This is an optimization exercise on Yosys and OpenROAD, whose aim is small area and a short achievable clock period, not a production implementation.
RTL that was checked went through simulation tests only; none was proved equivalent to the original.
The series may have gaps, and a smaller design here may also do less where the tests do not look.
Only the layout flow was run in runs 5 to 11; the RTL was not checked for function there. The flow treats the clock pin as an ideal source, which a real chip does not have.

==> design/flow/design.v <==
module spi(
    input clk,
    input rst,
    input ss,
    input mosi,
    output miso,
    input sck,
    output done,
    output done_next,
    input [7:0] din,
    output [7:0] dout
    );
reg mosi_d, mosi_q;
reg ss_d, ss_q;
reg sck_d, sck_q;
reg sck_old_d, sck_old_q;
reg [7:0] data_d, data_q;
reg done_d, done_q;
reg [2:0] bit_ct_d, bit_ct_q;
reg [7:0] dout_d, dout_q;
reg miso_d, miso_q;
assign miso = miso_q;
assign done = done_q;
assign done_next = done_d;
assign dout = dout_q;
always @(*) begin
    ss_d = ss;
    mosi_d = mosi;
    miso_d = miso_q;
    sck_d = sck;
    sck_old_d = sck_q;
    data_d = data_q;
    done_d = 1'b0;
    bit_ct_d = bit_ct_q;
    dout_d = dout_q;
    if (ss_q) begin
        bit_ct_d = 3'b0;
        data_d = din;
        miso_d = data_q[7];
    end else begin
        if (!sck_old_q && sck_q) begin  
            data_d = {data_q[6:0], mosi_q};
            bit_ct_d = bit_ct_q + 1'b1;
            if (bit_ct_q == 3'b111) begin
                dout_d = {data_q[6:0], mosi_q};
                done_d = 1'b1;
                data_d = din;
            end
        end else if (sck_old_q && !sck_q) begin  
            miso_d = data_q[7];
        end
    end
end
always @(posedge clk) begin
    if (!rst) begin
        done_q <= 1'b0;
        bit_ct_q <= 3'b0;
        dout_q <= 8'b0;
        miso_q <= 1'b1;
    end else begin
        done_q <= done_d;
        bit_ct_q <= bit_ct_d;
        dout_q <= dout_d;
        miso_q <= miso_d;
    end
    sck_q <= sck_d;
    mosi_q <= mosi_d;
    ss_q <= ss_d;
    data_q <= data_d;
    sck_old_q <= sck_old_d;
end
endmodule
module Edge(
   input wire        nReset,
   input wire        Clk,
   input wire        en,         
   input wire        en_next,    
   input wire [7:0]  PixelIn,
   output reg [7:0]  PixelOut
);
   parameter WIDTH  = 1000;
   parameter WIDTH2 = WIDTH*2;
   parameter BUFF   = WIDTH*2 + 10;
   parameter P      = 30;                  
   localparam NR    = BUFF / P;            
   reg [4:0] c;
   reg       pend;
   reg       sh;                           
   wire      req  = en | pend;
   wire [4:0] c_n = (sh || c == P-1) ? 5'd0 : c + 5'd1;
   always @(posedge Clk) begin
      if (!nReset) begin
         c    <= 5'd0;
         pend <= 1'b0;
         sh   <= 1'b0;
      end else begin
         c    <= c_n;
         pend <= req & ~sh;
         sh   <= (en_next | (req & ~sh)) & (c_n == 5'd0);
      end
   end
   reg [6*(BUFF+1)-1:0] pd;
   generate
      genvar i;
      for (i = 0; i <= BUFF; i = i + 1) begin : slot
         if (i == 0) begin : first
            always @(posedge Clk)
               pd[5:0] <= sh ? PixelIn[7:2] : pd[6*(P-1) +: 6];
         end else if (i == BUFF) begin : last
            always @(posedge Clk)
               pd[6*i +: 6] <= sh ? pd[6*(i-1) +: 6] : pd[6*i +: 6];
         end else if (i % P == 0) begin : head
            always @(posedge Clk)
               pd[6*i +: 6] <= sh ? pd[6*(i-1) +: 6] : pd[6*(i+P-1) +: 6];
         end else begin : body
            always @(posedge Clk)
               pd[6*i +: 6] <= pd[6*(i-1) +: 6];
         end
      end
   endgenerate
   wire [5:0] b0 = pd[6*(BUFF)          +: 6];
   wire [5:0] b1 = pd[6*(BUFF-1)        +: 6];
   wire [5:0] b2 = pd[6*(BUFF-2)        +: 6];
   wire [5:0] m0 = pd[6*(BUFF-WIDTH)    +: 6];
   wire [5:0] m2 = pd[6*(BUFF-WIDTH-2)  +: 6];
   wire [5:0] t0 = pd[6*(BUFF-WIDTH2)   +: 6];
   wire [5:0] t1 = pd[6*(BUFF-WIDTH2-1) +: 6];
   wire [5:0] t2 = pd[6*(BUFF-WIDTH2-2) +: 6];
   function [5:0] absd;
      input [5:0] a;
      input [5:0] b;
      absd = (a > b) ? a - b : b - a;
   endfunction
   reg [4:0] horz_bottom, horz_top, vert_left, vert_right;
   reg [5:0] horz_middle, vert_middle;
   always @(posedge Clk) begin
      if (sh) begin
         horz_bottom <= absd(b0, b2) >> 1;
         horz_middle <= absd(m0, m2);
         horz_top    <= absd(t0, t2) >> 1;
         vert_right  <= absd(b0, t0) >> 1;
         vert_middle <= absd(b1, t1);
         vert_left   <= absd(b2, t2) >> 1;
      end
   end
   reg [6:0] s_a, s_b;
   reg [5:0] s_c;
   always @(posedge Clk) begin
      s_a <= horz_bottom + horz_middle;
      s_b <= vert_middle + vert_left;
      s_c <= horz_top + vert_right;
      if (en) PixelOut <= s_a + s_b + s_c;
   end
endmodule
module mojo_top(
   input          clk,               
   input          rst_n,             
   input          mosi,
   output         miso,
   input          sclk,
   input          cs
);
   wire  [7:0] din;
   wire  [7:0] dout;
   wire        done;
   wire        done_next;
   spi spi(
      .clk  (clk     ),
      .rst  (rst_n   ),
      .ss   (cs      ),
      .mosi (mosi    ),
      .miso (miso    ),
      .sck  (sclk    ),
      .done (done    ),
      .done_next (done_next),
      .din  (din     ),
      .dout (dout    )
   );
   Edge Edge(
      .nReset     (rst_n   ),
      .Clk        (clk     ),
      .en         (done    ),
      .en_next    (done_next),
      .PixelIn    (dout    ),
      .PixelOut   (din     )
   );
endmodule
==> design/flow/run.sh <==
#!/bin/bash
# synth_recipe.tcl (not shown) runs the flow's synth.tcl, then flattens the netlist and writes it again
# the make line also repeats each setting of config.mk as NAME=value (left out here)
make -C /OpenROAD-flow-scripts/flow DESIGN_CONFIG=/design/flow/config.mk WORK_HOME=/design/flow/orfs CLKGATE_MAP_FILE= SYNTH_SCRIPT=/design/flow/synth_recipe.tcl finish
==> design/flow/config.mk <==
export PLATFORM = sky130hd
export DESIGN_NAME = mojo_top
export DESIGN_NICKNAME = mojo_top
export VERILOG_FILES = /design/flow/design.v
export SDC_FILE = /design/flow/constraint.sdc
export NUM_CORES = 4
export LEC_CHECK = 0
export CAP_MARGIN = 20
export CORE_MARGIN = 2
export CORE_UTILIZATION = 65
export CTS_CLUSTER_DIAMETER = 80
export CTS_CLUSTER_SIZE = 30
export PLACE_DENSITY = 0.75
export SLEW_MARGIN = 20
==> design/flow/constraint.sdc <==
create_clock -name core_clock -period 5.0 [get_ports {clk}]
set_input_delay 1.0000 -clock core_clock [delete_from_list [all_inputs] [get_ports {clk}]]
set_output_delay 1.0000 -clock core_clock [all_outputs]
set_load 0.01 [all_outputs]
==> run_results.csv, run 1 <==
group,metric,value,unit
layout,regMostFlops,"Edge.pd",
drt,drc,0,
critical_path,path_class,"flip-flop to output pin",
synth,synth_xor_area_share,0.1594,%
critical_path,r2r_setup_slack,2.43,ns
sta,hold_viol_final,0,
synth,yosysTopAreaCell,"dfxtp_1",
critical_path,cp_num_cells,1,
critical_path,r2r_start,"Edge.pd[12049]$_DFF_P_",
sta,period_needed,2.928,ns
critical_path,cp-end-kind,"output pin",
synth,synth_top_flop_cell,"dfxtp_1",
critical_path,cp-endpoint,"miso",
global_route,grt_pass1_wl,458400,um
cts,cts.htree.levels,5,
critical_path,crit_family,"buffers and inverters",
cts,clock_sinks,12156,
drt,wl_met2,118400,um
drt,top_layer_used,"met4",
cts,cts_hold_buf,0,
floorplan,ioPinCount,6,
synth,syn_nets,13195,
layout,syn_to_final_growth,7.136,%
worst_hold_path,worstHoldPathType,"flip-flop to flip-flop",
synth,synthTopCellsByArea,"dfxtp_1 (96%), mux2_2 (1.8%), edfxtp_1 (0.64%), ha_1 (0.46%), fa_1 (0.17%)",
drt,routed_wl,274300,um
drt,drt-met1-wl,140800,um
drt,wire_per_inst,14.67,um
sta,clock.fmax,341.5,MHz
synth,synth_cell_types,42,
synth,synth_mux_area_share,1.959,%
run_status,status,"complete, no violations",
worst_hold_path,hold_end,"Edge.pd[4958]$_DFF_P_",
floorplan,die_w,627.5,um
synth,ys_ff_latch,12156,
synth,synth-compound-area-share,0.3342,%
cts,path_clk_slew,0.10,ns
floorplan,rows,228,
global_route,antenna_found_initial,2,
run 1: layer usage:
metal | up-vias | track usage (%)
met4 | 0 | 4.114
met2 | 792 | 21.77
met3 | 573 | 1.944
met5 | - | 0
li1 | 40980 | -
met1 | 38267 | 20.98
run 1: final cells by class:
| type | instances | share of cell area, % |
|---|---|---|
| inverters | 64 | 0.08874 |
| well taps | 5175 | 2.392 |
| diodes | 1 | 0.0009244 |
| repair buffers | 12 | 0.05639 |
| clock buffers | 457 | 4.173 |
| flip-flops and latches | 12156 | 90.10 |
| multi-input cells | 803 | 3.059 |
| clock inverters | 28 | 0.1340 |
run 1: layout by cell type (no fill, tap or decap), types with 25 or more instances in the layout:
cell and count:
clkbuf_16 450, dfxtp_1 12101, xor2_1 25, edfxtp_1 54
mux2_2 405, mux2i_1 39, a21oi_1 31, ha_1 92
nor2_1 27, inv_1 63
Figure 1. Clock wires, drivers and flops (run 1).
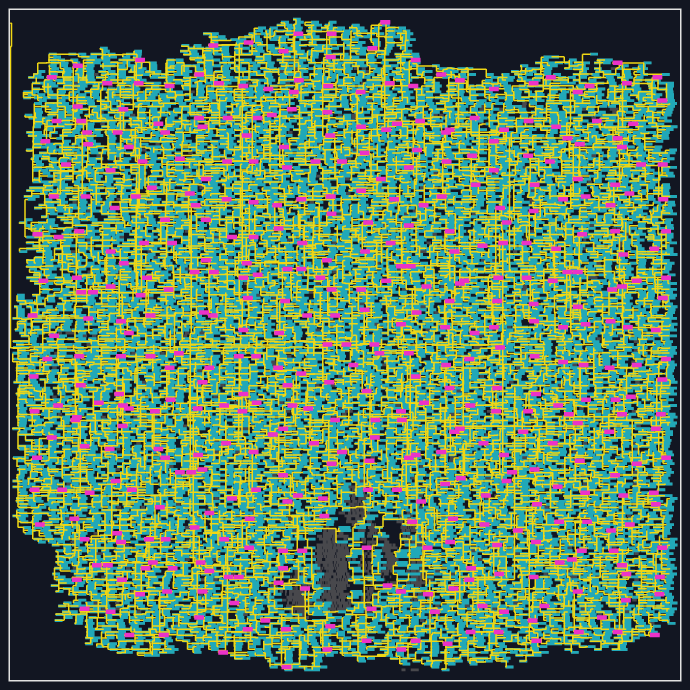
yellow -> clock wires  # length 94.1 mm
magenta -> clock-net drivers  # count 444
cyan -> flip-flops  # count 12156
flops lie = all over the die
Skew-Pair Late Insertion Delay: 0.98 ns
Setup Skew: 0.02215 ns

Figure 2. The whole layout, all layers (run 1).
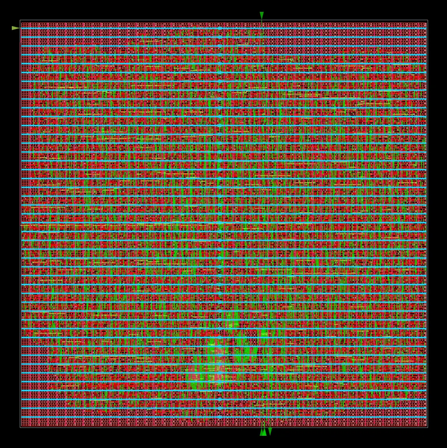
design area: 0.2707 sq mm
die height: 627.5 um
Finished Core Util: 70.08%

Figure 3. Layout detail (run 1).
Region (301, 176) to (326, 201) um. Cells in gray, sequential cells in the stronger gray; small squares are vias.
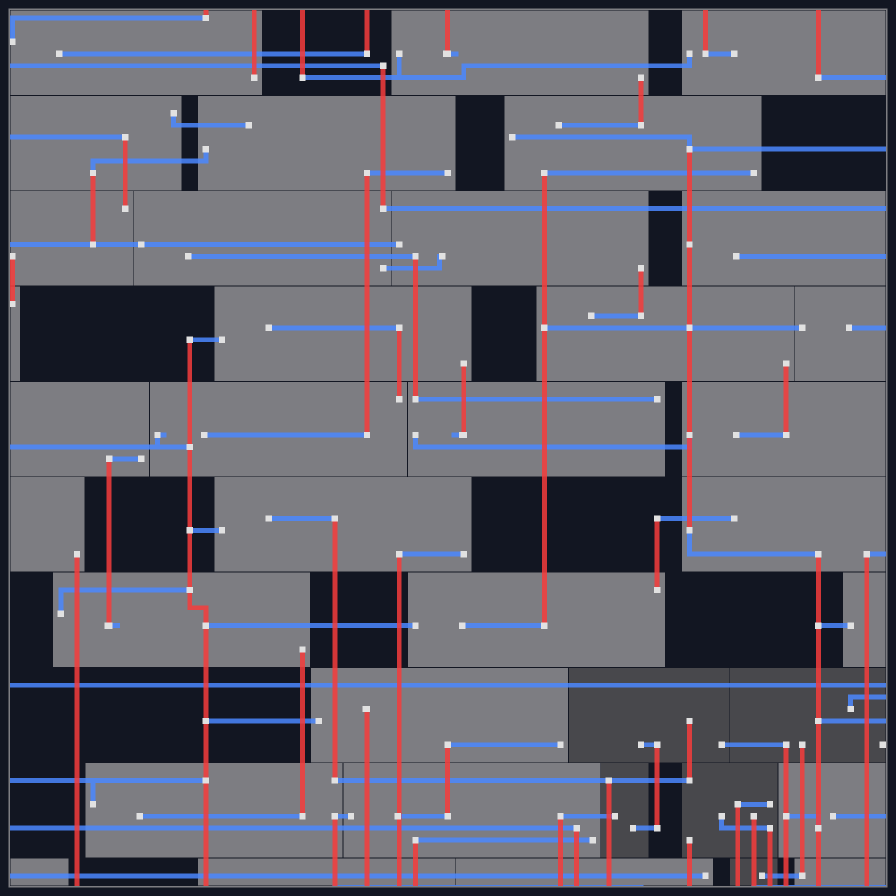
red -> M2
blue -> M1
most frequent = dfxtp_1 (22), ha_1 (2)
netlist names of flops here include = Edge.pd (22)
cells with their middle in the window = 26
sequential cells in the window = 22

Figure 4. The metal 3 layer (run 1).
Bar = 200 um.
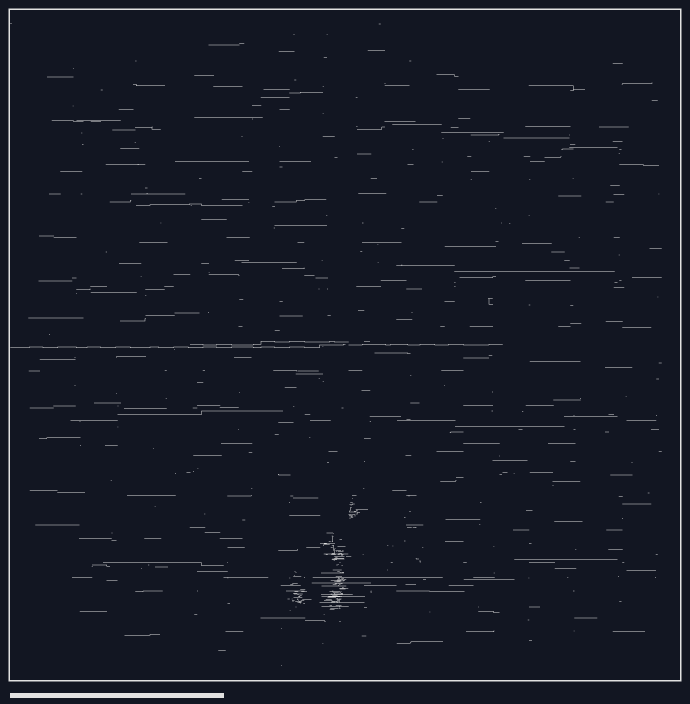

==> run 2: changes to the inputs <==
--- a/design/flow/config.mk
+++ b/design/flow/config.mk
@@ -11,4 +11,5 @@
 export CTS_CLUSTER_DIAMETER = 80
 export CTS_CLUSTER_SIZE = 30
 export PLACE_DENSITY = 0.75
+export SETUP_SLACK_MARGIN = 2.5
 export SLEW_MARGIN = 20
Figure 5. The metal 3 layer (run 2).
Bar = 200 um.
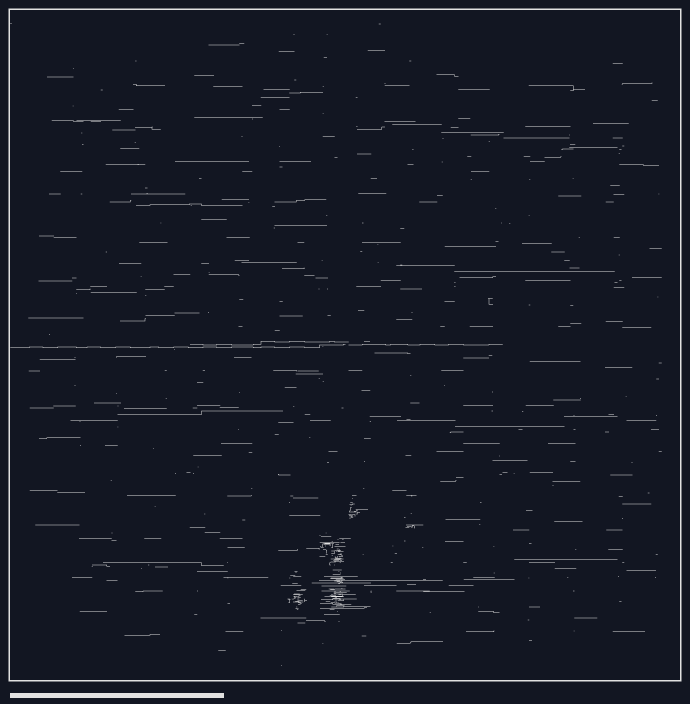
share of all routed wire = 2.8%
wire length on this layer = 7790 um
longest straight run = 150 um
main direction = horizontal
nets with wire on the layer = 152
M3 GR Usage: 1.944%
via count: 80591
WL final: 274300 um

Figure 6. The whole layout, all layers (run 2).
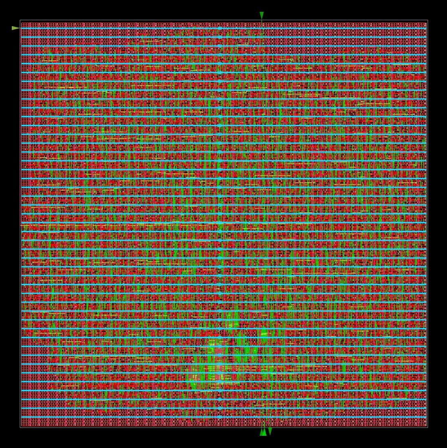
Finished Core Util: 70.09%
die width: 627.5 um

==> run 2 against run 1 <==
Still clean on timing, DRC and antenna; area after synthesis stayed put; global-route usage barely moved; maximum frequency up 20%; non-clock buffer count is 1 higher; count of clock-buffer cells in the layout unchanged; utilization about the same; via count about the same; critical path depth rose by 7; hold slack worse by 0.0012 ns.
==> run_results.csv, run 2 <==
group,metric,value,unit
synth,synth_xor_area_share,0.1594,%
critical_path,cp_slowest_cell,"fa_1",
worst_hold_path,worstHoldPathType,"flip-flop to flip-flop",
synth,synth_top_flop_cell,"dfxtp_1",
cts,path_clk_slew,0.11,ns
global_route,use_met2,21.77,%
layout,drive_gt1_share,6.849,%
layout,clkCellAreaFrac,4.307,%
synth,netlist_instances,13076,
critical_path,crit_family,"adder cells",
synth,ys_warn_count,2,
floorplan,tap-cell-count,5175,
floorplan,initial_core_util,65.42,%
sta,skew,0.02311,ns
critical_path,required,5.72,ns
global_route,grtUsageMet1,20.99,%
layout,buffers,13,
run_status,status,"complete, no violations",
cts,cts-root-buf,"clkbuf_16",
global_route,antenna_found_initial,2,
critical_path,r2r-end,"Edge.vert_middle[5]$_DFFE_PP_",
placement,hpwl,133000,um
synth,synth.top_cell.area_share,95.88,%
critical_path,cp_data_arrival_time,3.17,ns
synth,synthTopCellsByArea,"dfxtp_1 (96%), mux2_2 (1.8%), edfxtp_1 (0.64%), ha_1 (0.46%), fa_1 (0.17%)",
floorplan,rows,228,
layout,final_area,0.2707,sq mm
sta,setup_viol,0,
critical_path,cp-end-kind,"flip-flop",
sta,rsz0062_at_grt,"yes",
cts,cts_buffers,444,
sta,clock.fmax,408.9,MHz
cts,clockBufferDepth,4,
synth,synth-compound-area-share,0.3342,%
layout,nonClkBufAreaFrac,0.05962,%
drt,wl_met2,118600,um
synth,yosysTopAreaCell,"dfxtp_1",
sta,hold_viol_final,0,
global_route,grt_pass1_wl,458500,um
worst_hold_path,hold_end,"Edge.pd[4958]$_DFF_P_",
synth,syn_nets,13195,
synth,syn-cell-area,0.2527,sq mm
layout,n_antenna_cell,2,
floorplan,die_area,0.3937,sq mm
global_route,grt.busiest_layer,"met2",
critical_path,cp-endpoint,"Edge.vert_middle[5]$_DFFE_PP_",
floorplan,ioPinCount,6,
layout,n_all_inverters,64,
synth,synth_mux_area_share,1.959,%
job,cap_violations,0,
layout,final_cell_mix,"dfxtp_1 (12098), clkbuf_16 (450), mux2_2 (405)",
layout,multi_input_area_share,3.062,%
critical_path,cp_num_cells,8,
synth,ys_ff_latch,12156,
cts,cts.htree.levels,5,
global_route,grt_usage,14.08,%
synth,ys_seq_area_share,96.52,%
cts,clock_sinks,12156,
critical_path,r2r_setup_slack,2.55,ns
drt,top_layer_used,"met4",
drt,drc,0,
critical_path,crit_path_start,"Edge.pd[12054]$_DFF_P_",
placement,dpl-instance-area,0.2590,sq mm
synth,synth_edf_count,54,
critical_path,r2r_start,"Edge.pd[12054]$_DFF_P_",
layout,nClkBuffers,457,
drt,drt-met1-wl,140500,um
layout,seq_share,90.09,%
critical_path,slowest_delay,0.41,ns
layout,fillers,22917,
sta,period_needed,2.446,ns
global_route,grt_pass1_vias,85609,
layout,largest_class,"sequential cells",
drt,wire_per_inst,14.67,um
layout,syn_to_final_growth,7.145,%
cts,cts_hold_buf,0,
drt,dr.pass1.iters,5,
layout,final_common_cell,"dfxtp_1",
layout,seq_cell_count,12156,
cts,clk_latency,0.98,ns
layout,regMostFlops,"Edge.pd",
layout,multi_input_comb_cells,803,
synth,synth_cell_types,42,
critical_path,path_class,"flip-flop to flip-flop",
run 2: cell counts after synthesis:
No cell type changed its count.
run 2: repair_timing:
| item | CTS | global route |
|---|---|---|
| gates cloned | 0 | 0 |
| gates resized for setup | 9 | 3 |
| pin swaps | 0 | 0 |
| endpoints found under the setup margin | 3 | 13 |
| buffers inserted | 0 | 1 |
run 2: worst reg2reg max path: cells and delay by family, from the launching register on:
| kind | cells | cell delay, ns |
|---|---|---|
| AO/OA/AOI/OAI | 2 | 0.36 |
| XOR/XNOR | 1 | 0.13 |
| adder cells (fa/ha/maj) | 2 | 0.67 |
| buffers and inverters | 1 | 0.10 |
| flip-flops | 1 | 0.40 |
| multiplexers | 1 | 0.34 |
| AND/OR/NAND/NOR | 1 | 0.20 |
run 2: through the flow:
step	utilization, %	cells
finish	70.09	18698
detailed placement	67.07	18210
floorplan	-	13076
CTS	70.09	18695
global route	70.09	18697
global placement	67.07	18210
run 2: cell families after synthesis:
family	count (synthesis)
flip-flops	12156
multiplexers	444
buffers and inverters	117
adder cells (fa/ha/maj)	114
AO/OA/AOI/OAI	106
AND/OR/NAND/NOR	93
XOR/XNOR	46
Figure 7. Clock wires, drivers and flops (run 2).
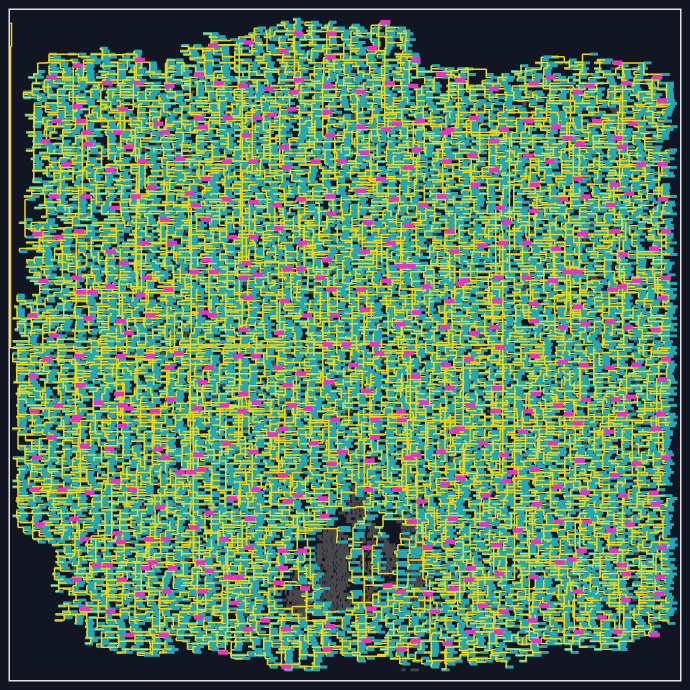

==> run 3: changes to the inputs <==
--- a/design/flow/config.mk
+++ b/design/flow/config.mk
@@ -7,9 +7,9 @@
 export LEC_CHECK = 0
 export CAP_MARGIN = 20
 export CORE_MARGIN = 2
-export CORE_UTILIZATION = 65
+export CORE_UTILIZATION = 55
 export CTS_CLUSTER_DIAMETER = 80
 export CTS_CLUSTER_SIZE = 30
-export PLACE_DENSITY = 0.75
+export PLACE_DENSITY = 0.65
 export SETUP_SLACK_MARGIN = 2.5
 export SLEW_MARGIN = 20
Figure 8. Clock wires, drivers and flops (run 3).
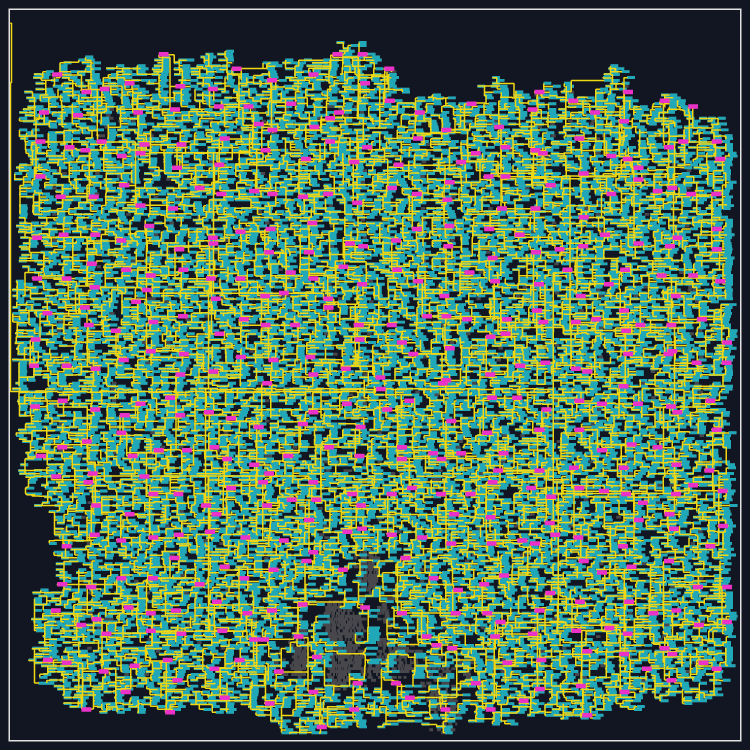
magenta -> clock-net drivers  # count 446
cyan -> flip-flops  # count 12156
yellow -> clock wires  # length 94.3 mm
flops lie = all over the die
routed clock nets = 447
Skew-Pair Late Insertion Delay: 1.01 ns
Setup Skew: 0.04122 ns

==> run 3 against run 2 <==
Still clean; sequential cell count is the same; non-clock buffer count up 3; first-iteration DRC count fell by 7.4%; via count is 0.36% lower; area after synthesis unchanged; critical path type is now flip-flop to output pin; largest cell class unchanged.
==> run_results.csv, run 3 <==
group,metric,value,unit
run_status,status,"complete, no violations",
synth,syn-cell-area,0.2527,sq mm
global_route,use_met2,16.19,%
placement,hpwl,129000,um
global_route,grt_pass1_vias,83802,
global_route,antenna_found_initial,4,
critical_path,required,4.00,ns
critical_path,cp_data_arrival_time,1.44,ns
synth,syn_nets,13195,
synth,synth_top_flop_cell,"dfxtp_1",
layout,regMostFlops,"Edge.pd",
sta,clock.fmax,409.3,MHz
critical_path,path_class,"flip-flop to output pin",
job,cap_violations,0,
placement,placedCellCount,19160,
critical_path,cp_slowest_cell,"dfxtp_2",
critical_path,cp_num_cells,1,
layout,seq_cell_count,12156,
layout,layoutNonFillerInstCount,19659,
floorplan,ioPinCount,6,
global_route,grt.busiest_layer,"met1",
sta,hold_viol_final,0,
floorplan,die_w,681.8,um
global_route,grt_pass1_wl,438000,um
layout,final_common_cell,"dfxtp_1",
layout,multi_input_comb_cells,803,
sta,rsz0062_at_grt,"yes",
layout,syn_to_final_growth,7.698,%
layout,multi_input_area_share,3.046,%
layout,final_core_util,59.58,%
global_route,grtUsageMet1,17.15,%
synth,netlist_instances,13076,
worst_hold_path,hold_end,"Edge.pd[9167]$_DFF_P_",
floorplan,rows,248,
drt,top_layer_used,"met4",
critical_path,crit_path_start,"spi.miso_q$_SDFFE_PN1P_",
critical_path,r2r-end,"Edge.vert_left[4]$_DFFE_PP_",
layout,clkCellAreaFrac,4.353,%
layout,n_all_inverters,64,
drt,drc,0,
layout,final_cell_mix,"dfxtp_1 (12097), clkbuf_16 (450), mux2_2 (405)",
layout,seq_share,89.63,%
global_route,grt_usage,11.15,%
layout,fillers,32628,
synth,synth.top_cell.area_share,95.88,%
synth,ys_ff_latch,12156,
critical_path,r2r_setup_slack,2.59,ns
layout,final_area,0.2721,sq mm
synth,yosysTopAreaCell,"dfxtp_1",
critical_path,cp-end-kind,"output pin",
cts,cts_hold_buf,0,
layout,buffers,16,
synth,synthTopCellsByArea,"dfxtp_1 (96%), mux2_2 (1.8%), edfxtp_1 (0.64%), ha_1 (0.46%), fa_1 (0.17%)",
drt,drt-met1-wl,138900,um
critical_path,r2r_start,"Edge.pd[12049]$_DFF_P_",
cts,path_clk_slew,0.11,ns
worst_hold_path,worstHoldPathType,"flip-flop to flip-flop",
layout,drive_gt1_share,6.910,%
cts,cts-root-buf,"clkbuf_16",
cts,clockBufferDepth,4,
critical_path,slowest_delay,0.34,ns
synth,synth_edf_count,54,
critical_path,cp-endpoint,"miso",
Figure 9. The metal 3 layer (run 3).
Bar = 200 um.
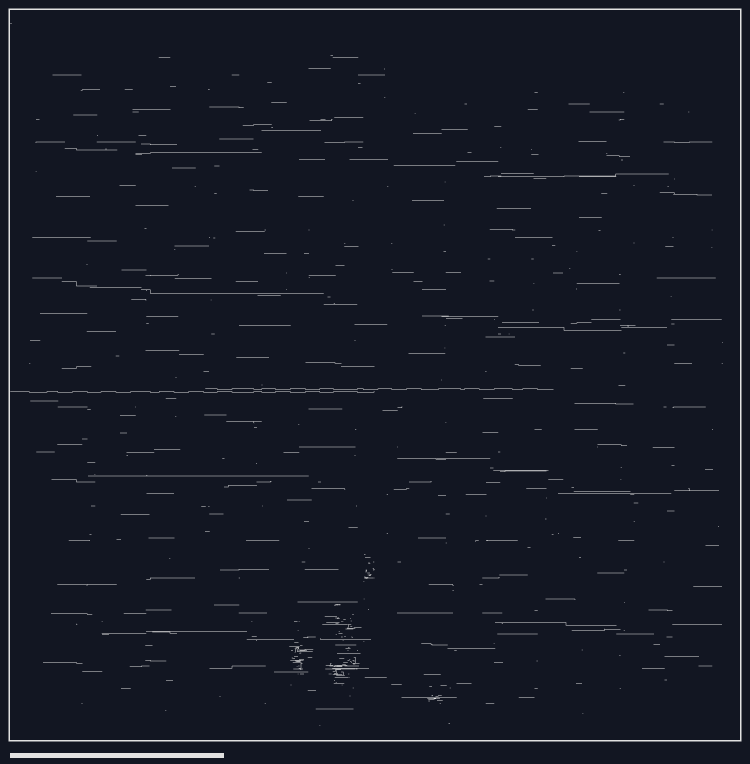
longest straight run = 206 um
share of all routed wire = 3.2%
via count: 80300
WL final: 258600 um
M3 GR Usage: 1.822%

run 3: cell count changes in the layout (fill, tap and decap cells not counted), moves of 2 or more:
cell,previous run,this run
buf_4,4,7
inv_16,5,8
inv_6,8,4
clkbuf_1,6,8
clkinv_16,0,4
run 3: worst reg2reg max path: stages (launching register included):
cell and delay, ns:
dfxtp_2 0.47, inv_1 0.22, fa_1 0.52, nor2b_2 0.21, o31ai_4 0.09, a21oi_4 0.26, mux2i_1 0.27, xor2_1 0.21
run 3: repair_timing:
item                       4_1_cts  5_1_grt
setup buffers                    0        4
setup endpoints to repair        6       10
pin swaps                        0        2
gates resized for setup          8        3
run 3: cells by family after synthesis:
group / Yosys count / share of synthesized area [%]
xor+xnor: 46 / 0.1594
buf+inv: 117 / 0.1996
mux: 444 / 1.959
simple gates: 93 / 0.1946
flops: 12156 / 96.52
compound gates: 106 / 0.3342
fa+ha+maj: 114 / 0.6299
Figure 10. Layout detail (run 3).
Region (328, 192) to (353, 217) um. Cells in gray, sequential cells in the stronger gray; small squares are vias.
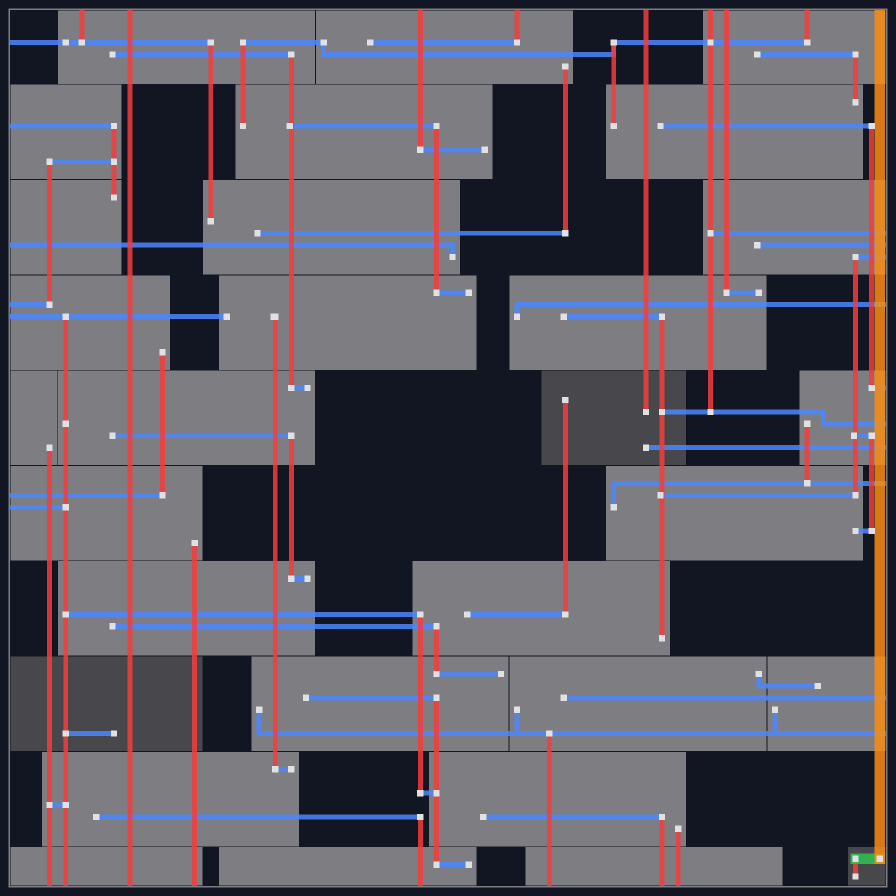

==> run 4: changes to the inputs <==
==> design/flow/config.mk (replaced) <==
export PLATFORM = sky130hd
export DESIGN_NAME = mojo_top
export DESIGN_NICKNAME = mojo_top
export VERILOG_FILES = /design/flow/design.v
export SDC_FILE = /design/flow/constraint.sdc
export NUM_CORES = 4
export LEC_CHECK = 0
export CAP_MARGIN = 20
export CORE_MARGIN = 2
export CORE_UTILIZATION = 50
export SLEW_MARGIN = 20
Figure 11. Layout detail (run 4).
Region (345, 202) to (370, 227) um. Cells in gray, sequential cells in the stronger gray; small squares are vias.
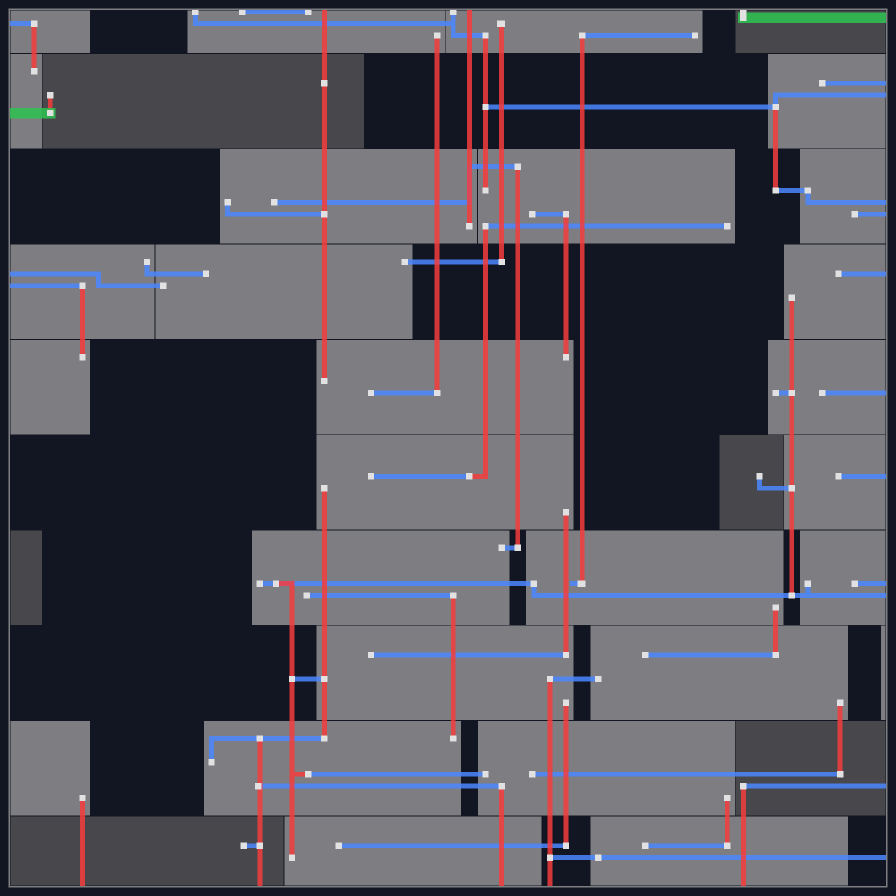
blue -> M1
green -> M3
red -> M2
sequential cells in the window = 14
netlist names of flops here include = Edge.pd (14)
cells with their middle in the window = 17
most frequent = dfxtp_1 (14), clkbuf_16 (2), clkinv_2 (1)

==> run 4 against run 3 <==
Cell area grew 9.1%; wire length increased by 7.2%; utilization fell by 0.70 points; first-iteration DRC count is 5.3% lower; via count rose by 7.0%; clock skew increased by 0.0063 ns; sequential cell count stayed put; count of clock-buffer cells in the layout is 1164 higher; non-clock buffer count down 3; largest cell class unchanged; critical path depth stayed put; critical path type unchanged; highest routed layer unchanged; still clean.
==> run_results.csv, run 4 <==
group,metric,value,unit
run_status,status,"complete, no violations",
global_route,grtUsageMet1,15.95,%
sta,hold_viol_final,0,
global_route,use_met2,15.37,%
critical_path,slowest_delay,0.58,ns
layout,regMostFlops,"Edge.pd",
synth,synth_top_flop_cell,"dfxtp_1",
critical_path,cp-end-kind,"output pin",
layout,syn_to_final_growth,17.48,%
critical_path,crit_path_start,"spi.miso_q$_SDFFE_PN1P_",
global_route,grt_pass1_vias,92028,
critical_path,path_class,"flip-flop to output pin",
layout,drive_gt1_share,13.87,%
cts,cts_hold_buf,0,
synth,syn_nets,13195,
sta,skew,0.04754,ns
global_route,grt_pass1_wl,474000,um
global_route,grt_usage,11.25,%
layout,final_common_cell,"dfxtp_1",
placement,hpwl,126900,um
critical_path,r2r-end,"Edge.vert_left[3]$_DFFE_PP_",
global_route,antenna_found_initial,5,
cts,clockBufferDepth,5,
floorplan,rows,261,
synth,syn-cell-area,0.2527,sq mm
critical_path,required,4.00,ns
layout,final_core_util,58.87,%
cts,cts-root-buf,"clkbuf_16",
layout,final_area,0.2969,sq mm
layout,layoutNonFillerInstCount,21620,
cts,clk_latency,1.12,ns
floorplan,die_w,714.9,um
critical_path,r2r_start,"Edge.pd[12049]$_DFF_P_",
synth,synth_edf_count,54,
drt,drt-met1-wl,142500,um
synth,ys_ff_latch,12156,
cts,cts_resized,0,
critical_path,cp_data_arrival_time,2.03,ns
synth,netlist_instances,13076,
floorplan,ioPinCount,6,
sta,rsz0062_at_grt,"no",
Figure 12. The metal 3 layer (run 4).
Bar = 200 um.
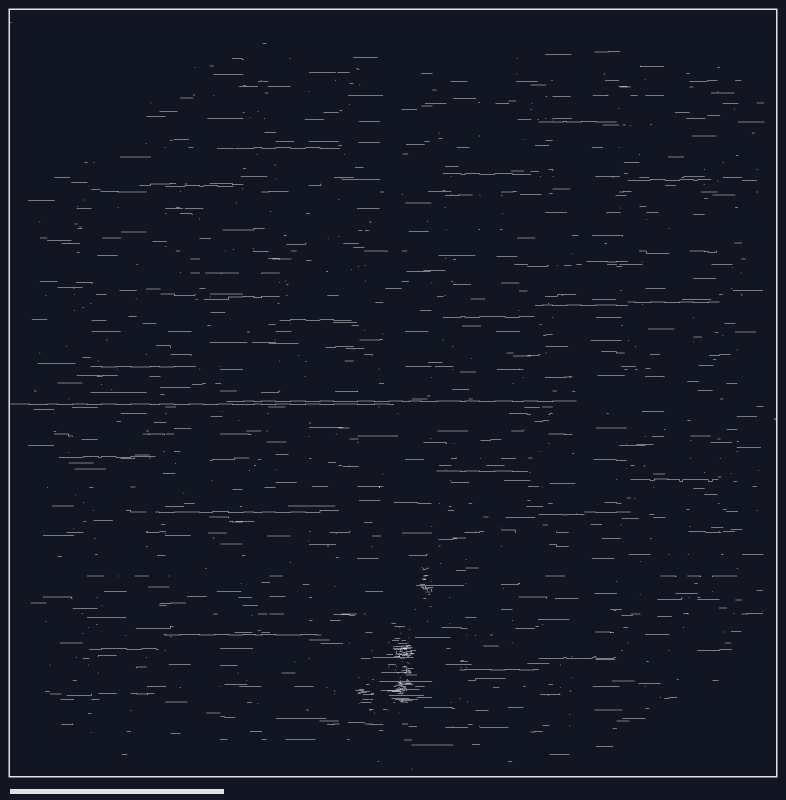
share of all routed wire = 4.4%
nets with wire on the layer = 311
wire length on this layer = 12100 um
via count: 85905
WL final: 277300 um
M3 GR Usage: 3.173%

==> run 4: logic make-up (layout without fill, tap and decap cells) <==
logic type / count (synthesis) / after routing / share of synthesized area [%]
other cells: 0 / 3 / 0
compound gates: 106 / 106 / 0.3342
buf+inv: 117 / 1952 / 0.1996
mux: 444 / 444 / 1.959
fa+ha+maj: 114 / 114 / 0.6299
xor+xnor: 46 / 46 / 0.1594
simple gates: 93 / 93 / 0.1946
flops: 12156 / 12156 / 96.52
==> run 4: final cells by class <==
cell class,count,area [sq um]
tap,6706,8391
fill,36384,207400
sequential,12156,243900
timing repair buffer,13,147.6
antenna,3,7.507
inverter,64,240.2
clock buffer,1623,32940
clock inverter,252,2948
multi-input combinational,803,8282
Figure 13. Clock wires, drivers and flops (run 4).
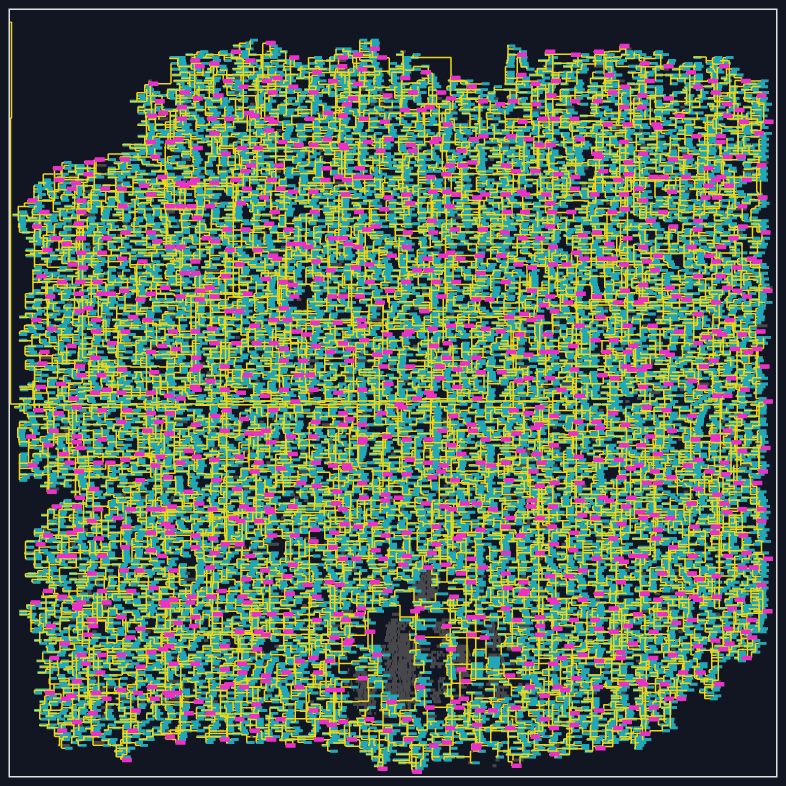

==> run 5: changes to the inputs <==
--- a/design/flow/design.v
+++ b/design/flow/design.v
@@ -86,32 +86,43 @@
    reg [4:0] c;
    reg       pend;
    reg       sh;                           
+   reg       shn;                          
    wire      req  = en | pend;
    wire [4:0] c_n = (sh || c == P-1) ? 5'd0 : c + 5'd1;
+   wire      sh_n = (en_next | (req & ~sh)) & (c_n == 5'd0);
    always @(posedge Clk) begin
       if (!nReset) begin
          c    <= 5'd0;
          pend <= 1'b0;
          sh   <= 1'b0;
+         shn  <= 1'b1;
       end else begin
          c    <= c_n;
          pend <= req & ~sh;
-         sh   <= (en_next | (req & ~sh)) & (c_n == 5'd0);
+         sh   <=  sh_n;
+         shn  <= ~sh_n;
       end
    end
    reg [6*(BUFF+1)-1:0] pd;
+   function [5:0] ringin;
+      input [5:0] prev;
+      input [5:0] tail;
+      input       take;
+      input       keep;
+      ringin = (prev & {6{take}}) | (tail & {6{keep}});
+   endfunction
    generate
       genvar i;
       for (i = 0; i <= BUFF; i = i + 1) begin : slot
          if (i == 0) begin : first
             always @(posedge Clk)
-               pd[5:0] <= sh ? PixelIn[7:2] : pd[6*(P-1) +: 6];
+               pd[5:0] <= ringin(PixelIn[7:2], pd[6*(P-1) +: 6], sh, shn);
          end else if (i == BUFF) begin : last
             always @(posedge Clk)
                pd[6*i +: 6] <= sh ? pd[6*(i-1) +: 6] : pd[6*i +: 6];
          end else if (i % P == 0) begin : head
             always @(posedge Clk)
-               pd[6*i +: 6] <= sh ? pd[6*(i-1) +: 6] : pd[6*(i+P-1) +: 6];
+               pd[6*i +: 6] <= ringin(pd[6*(i-1) +: 6], pd[6*(i+P-1) +: 6], sh, shn);
          end else begin : body
             always @(posedge Clk)
                pd[6*i +: 6] <= pd[6*(i-1) +: 6];
--- a/design/flow/config.mk
+++ b/design/flow/config.mk
@@ -7,5 +7,9 @@
 export LEC_CHECK = 0
 export CAP_MARGIN = 20
 export CORE_MARGIN = 2
-export CORE_UTILIZATION = 50
+export CORE_UTILIZATION = 55
+export CTS_CLUSTER_DIAMETER = 80
+export CTS_CLUSTER_SIZE = 34
+export PLACE_DENSITY = 0.65
+export SETUP_SLACK_MARGIN = 2.5
 export SLEW_MARGIN = 20
Figure 14. Clock wires, drivers and flops (run 5).
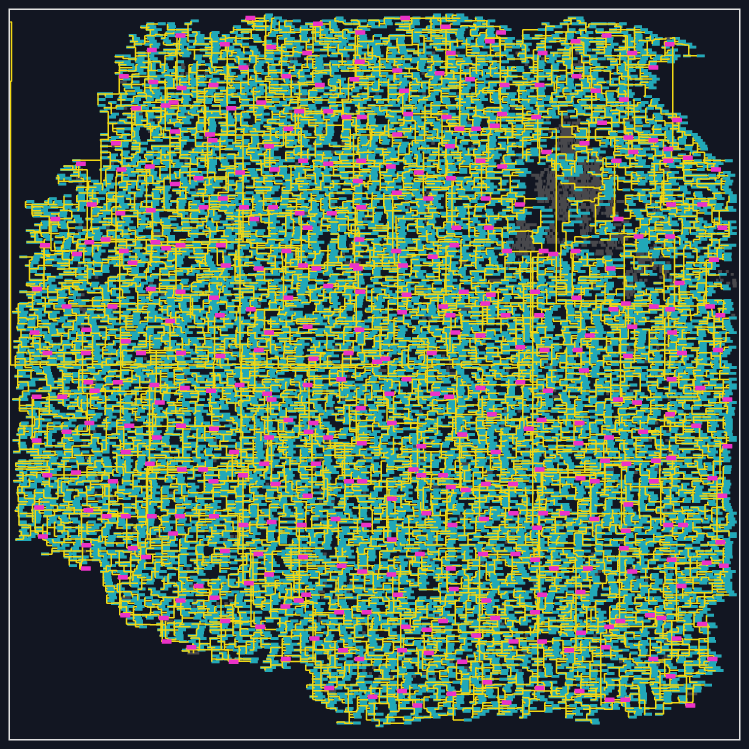
yellow -> clock wires  # length 94.4 mm
cyan -> flip-flops  # count 12157
magenta -> clock-net drivers  # count 402
routed clock nets = 403
Skew-Pair Late Insertion Delay: 0.99 ns
Setup Skew: 0.04646 ns

==> run 5 against run 4 <==
Global-route usage increased by 0.24 points; utilization grew 0.40 points; final cell count is 9.7% lower; area after synthesis down 0.34%; clock skew decreased by 0.0011 ns.
==> run_results.csv, run 5 <==
group,metric,value,unit
run_status,status,"complete, no violations",
layout,syn_to_final_growth,7.372,%
critical_path,r2r-end,"Edge.vert_right[1]$_DFFE_PP_",
sta,hold_viol_final,0,
synth,synth_most_common_cell,"dfxtp_1",
floorplan,ioPinCount,6,
critical_path,crit_path_start,"Edge.pd[12060]$_DFFE_PP_",
sta,finalCritPeriodShare,50.00,%
critical_path,cp_num_cells,8,
critical_path,cp_cell_sequence,"inv_1 -> ha_1 -> fa_2 -> nor2b_4 -> o31ai_4 -> a21oi_4 -> mux2i_1 -> xor2_1",
cts,clockBufferDepth,4,
layout,fillers,32719,
critical_path,cp-end-kind,"flip-flop",
layout,register_area,0.2439,sq mm
job,cap_violations,0,
synth,syn_nets,13242,
global_route,antenna_found_initial,8,
placement,gp_congestion,0.8107,
placement,placedCellCount,19041,
drt,drt_iter0_markers,3922,
global_route,grtUsageMet3,1.799,%
critical_path,cp_num_buf_inv,1,
critical_path,cp-endpoint,"Edge.vert_right[1]$_DFFE_PP_",
global_route,grt_pass1_wl,444800,um
synth,netlist_instances,13123,
floorplan,die_w,680.7,um
critical_path,cp_data_arrival_time,3.24,ns
global_route,grt_usage,11.49,%
layout,regMostFlops,"Edge.pd",
critical_path,required,5.74,ns
worst_hold_path,hold_end,"Edge.pd[8184]$_DFF_P_",
layout,layoutNonFillerInstCount,19515,
floorplan,die_h,680.7,um
global_route,use_met2,16.10,%
layout,final_common_cell,"dfxtp_1",
sta,hold_ws,0.2884,ns
synth,synth_cell_types,42,
layout,final_area,0.2704,sq mm
drt,vias,81415,
sta,rsz0062_at_grt,"yes",
layout,final_core_util,59.28,%
global_route,grtUsageMet1,18.18,%
synth,synthTopCellsByArea,"dfxtp_1 (96%), a22o_1 (1.4%), edfxtp_1 (0.64%), ha_1 (0.46%), fa_1 (0.17%)",
floorplan,rows,248,
layout,drive_gt1_share,3.885,%
worst_hold_path,whs_path_depth,0,
floorplan,coreArea,0.4561,sq mm
global_route,grt_pass1_vias,82796,
synth,syn-cell-area,0.2518,sq mm
global_route,grt_max_degree,92,
synth,synth_edf_count,54,
critical_path,slowest_delay,0.47,ns
synth,yosysTopAreaCell,"dfxtp_1",
sta,worst_pin_slew,0.9405,ns
drt,drt-met1-wl,146700,um
cts,cts_resized,8,
critical_path,path_class,"flip-flop to flip-flop",
cts,cts-root-buf,"clkbuf_16",
drt,routed_wl,268600,um
synth,ys_async_sr_fraction,0,%
layout,multi_input_area,0.007341,sq mm
cts,cts_hold_buf,0,
sta,relSlewSlack,37.30,%
synth,synth_top_flop_cell,"dfxtp_1",
synth,ys_ff_latch,12157,
drt,dr_wl_met3,8362,um
critical_path,reg2regPathDepth,8,
critical_path,start_kind,"flip-flop",
placement,hpwl,132700,um
critical_path,crit_family,"adder cells",
critical_path,r2r_start,"Edge.pd[12060]$_DFFE_PP_",
Figure 15. Layout detail (run 5).
Region (328, 192) to (353, 217) um. Cells in gray, sequential cells in the stronger gray; small squares are vias.
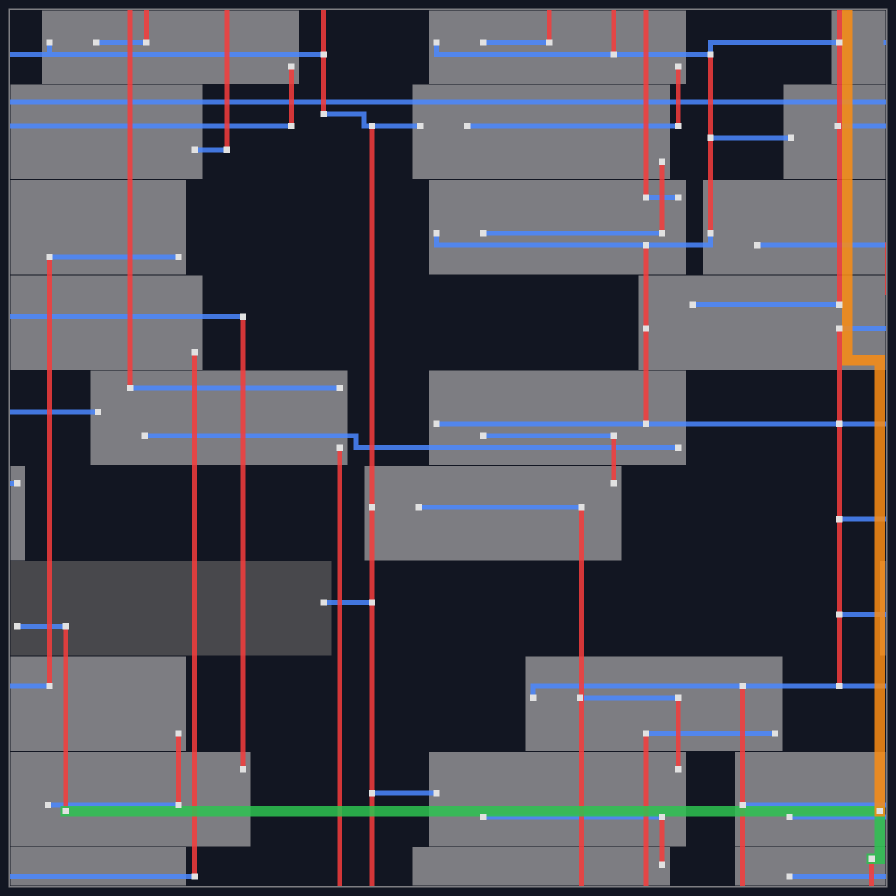
blue -> M1
green -> M3
orange -> M4
red -> M2
netlist names of flops here include = Edge.pd (17)
sequential cells in the window = 17
most frequent = dfxtp_1 (17), clkbuf_16 (1)
cells with their middle in the window = 18

-- run 5: changes by cell type in the layout (fill, tap and decap cells not counted), moves of 9 or more --
cell	change
clkinv_2	-151
inv_6	-10
clkbuf_8	-212
a22o_1	+402
mux2_2	-397
clkinvlp_4	-9
clkbuf_16	-751
bufinv_16	-58
clkbuf_1	-238
-- run 5: cell type report --
type	count	area share, %
antenna	3	0.002776
clock buffer	422	3.822
clock inverter	39	0.2554
inverter	67	0.09301
multi-input combinational	800	2.715
sequential	12157	90.21
tap	6000	2.776
timing repair buffer	27	0.1217
-- run 5: cell families after synthesis --
| group | synth area share [%] |
|---|---|
| adder cells (fa/ha/maj) | 0.6320 |
| flip-flops | 96.86 |
| AND/OR/NAND/NOR | 0.1823 |
| AO/OA/AOI/OAI | 1.722 |
| multiplexers | 0.1908 |
| XOR/XNOR | 0.1600 |
| buffers and inverters | 0.2544 |
Figure 16. The whole layout, all layers (run 5).
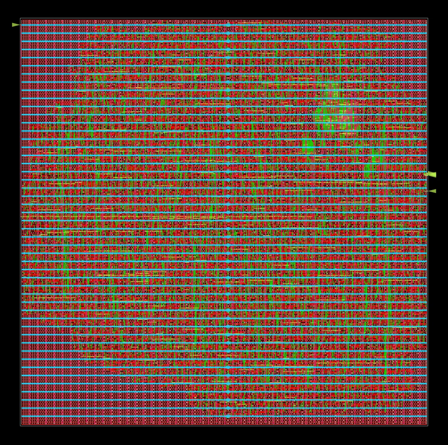

==> run 6: changes to the inputs <==
--- a/design/flow/config.mk
+++ b/design/flow/config.mk
@@ -7,9 +7,9 @@
 export LEC_CHECK = 0
 export CAP_MARGIN = 20
 export CORE_MARGIN = 2
-export CORE_UTILIZATION = 55
+export CORE_UTILIZATION = 45
 export CTS_CLUSTER_DIAMETER = 80
 export CTS_CLUSTER_SIZE = 34
-export PLACE_DENSITY = 0.65
+export PLACE_DENSITY = 0.55
 export SETUP_SLACK_MARGIN = 2.5
 export SLEW_MARGIN = 20
Figure 17. The whole layout, all layers (run 6).
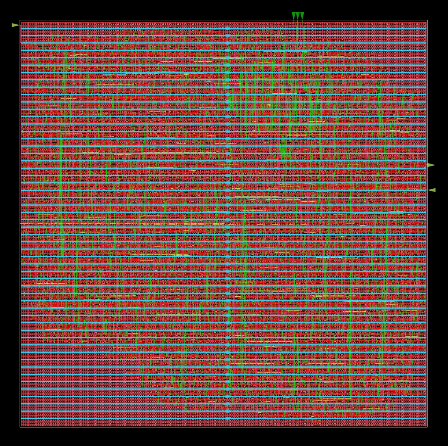
WL final: 254400 um
Finished Core Util: 49.16%
design area: 0.2739 sq mm

Figure 18. The metal 3 layer (run 6).
Bar = 200 um.
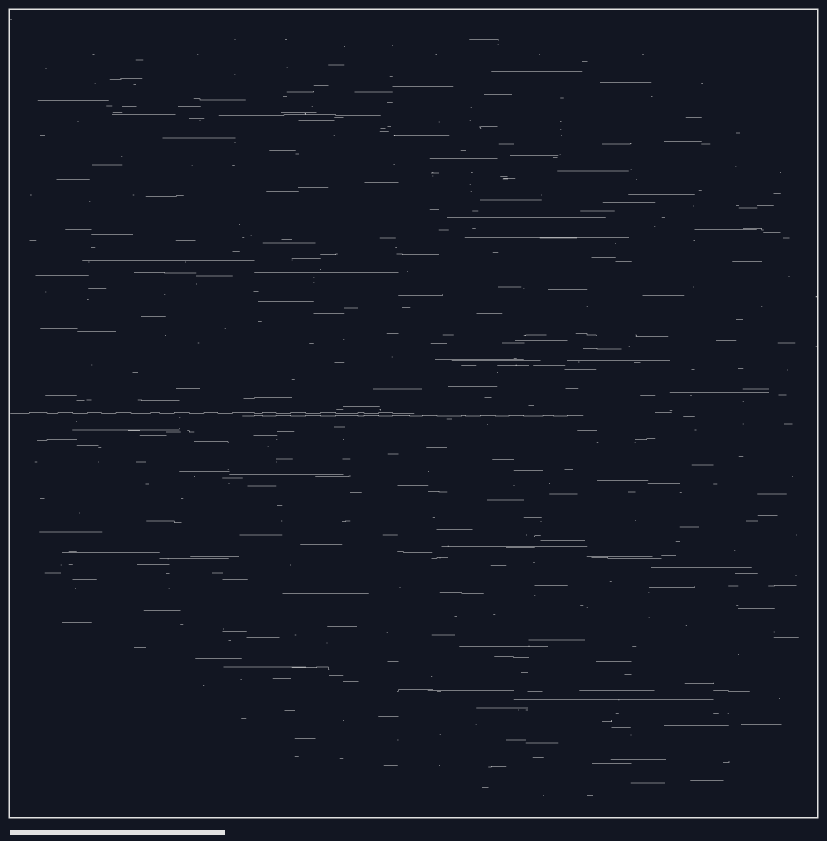
longest straight run = 186 um
wire length on this layer = 9260 um
via count: 80429
M3 GR Usage: 1.605%

==> run 6 against run 5 <==
Critical path depth fell by 7; hold slack got worse by 0.0033 ns; register-to-register slack improved by 0.14 ns; sequential cell count did not move; utilization fell by 10 points; clock skew rose by 0.0096 ns; via count fell by 1.2%; final cell count rose by 8.1%; die area rose by 22%; global-route usage fell by 2.5 points; worst setup slack got worse by 0.066 ns.
==> run_results.csv, run 6 <==
group,metric,value,unit
synth,synth_mux_area_share,0.1908,%
floorplan,die_w,752.1,um
synth,synthSimpleGateAreaFrac,0.1823,%
worst_hold_path,whs_path_depth,0,
critical_path,path_class,"flip-flop to output pin",
critical_path,slowest_delay,0.42,ns
synth,synth_fa_ha_area_share,0.6320,%
cts,clockBufferDepth,4,
sta,finalCritPeriodShare,51.32,%
cts,clk_latency,1.03,ns
synth,synthTopCellsByArea,"dfxtp_1 (96%), a22o_1 (1.4%), edfxtp_1 (0.64%), ha_1 (0.46%), fa_1 (0.17%)",
placement,hpwl,119400,um
synth,ys_ff_latch,12157,
layout,layoutNonFillerInstCount,21090,
critical_path,cp_cell_sequence,"buf_6",
layout,syn_to_final_growth,8.762,%
drt,drt_iter0_markers,3843,
global_route,grt_pass1_vias,77424,
global_route,grt_usage,8.939,%
global_route,grt_overflow,0,
cts,cts_resized,8,
critical_path,cp-end-kind,"output pin",
synth,synth_edf_count,54,
run_status,status,"complete, no violations",
cts,cts_hold_buf,0,
synth,netlist_instances,13123,
synth,synth_cell_types,42,
layout,final_common_cell,"dfxtp_1",
critical_path,crit_family,"flip-flops",
floorplan,ioPinCount,6,
synth,syn_nets,13242,
floorplan,die_h,752.1,um
synth,ys_async_sr_fraction,0,%
layout,multi_input_area,0.007286,sq mm
critical_path,cp_num_buf_inv,1,
global_route,antenna_found_initial,8,
critical_path,cp_num_cells,1,
synth,synth_most_common_cell,"dfxtp_1",
critical_path,required,4.00,ns
synth,synth_xor_area_share,0.1600,%
synth,synth_top_flop_cell,"dfxtp_1",
synth,yosysTopAreaCell,"dfxtp_1",
drt,dr.pass1.iters,4,
layout,final_cell_mix,"dfxtp_1 (12095), clkbuf_16 (424), a22o_1 (402)",
global_route,grt_pass1_wl,420100,um
job,cap_violations,0,
floorplan,rows,274,
sta,relSlewSlack,49.37,%
critical_path,start_kind,"flip-flop",
placement,placedCellCount,20493,
sta,hold_ws,0.2851,ns
critical_path,cp_data_arrival_time,1.57,ns
sta,rsz0062_at_grt,"yes",
sta,hold_viol_final,0,
synth,syn-cell-area,0.2518,sq mm
layout,regMostFlops,"Edge.pd",
global_route,grt_max_degree,110,
floorplan,coreArea,0.5571,sq mm
## run 6: layer usage
layer	routed length, um	vias to the layer above	track usage [%]	share of wire (%)
li1	-	41454	-	-
met1	148700	37845	14.86	58
met2	88200	568	11.45	35
met3	9256	558	1.605	3.6
met4	8145	4	2.902	3.2
met5	26	-	0	0.010
## run 6: layout make-up
| class | instances | area share, % |
|---|---|---|
| inverter | 67 | 0.09182 |
| sequential | 12157 | 89.06 |
| antenna | 1 | 0.0009137 |
| tap | 7452 | 3.404 |
| clock buffer | 449 | 3.948 |
| multi-input combinational | 800 | 2.660 |
| timing repair buffer | 24 | 0.1028 |
| clock inverter | 140 | 0.7291 |
## run 6: path summary, 6_finish.rpt
kind                                endpoint                    start  slack, ns
setup reg to reg  Edge.horz_top[2]$_DFFE_PP_      Edge.pd[60]$_DFF_P_       2.64
hold / removal         Edge.pd[9129]$_DFF_P_    Edge.pd[9123]$_DFF_P_       0.29
hold reg to reg        Edge.pd[9129]$_DFF_P_    Edge.pd[9123]$_DFF_P_       0.29
setup / recovery                        miso  spi.miso_q$_SDFFE_PN1P_       2.43
Figure 19. Clock wires, drivers and flops (run 6).
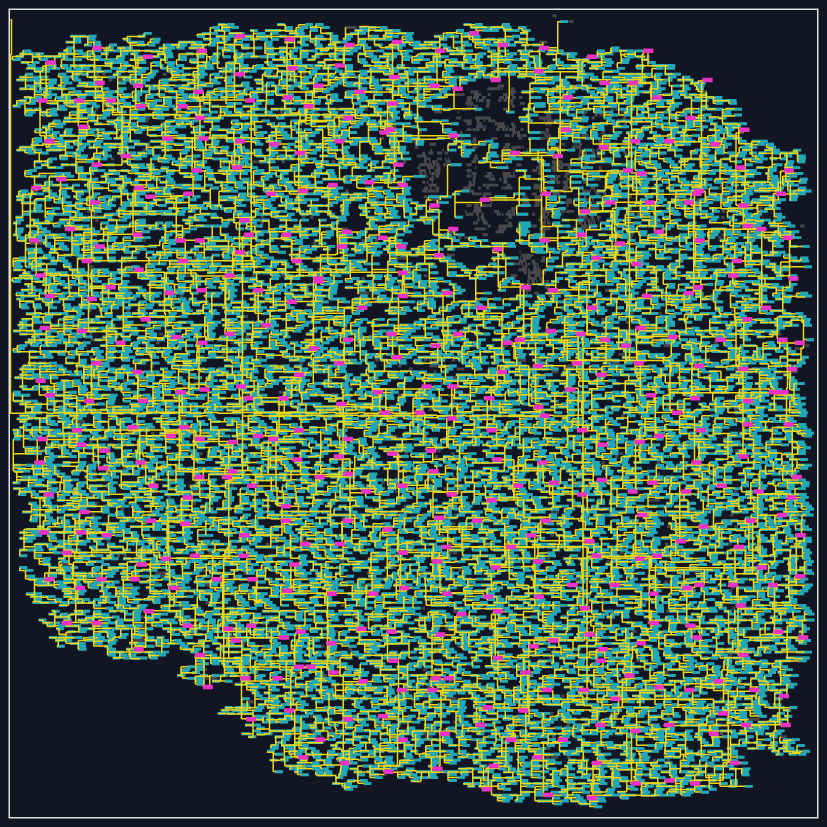

==> run 7: changes to the inputs <==
--- a/design/flow/config.mk
+++ b/design/flow/config.mk
@@ -7,9 +7,9 @@
 export LEC_CHECK = 0
 export CAP_MARGIN = 20
 export CORE_MARGIN = 2
-export CORE_UTILIZATION = 45
+export CORE_UTILIZATION = 60
 export CTS_CLUSTER_DIAMETER = 80
-export CTS_CLUSTER_SIZE = 34
-export PLACE_DENSITY = 0.55
+export CTS_CLUSTER_SIZE = 30
+export PLACE_DENSITY = 0.7
 export SETUP_SLACK_MARGIN = 2.5
 export SLEW_MARGIN = 20
Figure 20. Clock wires, drivers and flops (run 7).
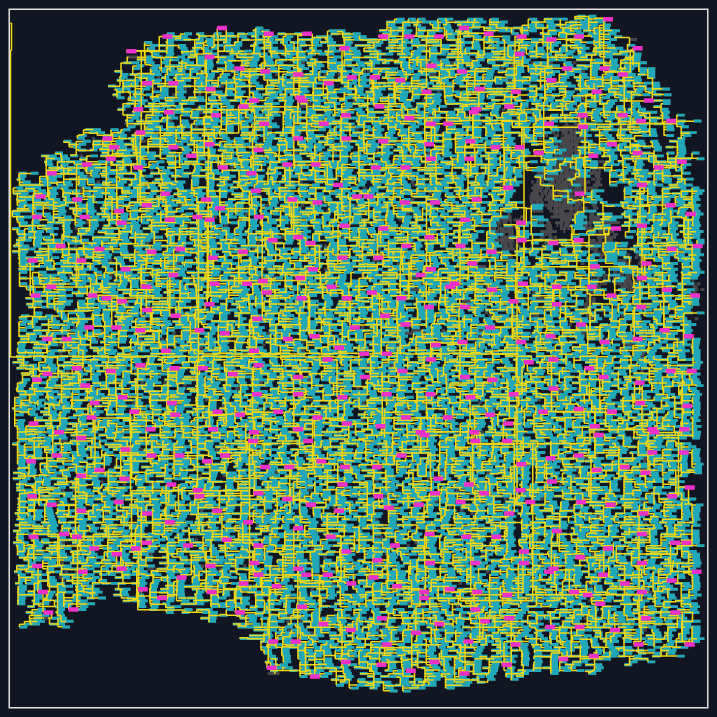
yellow -> clock wires  # length 92.7 mm
cyan -> flip-flops  # count 12157
magenta -> clock-net drivers  # count 446
routed clock nets = 447
Skew-Pair Late Insertion Delay: 0.98 ns

Figure 21. Wires at chosen ports, followed through buffers (run 7).
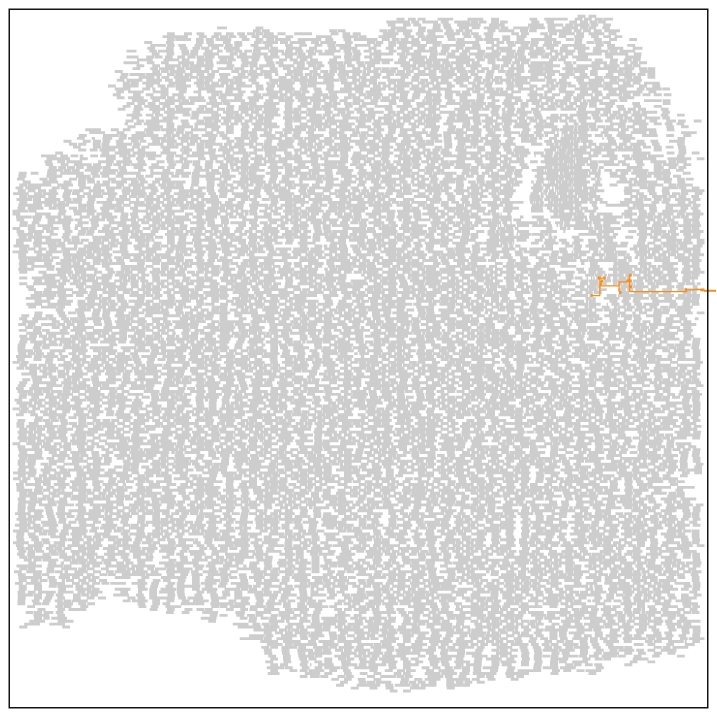
orange -> rst_n  # bits 1, direction input, edge east, end cells 11, wire 164 um
port bufs: 5
I/O Pins: 6

==> run 7 against run 6 <==
Critical path type is now flip-flop to flip-flop; via count increased by 1.6%; first-iteration DRC count is 2.3% higher; maximum frequency increased by 5.2%.
==> run_results.csv, run 7 <==
group,metric,value,unit
synth,netlist_instances,13123,
synth,syn_nets,13242,
critical_path,r2r-end,"Edge.vert_left[1]$_DFFE_PP_",
floorplan,die_w,651.9,um
layout,final_common_cell,"dfxtp_1",
run_status,status,"complete, no violations",
critical_path,crit_path_start,"Edge.pd[12048]$_DFF_P_",
layout,regMostFlops,"Edge.pd",
layout,final_core_util,64.81,%
global_route,grt_pass1_wl,455800,um
synth,synth_cell_types,42,
critical_path,cp-end-kind,"flip-flop",
synth,synthTopCellsByArea,"dfxtp_1 (96%), a22o_1 (1.4%), edfxtp_1 (0.64%), ha_1 (0.46%), fa_1 (0.17%)",
global_route,grt.busiest_layer,"met1",
drt,vias,81740,
sta,hold_viol_final,0,
drt,dr_wl_met3,8057,um
cts,cts_hold_buf,0,
global_route,use_met2,18.68,%
worst_hold_path,worstHoldStart,"Edge.pd[4587]$_DFF_P_",
cts,clockBufferDepth,4,
drt,dr.pass1.iters,6,
synth,ys_ff_latch,12157,
sta,finalCritPeriodShare,48.80,%
layout,final_cell_mix,"dfxtp_1 (12096), clkbuf_16 (454), a22o_1 (402)",
critical_path,r2r_start,"Edge.pd[12048]$_DFF_P_",
global_route,grtUsageMet1,20.04,%
critical_path,r2r_setup_slack,2.56,ns
global_route,antenna_found_initial,4,
job,cap_violations,0,
critical_path,start_kind,"flip-flop",
layout,final_area,0.2704,sq mm
drt,top_layer_used,"met4",
synth,synth_most_common_cell,"dfxtp_1",
worst_hold_path,hold_end,"Edge.pd[4593]$_DFF_P_",
drt,drt-met1-wl,146200,um
critical_path,slowest_delay,0.46,ns
placement,hpwl,133600,um
sta,relSlewSlack,34.50,%
drt,drt_iter0_markers,3930,
synth,syn-cell-area,0.2518,sq mm
cts,cts_resized,8,
synth,synth_top_flop_cell,"dfxtp_1",
sta,rsz0062_at_grt,"yes",
synth,ys_async_sr_fraction,0,%
layout,layoutNonFillerInstCount,19032,
critical_path,required,5.81,ns
worst_hold_path,whs_path_depth,0,
synth,synth_edf_count,54,
placement,placedCellCount,18535,
layout,syn_to_final_growth,7.371,%
drt,wl_met2,110300,um
global_route,grt_usage,12.87,%
floorplan,coreArea,0.4172,sq mm
floorplan,rows,237,
critical_path,cp-endpoint,"Edge.vert_left[1]$_DFFE_PP_",
==> run 7: area by class of cell <==
class / instances / area (sq um) / share of cell area [%]
flip-flops and latches: 12157 / 243900 / 90.21
clock buffers: 466 / 11420 / 4.222
multi-input cells: 800 / 7311 / 2.704
well taps: 5497 / 6878 / 2.544
clock inverters: 22 / 334.1 / 0.1236
repair buffers: 22 / 266.5 / 0.09856
inverters: 67 / 251.5 / 0.09301
diodes: 1 / 2.502 / 0.0009255
==> run 7: logic make-up (layout without fill, tap and decap cells) <==
logic type,Yosys count,after routing,synth area share (%)
AOI/OAI and AO/OA,504,504,1.722
xor gates and xnor gates,46,46,0.1600
adders and majority gates,114,114,0.6320
buffers and inverters,166,577,0.2544
DFF,12157,12157,96.86
muxes,47,47,0.1908
other,0,1,0
and+or+nand+nor,89,89,0.1823
==> run 7: worst max-delay path: cells and delay by family (launching register included) <==
family | cells | cell delay [ns]
XOR/XNOR | 1 | 0.22
AND/OR/NAND/NOR | 1 | 0.18
flip-flops | 1 | 0.41
adder cells (fa/ha/maj) | 2 | 0.71
buffers and inverters | 1 | 0.10
AO/OA/AOI/OAI | 2 | 0.37
multiplexers | 1 | 0.30
Figure 22. Layout detail (run 7).
Region (313, 183) to (338, 208) um. Cells in gray, sequential cells in the stronger gray; small squares are vias.
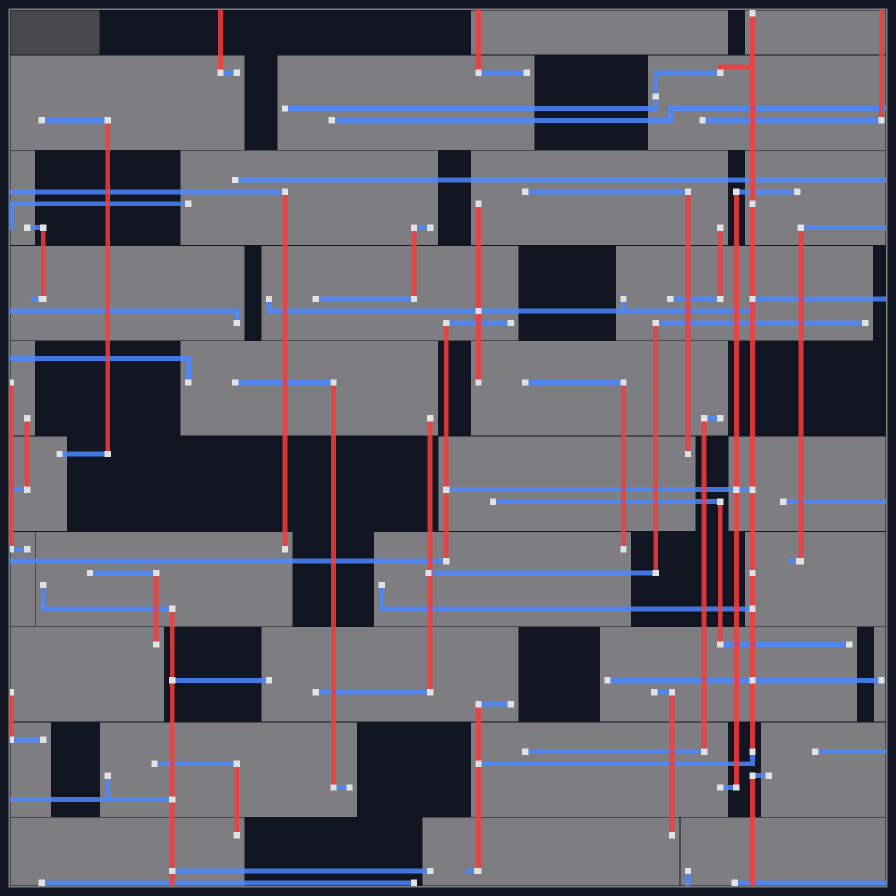

==> run 8: changes to the inputs <==
--- a/design/flow/config.mk
+++ b/design/flow/config.mk
@@ -7,9 +7,9 @@
 export LEC_CHECK = 0
 export CAP_MARGIN = 20
 export CORE_MARGIN = 2
-export CORE_UTILIZATION = 60
+export CORE_UTILIZATION = 55
 export CTS_CLUSTER_DIAMETER = 80
 export CTS_CLUSTER_SIZE = 30
-export PLACE_DENSITY = 0.7
+export PLACE_DENSITY = 0.65
 export SETUP_SLACK_MARGIN = 2.5
 export SLEW_MARGIN = 20
Figure 23. Layout detail (run 8).
Region (328, 192) to (353, 217) um. Cells in gray, sequential cells in the stronger gray; small squares are vias.
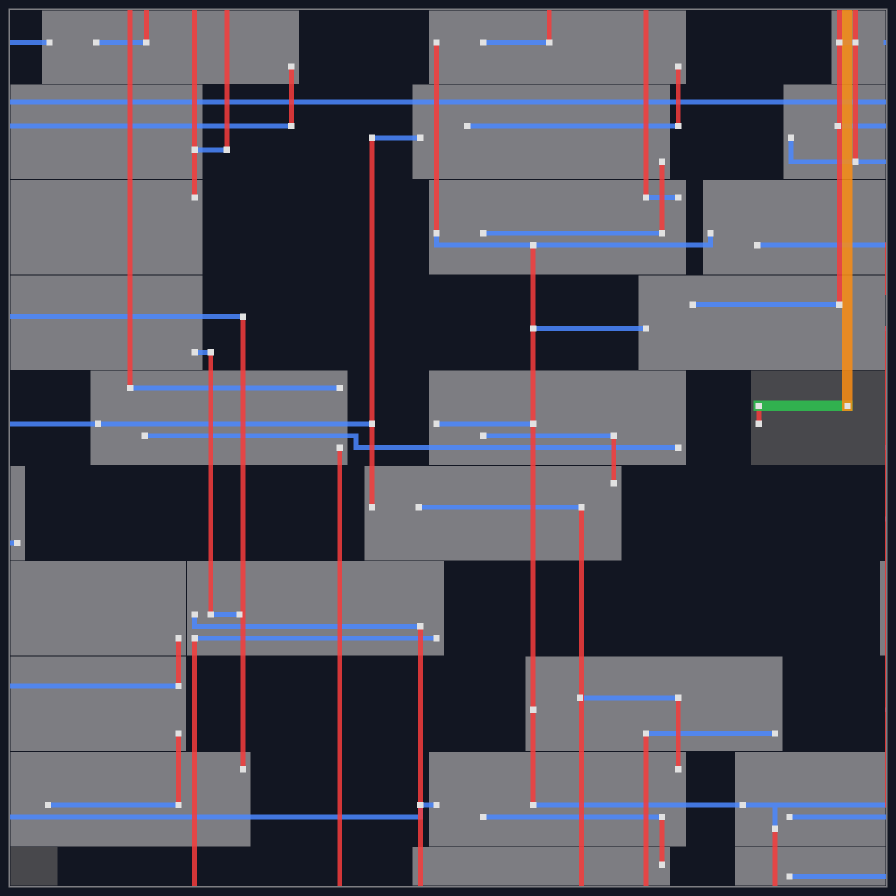
blue -> M1
red -> M2
orange -> M4
green -> M3
cells with their middle in the window = 19
netlist names of flops here include = Edge.pd (19)
most frequent = dfxtp_1 (19)
sequential cells in the window = 19

Figure 24. The whole layout, all layers (run 8).
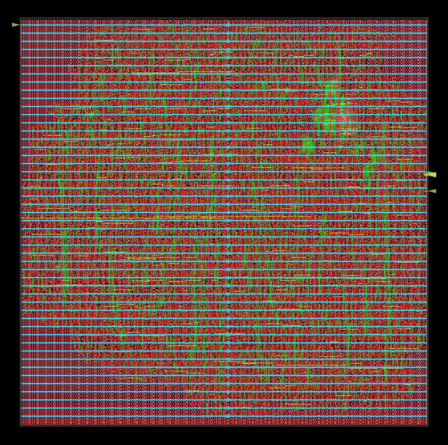
WL final: 269200 um
Finished Core Util: 59.46%
die width: 680.7 um

==> run 8 against run 7 <==
Critical endpoint is now Edge.vert_right[1]$_DFFE_PP_; critical path type unchanged; still clean; wire length decreased by 1.2%; maximum frequency fell by 1.7%; hold slack better by 0.015 ns; critical path depth up 1; highest routed layer unchanged.
==> run_results.csv, run 8 <==
group,metric,value,unit
sta,clock.fmax,403.0,MHz
cts,clock_sinks,12157,
layout,buffers,27,
synth,netlist_instances,13123,
critical_path,cp_max_fo,3,
floorplan,coreArea,0.4561,sq mm
synth,synth_top_family_by_area,"compound AO/OA/AOI/OAI gates",
floorplan,tap-cell-count,6000,
critical_path,slowest_delay,0.45,ns
job,cap_violations,0,
layout,clkCellAreaFrac,4.372,%
layout,nClkBuffers,467,
layout,n_antenna_cell,2,
cts,cts.htree.levels,5,
layout,multi_input_area_share,2.709,%
layout,final_area,0.2712,sq mm
layout,syn_to_final_growth,7.705,%
drt,vias,81613,
synth,syn_nets,13242,
synth,synth_cell_types,42,
critical_path,cp_num_cells,9,
sta,slew_violations,0,
drt,wire_per_inst,13.77,um
synth,synthSimpleGateAreaFrac,0.1823,%
layout,layoutNonFillerInstCount,19548,
synth,synth_xor_area_share,0.1600,%
critical_path,r2r-end,"Edge.vert_right[1]$_DFFE_PP_",
layout,multi_input_area,0.007347,sq mm
global_route,grt_pass1_wl,446600,um
layout,final_cell_mix,"dfxtp_1 (12095), clkbuf_16 (456), a22o_1 (402)",
layout,nonClkBufAreaFrac,0.1213,%
critical_path,start_kind,"flip-flop",
sta,setup_viol,0,
critical_path,cp_num_buf_inv,2,
layout,reg_top3,"Edge.pd x12066, Edge.PixelOut x8, spi.data_q x8",
layout,regMostFlops,"Edge.pd",
synth,synth_fa_ha_area_share,0.6320,%
critical_path,r2r_setup_slack,2.52,ns
layout,seq_share,89.94,%
layout,largest_class,"sequential cells",
layout,multi_input_comb_cells,800,
critical_path,crit_family,"adder cells",
global_route,grt_usage,11.53,%
synth,synth-compound-area-share,1.722,%
synth,syn-cell-area,0.2518,sq mm
critical_path,required,5.72,ns
layout,n_all_inverters,67,
placement,placedCellCount,19041,
global_route,antenna_found_initial,7,
critical_path,r2r_start,"Edge.pd[12060]$_DFFE_PP_",
floorplan,ioPinCount,6,
layout,seq_cell_count,12157,
run_status,status,"complete, no violations",
critical_path,cp-end-kind,"flip-flop",
sta,relSlewSlack,38.34,%
drt,via_per_inst,4.175,
synth,syn_area_per_cell,19.19,sq um
synth,synthTopCellsByArea,"dfxtp_1 (96%), a22o_1 (1.4%), edfxtp_1 (0.64%), ha_1 (0.46%), fa_1 (0.17%)",
sta,skew,0.03498,ns
synth,ys_async_sr_fraction,0,%
cts,cts_tree,"yes",
synth,ys_ff_latch,12157,
critical_path,cp-endpoint,"Edge.vert_right[1]$_DFFE_PP_",
drt,drt_iter0_markers,3738,
synth,synth_mux_area_share,0.1908,%
placement,hpwl,132700,um
cts,clockBufferDepth,4,
layout,final_common_cell,"dfxtp_1",
placement,io_buffers,5,
sta,rsz0062_at_grt,"yes",
floorplan,rows,248,
synth,synth.top_cell.area_share,96.21,%
sta,hold_viol_final,0,
synth,synth_edf_count,54,
synth,synth_top_flop_cell,"dfxtp_1",
drt,antenna_left,0,
synth,synth_most_common_cell,"dfxtp_1",
sta,finalCritPeriodShare,49.63,%
cts,clk_latency,0.98,ns
placement,dp_slack,2.480,ns
drt,dr.pass1.iters,5,
cts,cts_hold_buf,0,
critical_path,crit_path_start,"Edge.pd[12060]$_DFFE_PP_",
cts,cts_buffers,447,
critical_path,cp_slowest_cell,"fa_2",
layout,register_area,0.2439,sq mm
layout,drive_gt1_share,4.134,%
sta,worst_pin_slew,0.9250,ns
==> run 8: cell counts after synthesis <==
No cell type changed its count.
==> run 8: metal layers <==
metal / vias up / routed length (um) / GRT usage [%]
li1: 41408 / - / -
met4: 0 / 8931 / 3.836
met5: - / 0 / 0
met3: 620 / 8603 / 1.901
met1: 38780 / 146500 / 18.15
met2: 805 / 105200 / 16.15
==> run 8: worst min-delay path by stage <==
stage	from	to	cells after the start
finish	Edge.pd[8178]$_DFF_P_	Edge.pd[8184]$_DFF_P_	0
global route	Edge.pd[414]$_DFF_P_	Edge.pd[420]$_DFF_P_	0
CTS	Edge.pd[4939]$_DFF_P_	Edge.pd[4945]$_DFF_P_	0
detailed placement	Edge.pd[1006]$_DFF_P_	Edge.pd[1012]$_DFF_P_	0
global placement	Edge.pd[79]$_DFF_P_	Edge.pd[85]$_DFF_P_	0
floorplan	Edge.pd[9994]$_DFF_P_	Edge.pd[10000]$_DFF_P_	0
==> run 8: what timing repair did <==
action / 4_1_cts / 5_1_grt
pin swaps: 1 / 5
setup endpoints to repair: 2 / 15
resized for setup: 8 / 20
setup buffers: 1 / 9
Figure 25. Clock wires, drivers and flops (run 8).
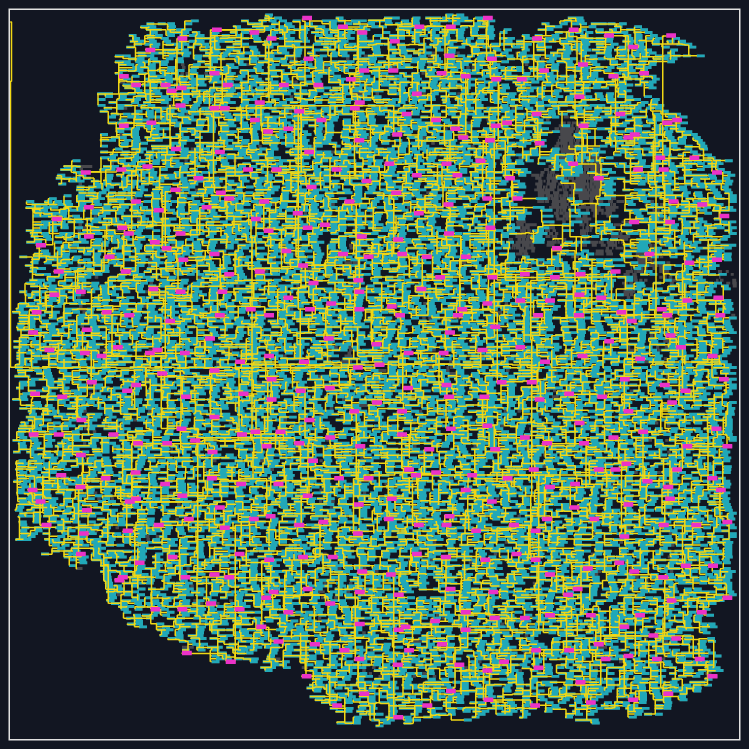

==> run 9: changes to the inputs <==
--- a/design/flow/design.v
+++ b/design/flow/design.v
@@ -129,14 +129,25 @@
          end
       end
    endgenerate
-   wire [5:0] b0 = pd[6*(BUFF)          +: 6];
-   wire [5:0] b1 = pd[6*(BUFF-1)        +: 6];
-   wire [5:0] b2 = pd[6*(BUFF-2)        +: 6];
-   wire [5:0] m0 = pd[6*(BUFF-WIDTH)    +: 6];
-   wire [5:0] m2 = pd[6*(BUFF-WIDTH-2)  +: 6];
-   wire [5:0] t0 = pd[6*(BUFF-WIDTH2)   +: 6];
-   wire [5:0] t1 = pd[6*(BUFF-WIDTH2-1) +: 6];
-   wire [5:0] t2 = pd[6*(BUFF-WIDTH2-2) +: 6];
+   reg [5:0] b0, b1, b2, m0, m2, t0, t1, t2;
+   always @(posedge Clk) begin
+      if (sh_n) begin
+         b0 <= pd[6*tapi(BUFF) +: 6];
+         b1 <= pd[6*tapi(BUFF-1) +: 6];
+         b2 <= pd[6*tapi(BUFF-2) +: 6];
+         m0 <= pd[6*tapi(BUFF-WIDTH) +: 6];
+         m2 <= pd[6*tapi(BUFF-WIDTH-2) +: 6];
+         t0 <= pd[6*tapi(BUFF-WIDTH2) +: 6];
+         t1 <= pd[6*tapi(BUFF-WIDTH2-1) +: 6];
+         t2 <= pd[6*tapi(BUFF-WIDTH2-2) +: 6];
+      end
+   end
+   function integer tapi;
+      input integer k;
+      if (k == BUFF)        tapi = k;            
+      else if (k % P == 0)  tapi = k + P - 1;    
+      else                  tapi = k - 1;
+   endfunction
    function [5:0] absd;
       input [5:0] a;
       input [5:0] b;
@@ -145,14 +156,12 @@
    reg [4:0] horz_bottom, horz_top, vert_left, vert_right;
    reg [5:0] horz_middle, vert_middle;
    always @(posedge Clk) begin
-      if (sh) begin
-         horz_bottom <= absd(b0, b2) >> 1;
-         horz_middle <= absd(m0, m2);
-         horz_top    <= absd(t0, t2) >> 1;
-         vert_right  <= absd(b0, t0) >> 1;
-         vert_middle <= absd(b1, t1);
-         vert_left   <= absd(b2, t2) >> 1;
-      end
+      horz_bottom <= absd(b0, b2) >> 1;
+      horz_middle <= absd(m0, m2);
+      horz_top    <= absd(t0, t2) >> 1;
+      vert_right  <= absd(b0, t0) >> 1;
+      vert_middle <= absd(b1, t1);
+      vert_left   <= absd(b2, t2) >> 1;
    end
    reg [6:0] s_a, s_b;
    reg [5:0] s_c;
--- a/design/flow/config.mk
+++ b/design/flow/config.mk
@@ -7,9 +7,9 @@
 export LEC_CHECK = 0
 export CAP_MARGIN = 20
 export CORE_MARGIN = 2
-export CORE_UTILIZATION = 55
+export CORE_UTILIZATION = 50
 export CTS_CLUSTER_DIAMETER = 80
 export CTS_CLUSTER_SIZE = 30
-export PLACE_DENSITY = 0.65
-export SETUP_SLACK_MARGIN = 2.5
+export PLACE_DENSITY = 0.6
+export SETUP_SLACK_MARGIN = 2.6
 export SLEW_MARGIN = 20
Figure 26. Clock wires, drivers and flops (run 9).
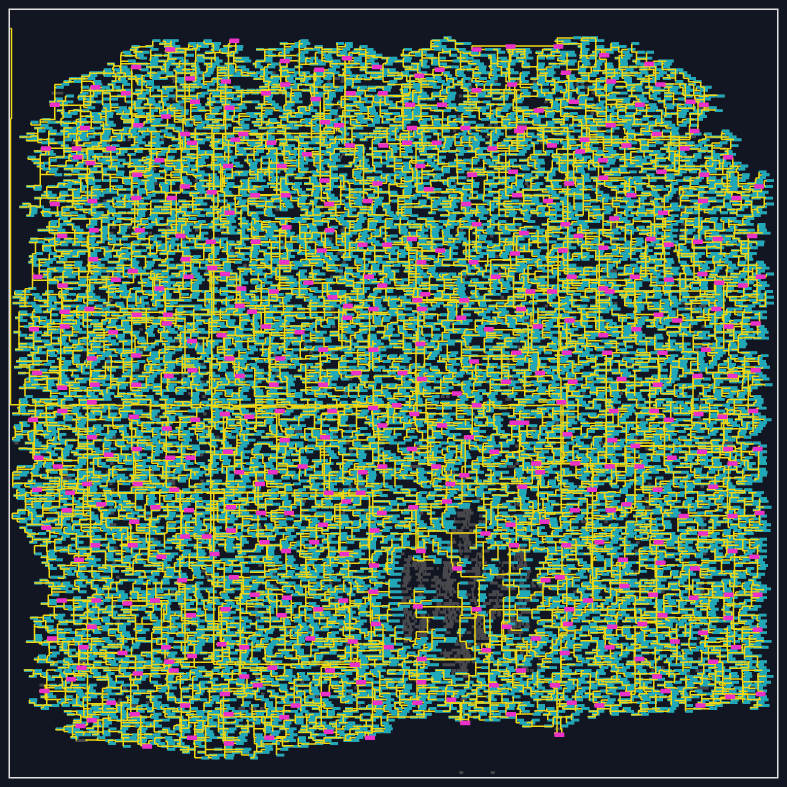
yellow -> clock wires  # length 98.8 mm
cyan -> flip-flops  # count 12205
magenta -> clock-net drivers  # count 450
routed clock nets = 451
Skew-Pair Late Insertion Delay: 1.03 ns

==> run 9 against run 8 <==
Synthesized cell count is 0.35% higher; area after synthesis is 0.48% higher; first-iteration DRC count is 1.8% higher; critical path type is now flip-flop to output pin; register-to-register slack better by 0.22 ns; via count is 0.91% lower; still clean on timing, DRC and antenna; die area is 10% higher; sequential cell count is 48 higher.
==> run_results.csv, run 9 <==
group,metric,value,unit
cts,cts_buffers,450,
synth,synth_top_flop_cell,"dfxtp_1",
synth,synth_edf_count,70,
layout,reg_top3,"Edge.pd x12066, Edge.PixelOut x8, spi.data_q x8",
global_route,grtUsageMet1,16.23,%
synth,synth_fa_ha_area_share,0.6290,%
placement,hpwl,123100,um
floorplan,coreArea,0.5045,sq mm
layout,finalNetCount,13659,
sta,hold_viol_final,0,
cts,clockBufferDepth,4,
critical_path,start_kind,"flip-flop",
layout,regMostFlops,"Edge.pd",
synth,synth_xor_area_share,0.1523,%
synth,synthTopCellsByArea,"dfxtp_1 (96%), a22o_1 (1.4%), edfxtp_1 (0.83%), ha_1 (0.45%), fa_1 (0.17%)",
layout,register_area,0.2450,sq mm
synth,ys_ff_latch,12205,
critical_path,required,4.00,ns
sta,hold_ws,0.2999,ns
synth,synth_most_common_cell,"dfxtp_1",
drt,top_layer_used,"met4",
synth,syn_nets,13288,
synth,synth_mux_area_share,0.1899,%
cts,cts_hold_buf,0,
global_route,grt_pass1_wl,416600,um
critical_path,crit_path_start,"spi.miso_q$_SDFFE_PN1P_",
drt,wl_met2,89490,um
synth,synthSimpleGateAreaFrac,0.1840,%
floorplan,rows,261,
sta,slew_violations,0,
synth,netlist_instances,13169,
drt,routed_wl,252800,um
sta,skew,0.04273,ns
run_status,status,"complete, no violations",
sta,worst_pin_slew,0.9100,ns
sta,rsz0062_at_grt,"yes",
critical_path,slowest_delay,0.36,ns
floorplan,die_area,0.5118,sq mm
global_route,antenna_found_initial,6,
layout,final_common_cell,"dfxtp_1",
placement,dp_slack,2.549,ns
sta,relSlewSlack,39.34,%
layout,final_cell_mix,"dfxtp_1 (12130), clkbuf_16 (459), a22o_1 (402)",
placement,placedCellCount,19794,
global_route,grt.busiest_layer,"met1",
layout,final_area,0.2733,sq mm
critical_path,crit_family,"flip-flops",
global_route,use_met2,12.80,%
synth,synth-compound-area-share,1.730,%
drt,drt_iter0_markers,3804,
synth,ys_async_sr_fraction,0,%
job,cap_violations,0,
layout,multi_input_area,0.007341,sq mm
drt,dr.pass1.iters,4,
floorplan,die_w,715.4,um
layout,final_core_util,54.17,%
floorplan,ioPinCount,6,
placement,io_buffers,5,
cts,clock_sinks,12205,
global_route,grtUsageMet3,1.758,%
drt,drt-met1-wl,146300,um
synth,synth_top_family_by_area,"compound AO/OA/AOI/OAI gates",
synth,ys_warn_count,2,
layout,syn_to_final_growth,8.017,%
synth,syn-cell-area,0.2530,sq mm
synth,synth.top_cell.area_share,96.01,%
cts,cts_tree,"yes",
global_route,grt_usage,9.828,%
cts,cts.htree.levels,5,
sta,finalCritPeriodShare,50.00,%
synth,syn_area_per_cell,19.21,sq um
layout,drive_gt1_share,4.046,%
critical_path,cp_num_buf_inv,1,
synth,synth_cell_types,48,
layout,layoutNonFillerInstCount,20315,
critical_path,cp_slowest_cell,"dfxtp_2",
sta,clock.fmax,400.0,MHz
drt,dr_wl_met3,9310,um
critical_path,cp_max_fo,2,
critical_path,cp-end-kind,"output pin",
drt,via_per_inst,3.981,
sta,setup_viol,0,
drt,vias,80871,
drt,wire_per_inst,12.44,um
critical_path,r2r_start,"Edge.s_c[1]$_DFF_P_",
drt,antenna_left,0,
Figure 27. Layout detail (run 9).
Region (345, 202) to (370, 227) um. Cells in gray, sequential cells in the stronger gray; small squares are vias.
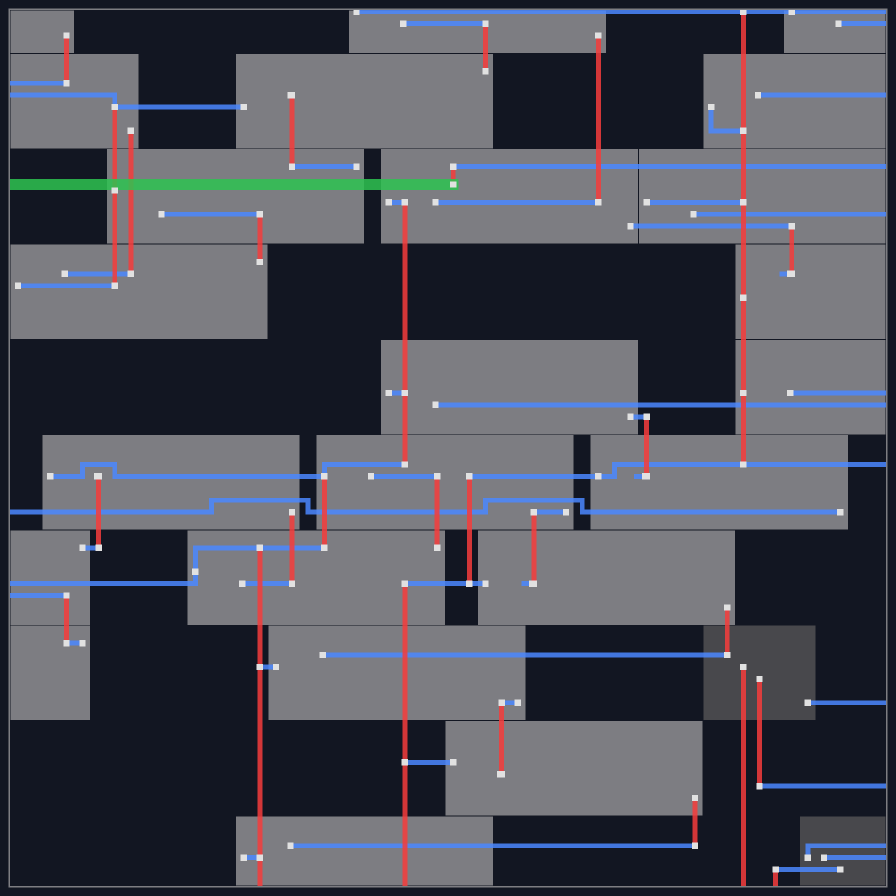
green -> M3
red -> M2
blue -> M1
netlist names of flops here include = Edge.pd (18)
sequential cells in the window = 18
cells with their middle in the window = 20
most frequent = dfxtp_1 (18), mux2i_1 (1), xor2_1 (1)

-- run 9: final timing paths --
kind | endpoint | slack [ns] | cells past startpoint
max | miso | 2.50 | 1
min | Edge.pd[273]$_DFF_P_ | 0.30 | 0
max reg2reg | Edge.PixelOut[7]$_DFFE_PP_ | 2.74 | 8
min reg2reg | Edge.pd[273]$_DFF_P_ | 0.30 | 0
-- run 9: worst register-to-register path, cell delays in order, from the launching register on --
cell,delay (ns)
dfxtp_1,0.33
fa_1,0.47
ha_2,0.21
fa_2,0.35
a21o_1,0.17
a21oi_2,0.17
o21bai_1,0.08
a21oi_1,0.16
xnor2_1,0.08
-- run 9: layout make-up --
class / count / area share (%)
Timing Repair Buffer: 18 / 0.08286
Clock buffer: 476 / 4.230
Multi-Input combinational cell: 800 / 2.686
Tap cell: 6706 / 3.070
Clock inverter: 30 / 0.1689
Antenna cell: 15 / 0.01373
Sequential cell: 12205 / 89.66
Inverter: 65 / 0.08927
-- run 9: what timing repair did --
| action | in CTS | in global routing |
|---|---|---|
| setup buffers | 0 | 0 |
| resized for setup | 12 | 3 |
| pin swaps | 0 | 1 |
| endpoints found under the setup margin | 88 | 53 |
Figure 28. Wires at chosen ports, followed through buffers (run 9).
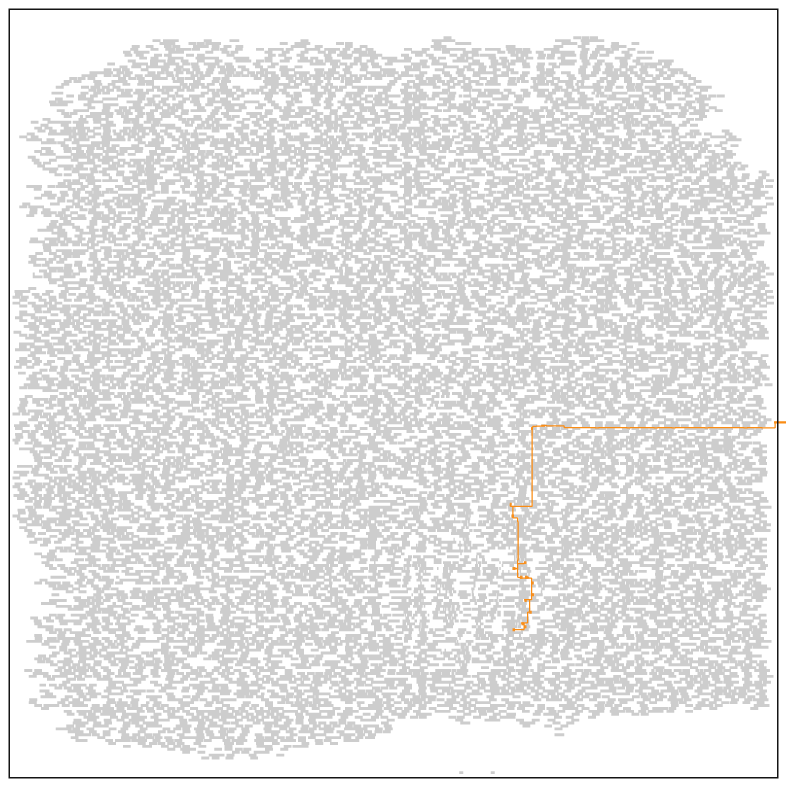

==> run 10: changes to the inputs <==
--- a/design/flow/config.mk
+++ b/design/flow/config.mk
@@ -7,9 +7,9 @@
 export LEC_CHECK = 0
 export CAP_MARGIN = 20
 export CORE_MARGIN = 2
-export CORE_UTILIZATION = 50
+export CORE_UTILIZATION = 55
 export CTS_CLUSTER_DIAMETER = 80
 export CTS_CLUSTER_SIZE = 30
-export PLACE_DENSITY = 0.6
-export SETUP_SLACK_MARGIN = 2.6
+export PLACE_DENSITY = 0.65
+export SETUP_SLACK_MARGIN = 2.5
 export SLEW_MARGIN = 20
Figure 29. Wires at chosen ports, followed through buffers (run 10).
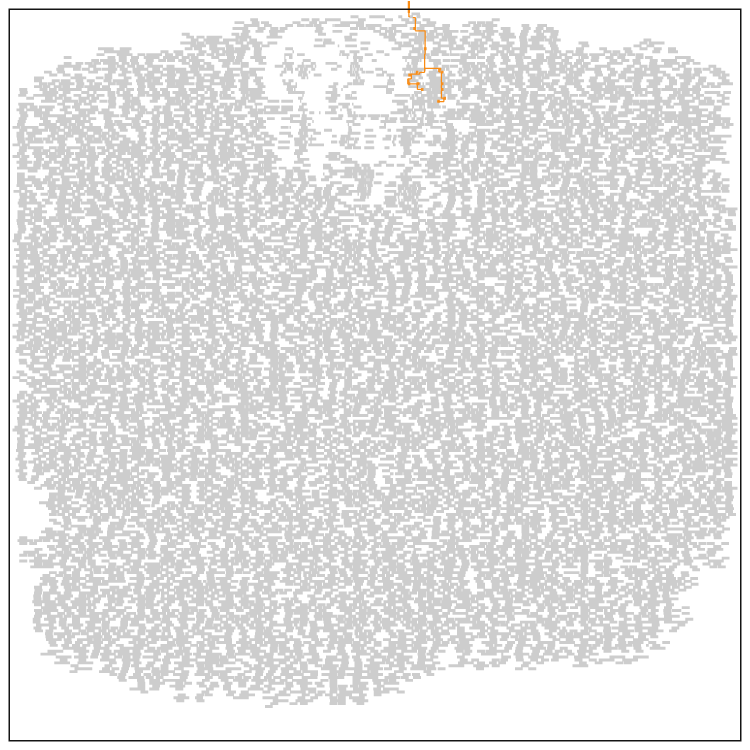
orange -> rst_n  # bits 1, direction input, edge north, end cells 14, wire 175 um

==> run 10 against run 9 <==
Clock skew up 0.0054 ns; maximum frequency increased by 1.9%; utilization is 5.2 points higher; area after synthesis unchanged; wire length is 7.2% higher; final cell count shrank 2.8%; critical path depth did not move; worst setup slack improved by 0.047 ns; non-clock buffer count is 2 higher; hold slack got worse by 0.0019 ns; largest cell class unchanged.
==> run_results.csv, run 10 <==
group,metric,value,unit
run_status,status,"complete, no violations",
layout,multi_input_comb_cells,800,
global_route,grtUsageMet1,17.98,%
synth,ys_ff_latch,12205,
critical_path,cp_num_buf_inv,1,
drt,wl_met2,109200,um
cts,cts_buffers,451,
drt,dr_wl_met3,7990,um
floorplan,ioPinCount,6,
sta,relSlewSlack,34.08,%
critical_path,crit_family,"flip-flops",
cts,cts_tree,"yes",
synth,synth_top_family_by_area,"compound AO/OA/AOI/OAI gates",
drt,antenna_left,0,
layout,seq_cell_count,12205,
layout,final_cell_mix,"dfxtp_1 (12130), clkbuf_16 (457), a22o_1 (402)",
critical_path,cp-end-kind,"output pin",
critical_path,r2r-end,"Edge.PixelOut[7]$_DFFE_PP_",
global_route,use_met2,16.85,%
worst_hold_path,hold_end,"Edge.pd[5699]$_DFF_P_",
placement,io_buffers,5,
synth,synth_top_flop_cell,"dfxtp_1",
layout,layoutNonFillerInstCount,19743,
synth,synth_most_common_cell,"dfxtp_1",
sta,rsz0062_at_grt,"yes",
global_route,grt.busiest_layer,"met1",
synth,synth_xor_area_share,0.1523,%
layout,n_antenna_cell,3,
layout,buffers,20,
layout,nonClkBufAreaFrac,0.08905,%
drt,drt_iter0_markers,3532,
layout,nClkBuffers,468,
synth,ys_warn_count,2,
critical_path,cp-endpoint,"miso",
critical_path,slowest_delay,0.34,ns
cts,clock_sinks,12205,
critical_path,cp_max_fo,2,
placement,placedCellCount,19238,
critical_path,r2r_start,"Edge.s_c[1]$_DFF_P_",
sta,slew_violations,0,
worst_hold_path,whs_path_depth,0,
placement,hpwl,134800,um
global_route,grt_usage,11.61,%
synth,synth_cell_types,48,
layout,multi_input_area,0.007340,sq mm
layout,register_area,0.2450,sq mm
cts,cts.htree.levels,5,
critical_path,cp_num_cells,1,
critical_path,start_kind,"flip-flop",
layout,seq_share,89.90,%
layout,clkCellAreaFrac,4.407,%
layout,finalNetCount,13662,
synth,synth_edf_count,70,
drt,dr.pass1.iters,5,
synth,netlist_instances,13169,
synth,syn_nets,13288,
synth,syn_area_per_cell,19.21,sq um
synth,synth-compound-area-share,1.730,%
critical_path,r2r_setup_slack,2.56,ns
critical_path,cp_slowest_cell,"dfxtp_2",
synth,synth_fa_ha_area_share,0.6290,%
sta,setup_viol,0,
critical_path,reg2regPathDepth,8,
global_route,grt_pass1_wl,450000,um
synth,ys_async_sr_fraction,0,%
synth,synth.top_cell.area_share,96.01,%
critical_path,crit_path_start,"spi.miso_q$_SDFFE_PN1P_",
layout,drive_gt1_share,4.054,%
drt,vias,81425,
cts,cts_hold_buf,0,
layout,syn_to_final_growth,7.731,%
Figure 30. The metal 3 layer (run 10).
Bar = 200 um.
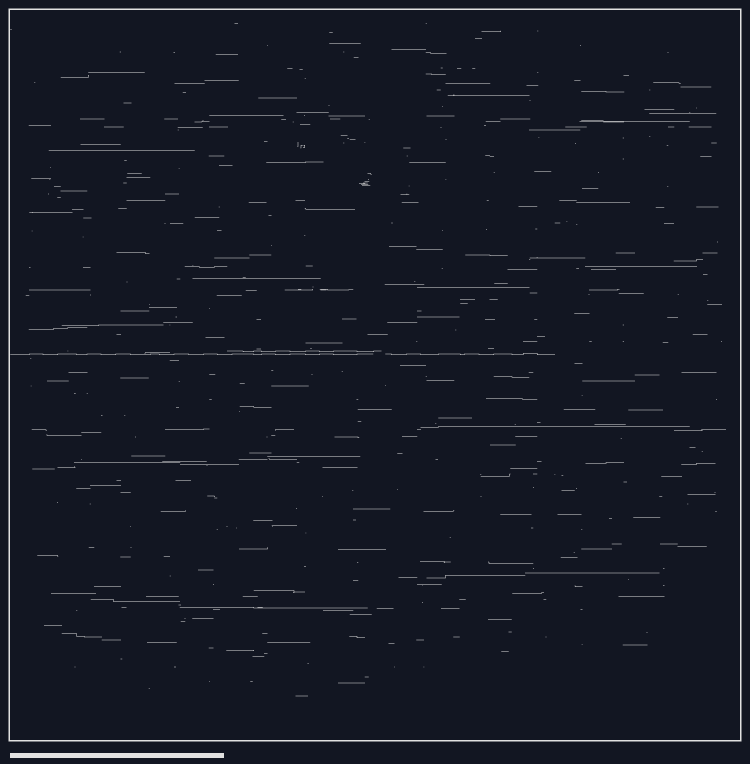
main direction = horizontal
share of all routed wire = 2.9%
wire length on this layer = 7990 um
WL final: 270900 um
M3 GR Usage: 1.794%

==> run 10: metrics by stage <==
stage                     cell area [sq um]  util [%]  worst slack, ns  hold WS, ns
after CTS                            272600     59.39            2.410       0.2926
after floorplan                      253100         -            2.270       0.3096
after global routing                 272600     59.40            2.432       0.3007
after global placement               260500     56.77            2.405       0.3096
final                                272600     59.40            2.547       0.2979
after detailed placement             260500     56.77            2.498       0.3121
==> run 10: kinds of logic (layout without fill, tap and decap cells) <==
family          after synthesis  after routing
compound gates              508            508
xor+xnor                     44             44
fa+ha+maj                   114            114
buf+inv                     164            586
flops                     12205          12205
mux                          47             47
other cells                   0              3
simple gates                 87             87
==> run 10: timing repair <==
item | CTS | global route
pin swaps | 0 | 1
resized for setup | 7 | 2
endpoints found under the setup margin | 2 | 38
setup buffers | 0 | 1
cloned | 0 | 0
Figure 31. Layout detail (run 10).
Region (329, 192) to (354, 217) um. Cells in gray, sequential cells in the stronger gray; small squares are vias.
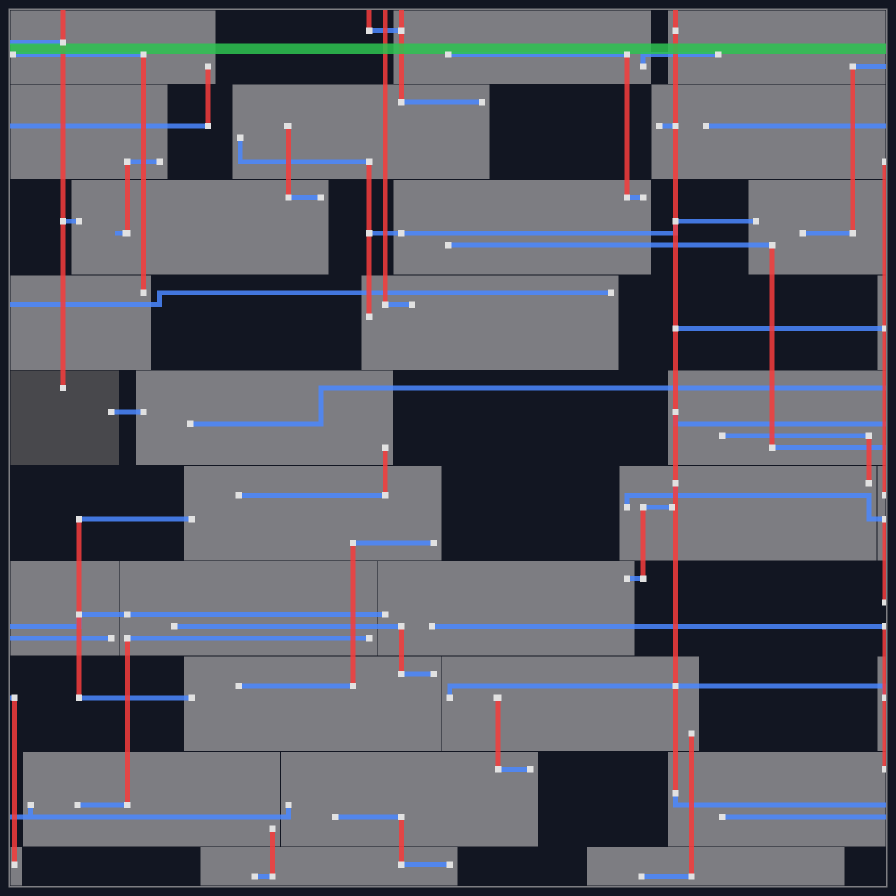

--- run 11 (changed files replaced; the others as in run 10) ---
==> design/flow/design.v <==
module spi(
    input clk,
    input rst,
    input ss,
    input mosi,
    output miso,
    input sck,
    output done,
    input [7:0] din,
    output [7:0] dout
    );
reg mosi_d, mosi_q;
reg ss_d, ss_q;
reg sck_d, sck_q;
reg sck_old_d, sck_old_q;
reg [7:0] data_d, data_q;
reg done_d, done_q;
reg [2:0] bit_ct_d, bit_ct_q;
reg [7:0] dout_d, dout_q;
reg miso_d, miso_q;
assign miso = miso_q;
assign done = done_q;
assign dout = dout_q;
always @(*) begin
    ss_d = ss;
    mosi_d = mosi;
    miso_d = miso_q;
    sck_d = sck;
    sck_old_d = sck_q;
    data_d = data_q;
    done_d = 1'b0;
    bit_ct_d = bit_ct_q;
    dout_d = dout_q;
    if (ss_q) begin
        bit_ct_d = 3'b0;
        data_d = din;
        miso_d = data_q[7];
    end else begin
        if (!sck_old_q && sck_q) begin  
            data_d = {data_q[6:0], mosi_q};
            bit_ct_d = bit_ct_q + 1'b1;
            if (bit_ct_q == 3'b111) begin
                dout_d = {data_q[6:0], mosi_q};
                done_d = 1'b1;
                data_d = din;
            end
        end else if (sck_old_q && !sck_q) begin  
            miso_d = data_q[7];
        end
    end
end
always @(posedge clk) begin
    if (!rst) begin
        done_q <= 1'b0;
        bit_ct_q <= 3'b0;
        dout_q <= 8'b0;
        miso_q <= 1'b1;
    end else begin
        done_q <= done_d;
        bit_ct_q <= bit_ct_d;
        dout_q <= dout_d;
        miso_q <= miso_d;
    end
    sck_q <= sck_d;
    mosi_q <= mosi_d;
    ss_q <= ss_d;
    data_q <= data_d;
    sck_old_q <= sck_old_d;
end
endmodule
module Edge(
	input wire			nReset,                                                       
	input wire			Clk,    
   input wire        en,
	input wire 	[7:0]	PixelIn,	
	output reg	[7:0]	PixelOut
);
	parameter WIDTH   = 1000;
   parameter WIDTH2  = WIDTH*2;
   parameter BUFF    = WIDTH*2 + 10;
	reg [5:0] 	pixelDelay	[BUFF:0];
	generate
		genvar j;
		for (j=0; j < BUFF; j = j + 1) begin : delay_pixel
	      always @(posedge Clk) begin
				if(en) pixelDelay[j+1] <= 	pixelDelay[j];
         end
	    end
	endgenerate
   reg [4:0]      horz_bottom;
   reg [5:0]      horz_middle;
   reg [4:0]      horz_top;
   reg [4:0]      vert_left;
   reg [5:0]      vert_middle;
   reg [4:0]      vert_right;
   always @ (posedge Clk) begin
      if(en) begin
         pixelDelay[0] <= PixelIn >> 2; 
         if(pixelDelay[BUFF] > pixelDelay[BUFF-2])                horz_bottom <=    (pixelDelay[BUFF]          -     pixelDelay[BUFF-2])              >> 1; 
         else                                                     horz_bottom <=    (pixelDelay[BUFF-2]        -     pixelDelay[BUFF])                >> 1; 
         if(pixelDelay[BUFF-WIDTH] > pixelDelay[BUFF-WIDTH-2])    horz_middle <=    (pixelDelay[BUFF-WIDTH]    -     pixelDelay[BUFF-WIDTH-2])        >> 0; 
         else                                                     horz_middle <=    (pixelDelay[BUFF-WIDTH-2]  -     pixelDelay[BUFF-WIDTH])          >> 0; 
         if(pixelDelay[BUFF-WIDTH2] > pixelDelay[BUFF-WIDTH2-2])  horz_top <=       (pixelDelay[BUFF-WIDTH2]   -     pixelDelay[BUFF-WIDTH2-2])       >> 1; 
         else                                                     horz_top <=       (pixelDelay[BUFF-WIDTH2-2] -     pixelDelay[BUFF-WIDTH2])         >> 1; 
         if(pixelDelay[BUFF] > pixelDelay[BUFF-WIDTH2])           vert_right <=     (pixelDelay[BUFF]          -     pixelDelay[BUFF-WIDTH2])         >> 1; 
         else                                                     vert_right <=     (pixelDelay[BUFF-WIDTH2]   -     pixelDelay[BUFF])                >> 1;
         if(pixelDelay[BUFF-1] > pixelDelay[BUFF-WIDTH2-1])       vert_middle <=    (pixelDelay[BUFF-1]        -     pixelDelay[BUFF-WIDTH2-1])       >> 0;
         else                                                     vert_middle <=    (pixelDelay[BUFF-WIDTH2-1] -     pixelDelay[BUFF-1])              >> 0;    
         if(pixelDelay[BUFF-2] > pixelDelay[BUFF-WIDTH2-2])       vert_left <=      (pixelDelay[BUFF-2]        -     pixelDelay[BUFF-WIDTH2-2])       >> 1; 
         else                                                     vert_left <=      (pixelDelay[BUFF-WIDTH2-2] -     pixelDelay[BUFF-2])              >> 1; 
         PixelOut <= horz_bottom + horz_middle + horz_top + vert_left + vert_middle + vert_right;      
      end
   end
endmodule
module mojo_top(
   input          clk,               
   input          rst_n,             
   input          mosi,
   output         miso,
   input          sclk,
   input          cs
);
   wire  [7:0] din;
   wire  [7:0] dout;
   wire        done;
   spi spi(
      .clk  (clk     ),
      .rst  (rst_n   ),
      .ss   (cs      ),
      .mosi (mosi    ),
      .miso (miso    ),
      .sck  (sclk    ),
      .done (done    ),
      .din  (din     ),
      .dout (dout    )
   );
   Edge Edge(
      .nReset     (rst_n   ),
      .Clk        (clk     ),
      .en         (done    ),
      .PixelIn    (dout    ),
      .PixelOut   (din     )
   );
endmodule
==> design/flow/config.mk <==
export PLATFORM = sky130hd
export DESIGN_NAME = mojo_top
export DESIGN_NICKNAME = mojo_top
export VERILOG_FILES = /design/flow/design.v
export SDC_FILE = /design/flow/constraint.sdc
export NUM_CORES = 4
export LEC_CHECK = 0
export CAP_MARGIN = 20
export CORE_MARGIN = 2
export CORE_UTILIZATION = 50
export SLEW_MARGIN = 20
Figure 32. Layout detail (run 11).
Region (418, 246) to (443, 271) um. Cells in gray, sequential cells in the stronger gray; small squares are vias.
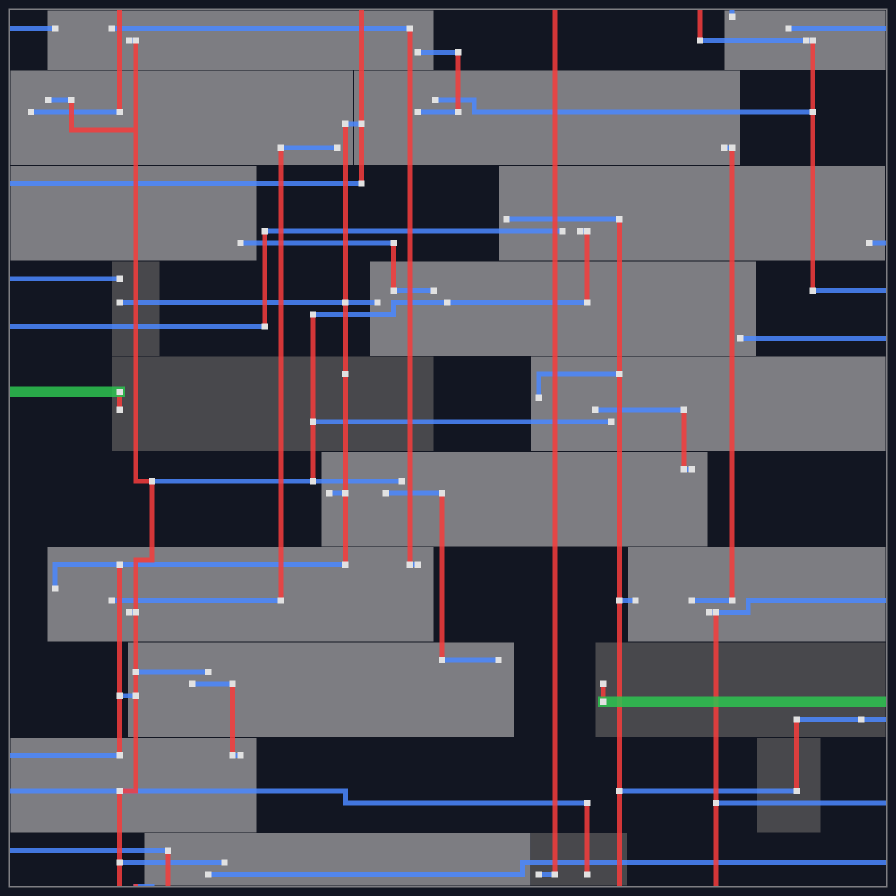
red -> M2
green -> M3
blue -> M1
cells with their middle in the window = 18
netlist names of flops here include = Edge.pixelDelay (13)
most frequent = edfxtp_1 (13), clkbuf_16 (2)
sequential cells in the window = 13

==> run 11 against run 10 <==
Still clean; cell area is 54% higher; non-clock buffer count is 232 higher; sequential share of layout area is 3.4 points lower; utilization is 2.1 points lower; synthesized cell count is 4.5% lower; maximum frequency is 45% lower; sequential cell count is 76 lower; die area is 60% higher; via count is 46% higher; critical path type is now flip-flop to flip-flop.
==> run_results.csv, run 11 <==
group,metric,value,unit
floorplan,ioPinCount,6,
layout,seq_cell_count,12129,
synth,ys_warn_count,3,
critical_path,cp-end-kind,"flip-flop",
layout,nClkBuffers,1526,
synth,syn_nets,12696,
placement,dp_slack,0.5330,ns
placement,io_buffers,5,
floorplan,die_h,861.9,um
layout,seq_share,86.53,%
layout,syn_to_final_growth,14.33,%
layout,layoutNonFillerInstCount,24757,
sta,slew_violations,0,
critical_path,start_kind,"flip-flop",
synth,synth_top_flop_cell,"edfxtp_1",
worst_hold_path,whs_path_depth,1,
placement,placedCellCount,22651,
critical_path,cp_num_buf_inv,2,
layout,n_antenna_cell,3,
placement,hpwl,184800,um
layout,register_area,0.3641,sq mm
worst_hold_path,hold_end,"spi.ss_q$_DFF_P_",
critical_path,cp_num_cells,14,
run_status,status,"complete, no violations",
sta,setup_viol,0,
critical_path,reg2regPathDepth,14,
global_route,grt_usage,11.80,%
cts,cts.htree.levels,7,
drt,vias,118743,
drt,antenna_left,0,
layout,multi_input_area,0.003547,sq mm
synth,synth.top_cell.area_share,98.85,%
synth,synth_cell_types,35,
drt,dr.pass1.iters,5,
layout,finalNetCount,14183,
synth,ys_async_sr_fraction,0,%
synth,synth_xor_area_share,0.07616,%
cts,cts_tree,"yes",
synth,synth-compound-area-share,0.1870,%
drt,drt_iter0_markers,11552,
layout,drive_gt1_share,12.55,%
synth,netlist_instances,12578,
synth,syn_area_per_cell,29.26,sq um
critical_path,r2r-end,"Edge.PixelOut[7]$_DFFE_PP_",
critical_path,r2r_setup_slack,0.55,ns
layout,nonClkBufAreaFrac,0.7518,%
cts,cts_resized,0,
critical_path,cp-endpoint,"Edge.PixelOut[7]$_DFFE_PP_",
synth,ys_ff_latch,12129,
synth,synth_edf_count,12114,
layout,final_cell_mix,"edfxtp_1 (12114), clkbuf_16 (1275), clkinv_1 (255)",
layout,final_area,0.4207,sq mm
synth,synth_top_family_by_area,"adder cells",
critical_path,r2r_start,"Edge.horz_bottom[0]$_DFFE_PP_",
synth,synth_fa_ha_area_share,0.4413,%
Figure 33. Clock wires, drivers and flops (run 11).
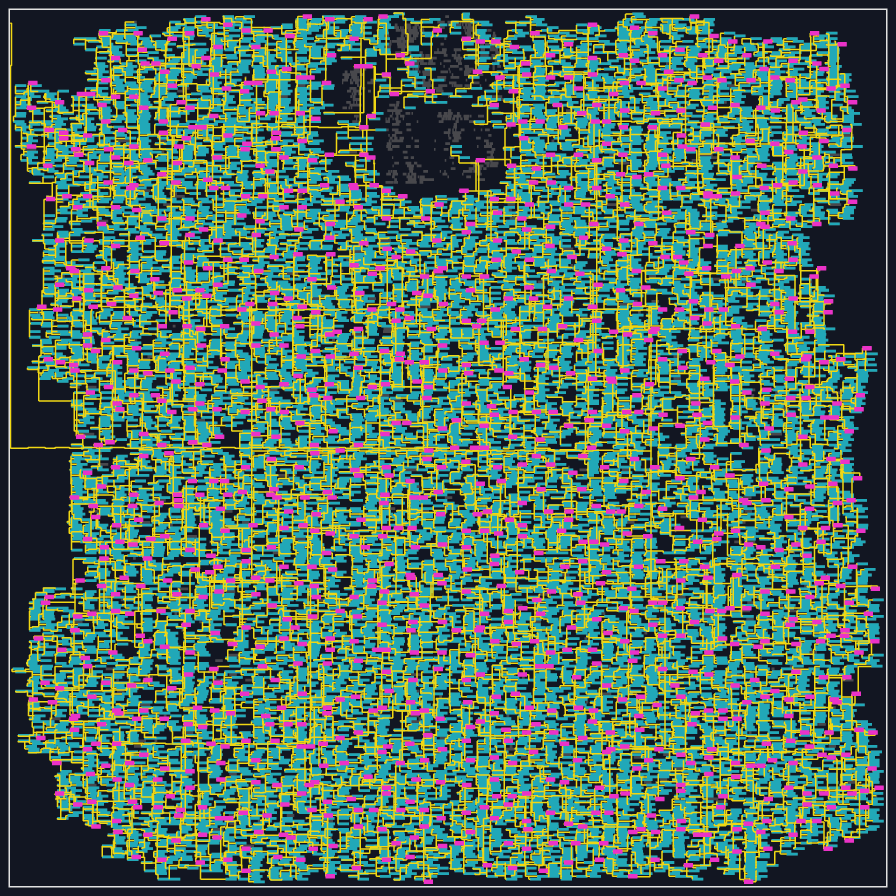
yellow -> clock wires  # length 135 mm
cyan -> flip-flops  # count 12129
magenta -> clock-net drivers  # count 1239
routed clock nets = 1240
flops lie = all over the die

[run 11: cell count changes after synthesis, moves of 8 or more]
cell	before	now
dfxtp_1	12135	15
edfxtp_1	70	12114
a22o_1	402	0
clkbuf_1	44	0
buf_2	43	0
inv_1	65	84
buf_1	9	0
o21ai_0	11	2
nand3b_1	3	11
xnor2_1	21	13
[run 11: kinds of logic (layout without fill, tap and decap cells)]
kind of cell | after synthesis | in the layout
DFF | 12129 | 12129
buffers and inverters | 90 | 2439
and+or+nand+nor | 85 | 85
adders and majority gates | 113 | 113
AOI/OAI and AO/OA | 82 | 82
xor gates and xnor gates | 32 | 32
muxes | 47 | 47
other | 0 | 3
[run 11: through the flow]
step | utilization (%) | hold slack (ns)
6_report | 57.27 | 0.3026
5_1_grt | 57.27 | 0.1986
4_1_cts | 57.27 | 0.1455
3_5_place_dp | 52.19 | 0.3444
3_3_place_gp | 52.18 | 0.3473
2_1_floorplan | - | 0.3308
[run 11: metal layers]
layer | GRT usage, % | wire [um]
met1 | 19.74 | 231100
met2 | 14.60 | 175800
met3 | 2.837 | 17020
met4 | 5.227 | 15580
met5 | 0 | 0

## static timing again, ports no longer ideal
The results above use ideal ports. As a check the final layouts listed here were re-extracted and re-timed, cells and wires unchanged. Step 1 sets driving cells, clkbuf_16 on the clock port and buf_2 on the other inputs (assumed; they add their load-dependent delay and slew). Step 2 also shifts input and output timing later by t, the mid clock arrival at the registers, as if the neighbouring blocks saw the same clock. Slacks: ideal ports / drivers / drivers and shift; pairs: ideal ports / drivers.
run	t, ns	slack for setup (ns)	worst setup path after step 2	clock arrival spread, ns
run 1	1.070	2.072 / 1.970 / 2.424	input to register	0.038 / 0.037
run 2	1.069	2.554 / 2.468 / 2.456	input to register	0.037 / 0.036
run 3	1.094	2.557 / 2.449 / 2.594	register to register	0.063 / 0.064
run 4	1.214	1.970 / 1.858 / 2.325	register to register	0.057 / 0.058
run 5	1.079	2.500 / 2.460 / 2.500	register to register	0.073 / 0.073
run 6	1.114	2.434 / 2.324 / 2.639	register to register	0.068 / 0.068
run 7	1.069	2.560 / 2.468 / 2.560	register to register	0.066 / 0.066
run 8	1.071	2.519 / 2.472 / 2.519	register to register	0.056 / 0.056
run 9	1.110	2.500 / 2.390 / 2.440	input to register	0.063 / 0.063
run 10	1.090	2.547 / 2.444 / 2.563	register to register	0.075 / 0.076
run 11	1.278	0.545 / 0.545 / 0.545	register to register	0.072 / 0.072
After both steps setup and hold are still met in every run listed. For run 2, which loses most, drivers alone change the setup slack by -0.086 ns; drivers and shift together by -0.098 ns.
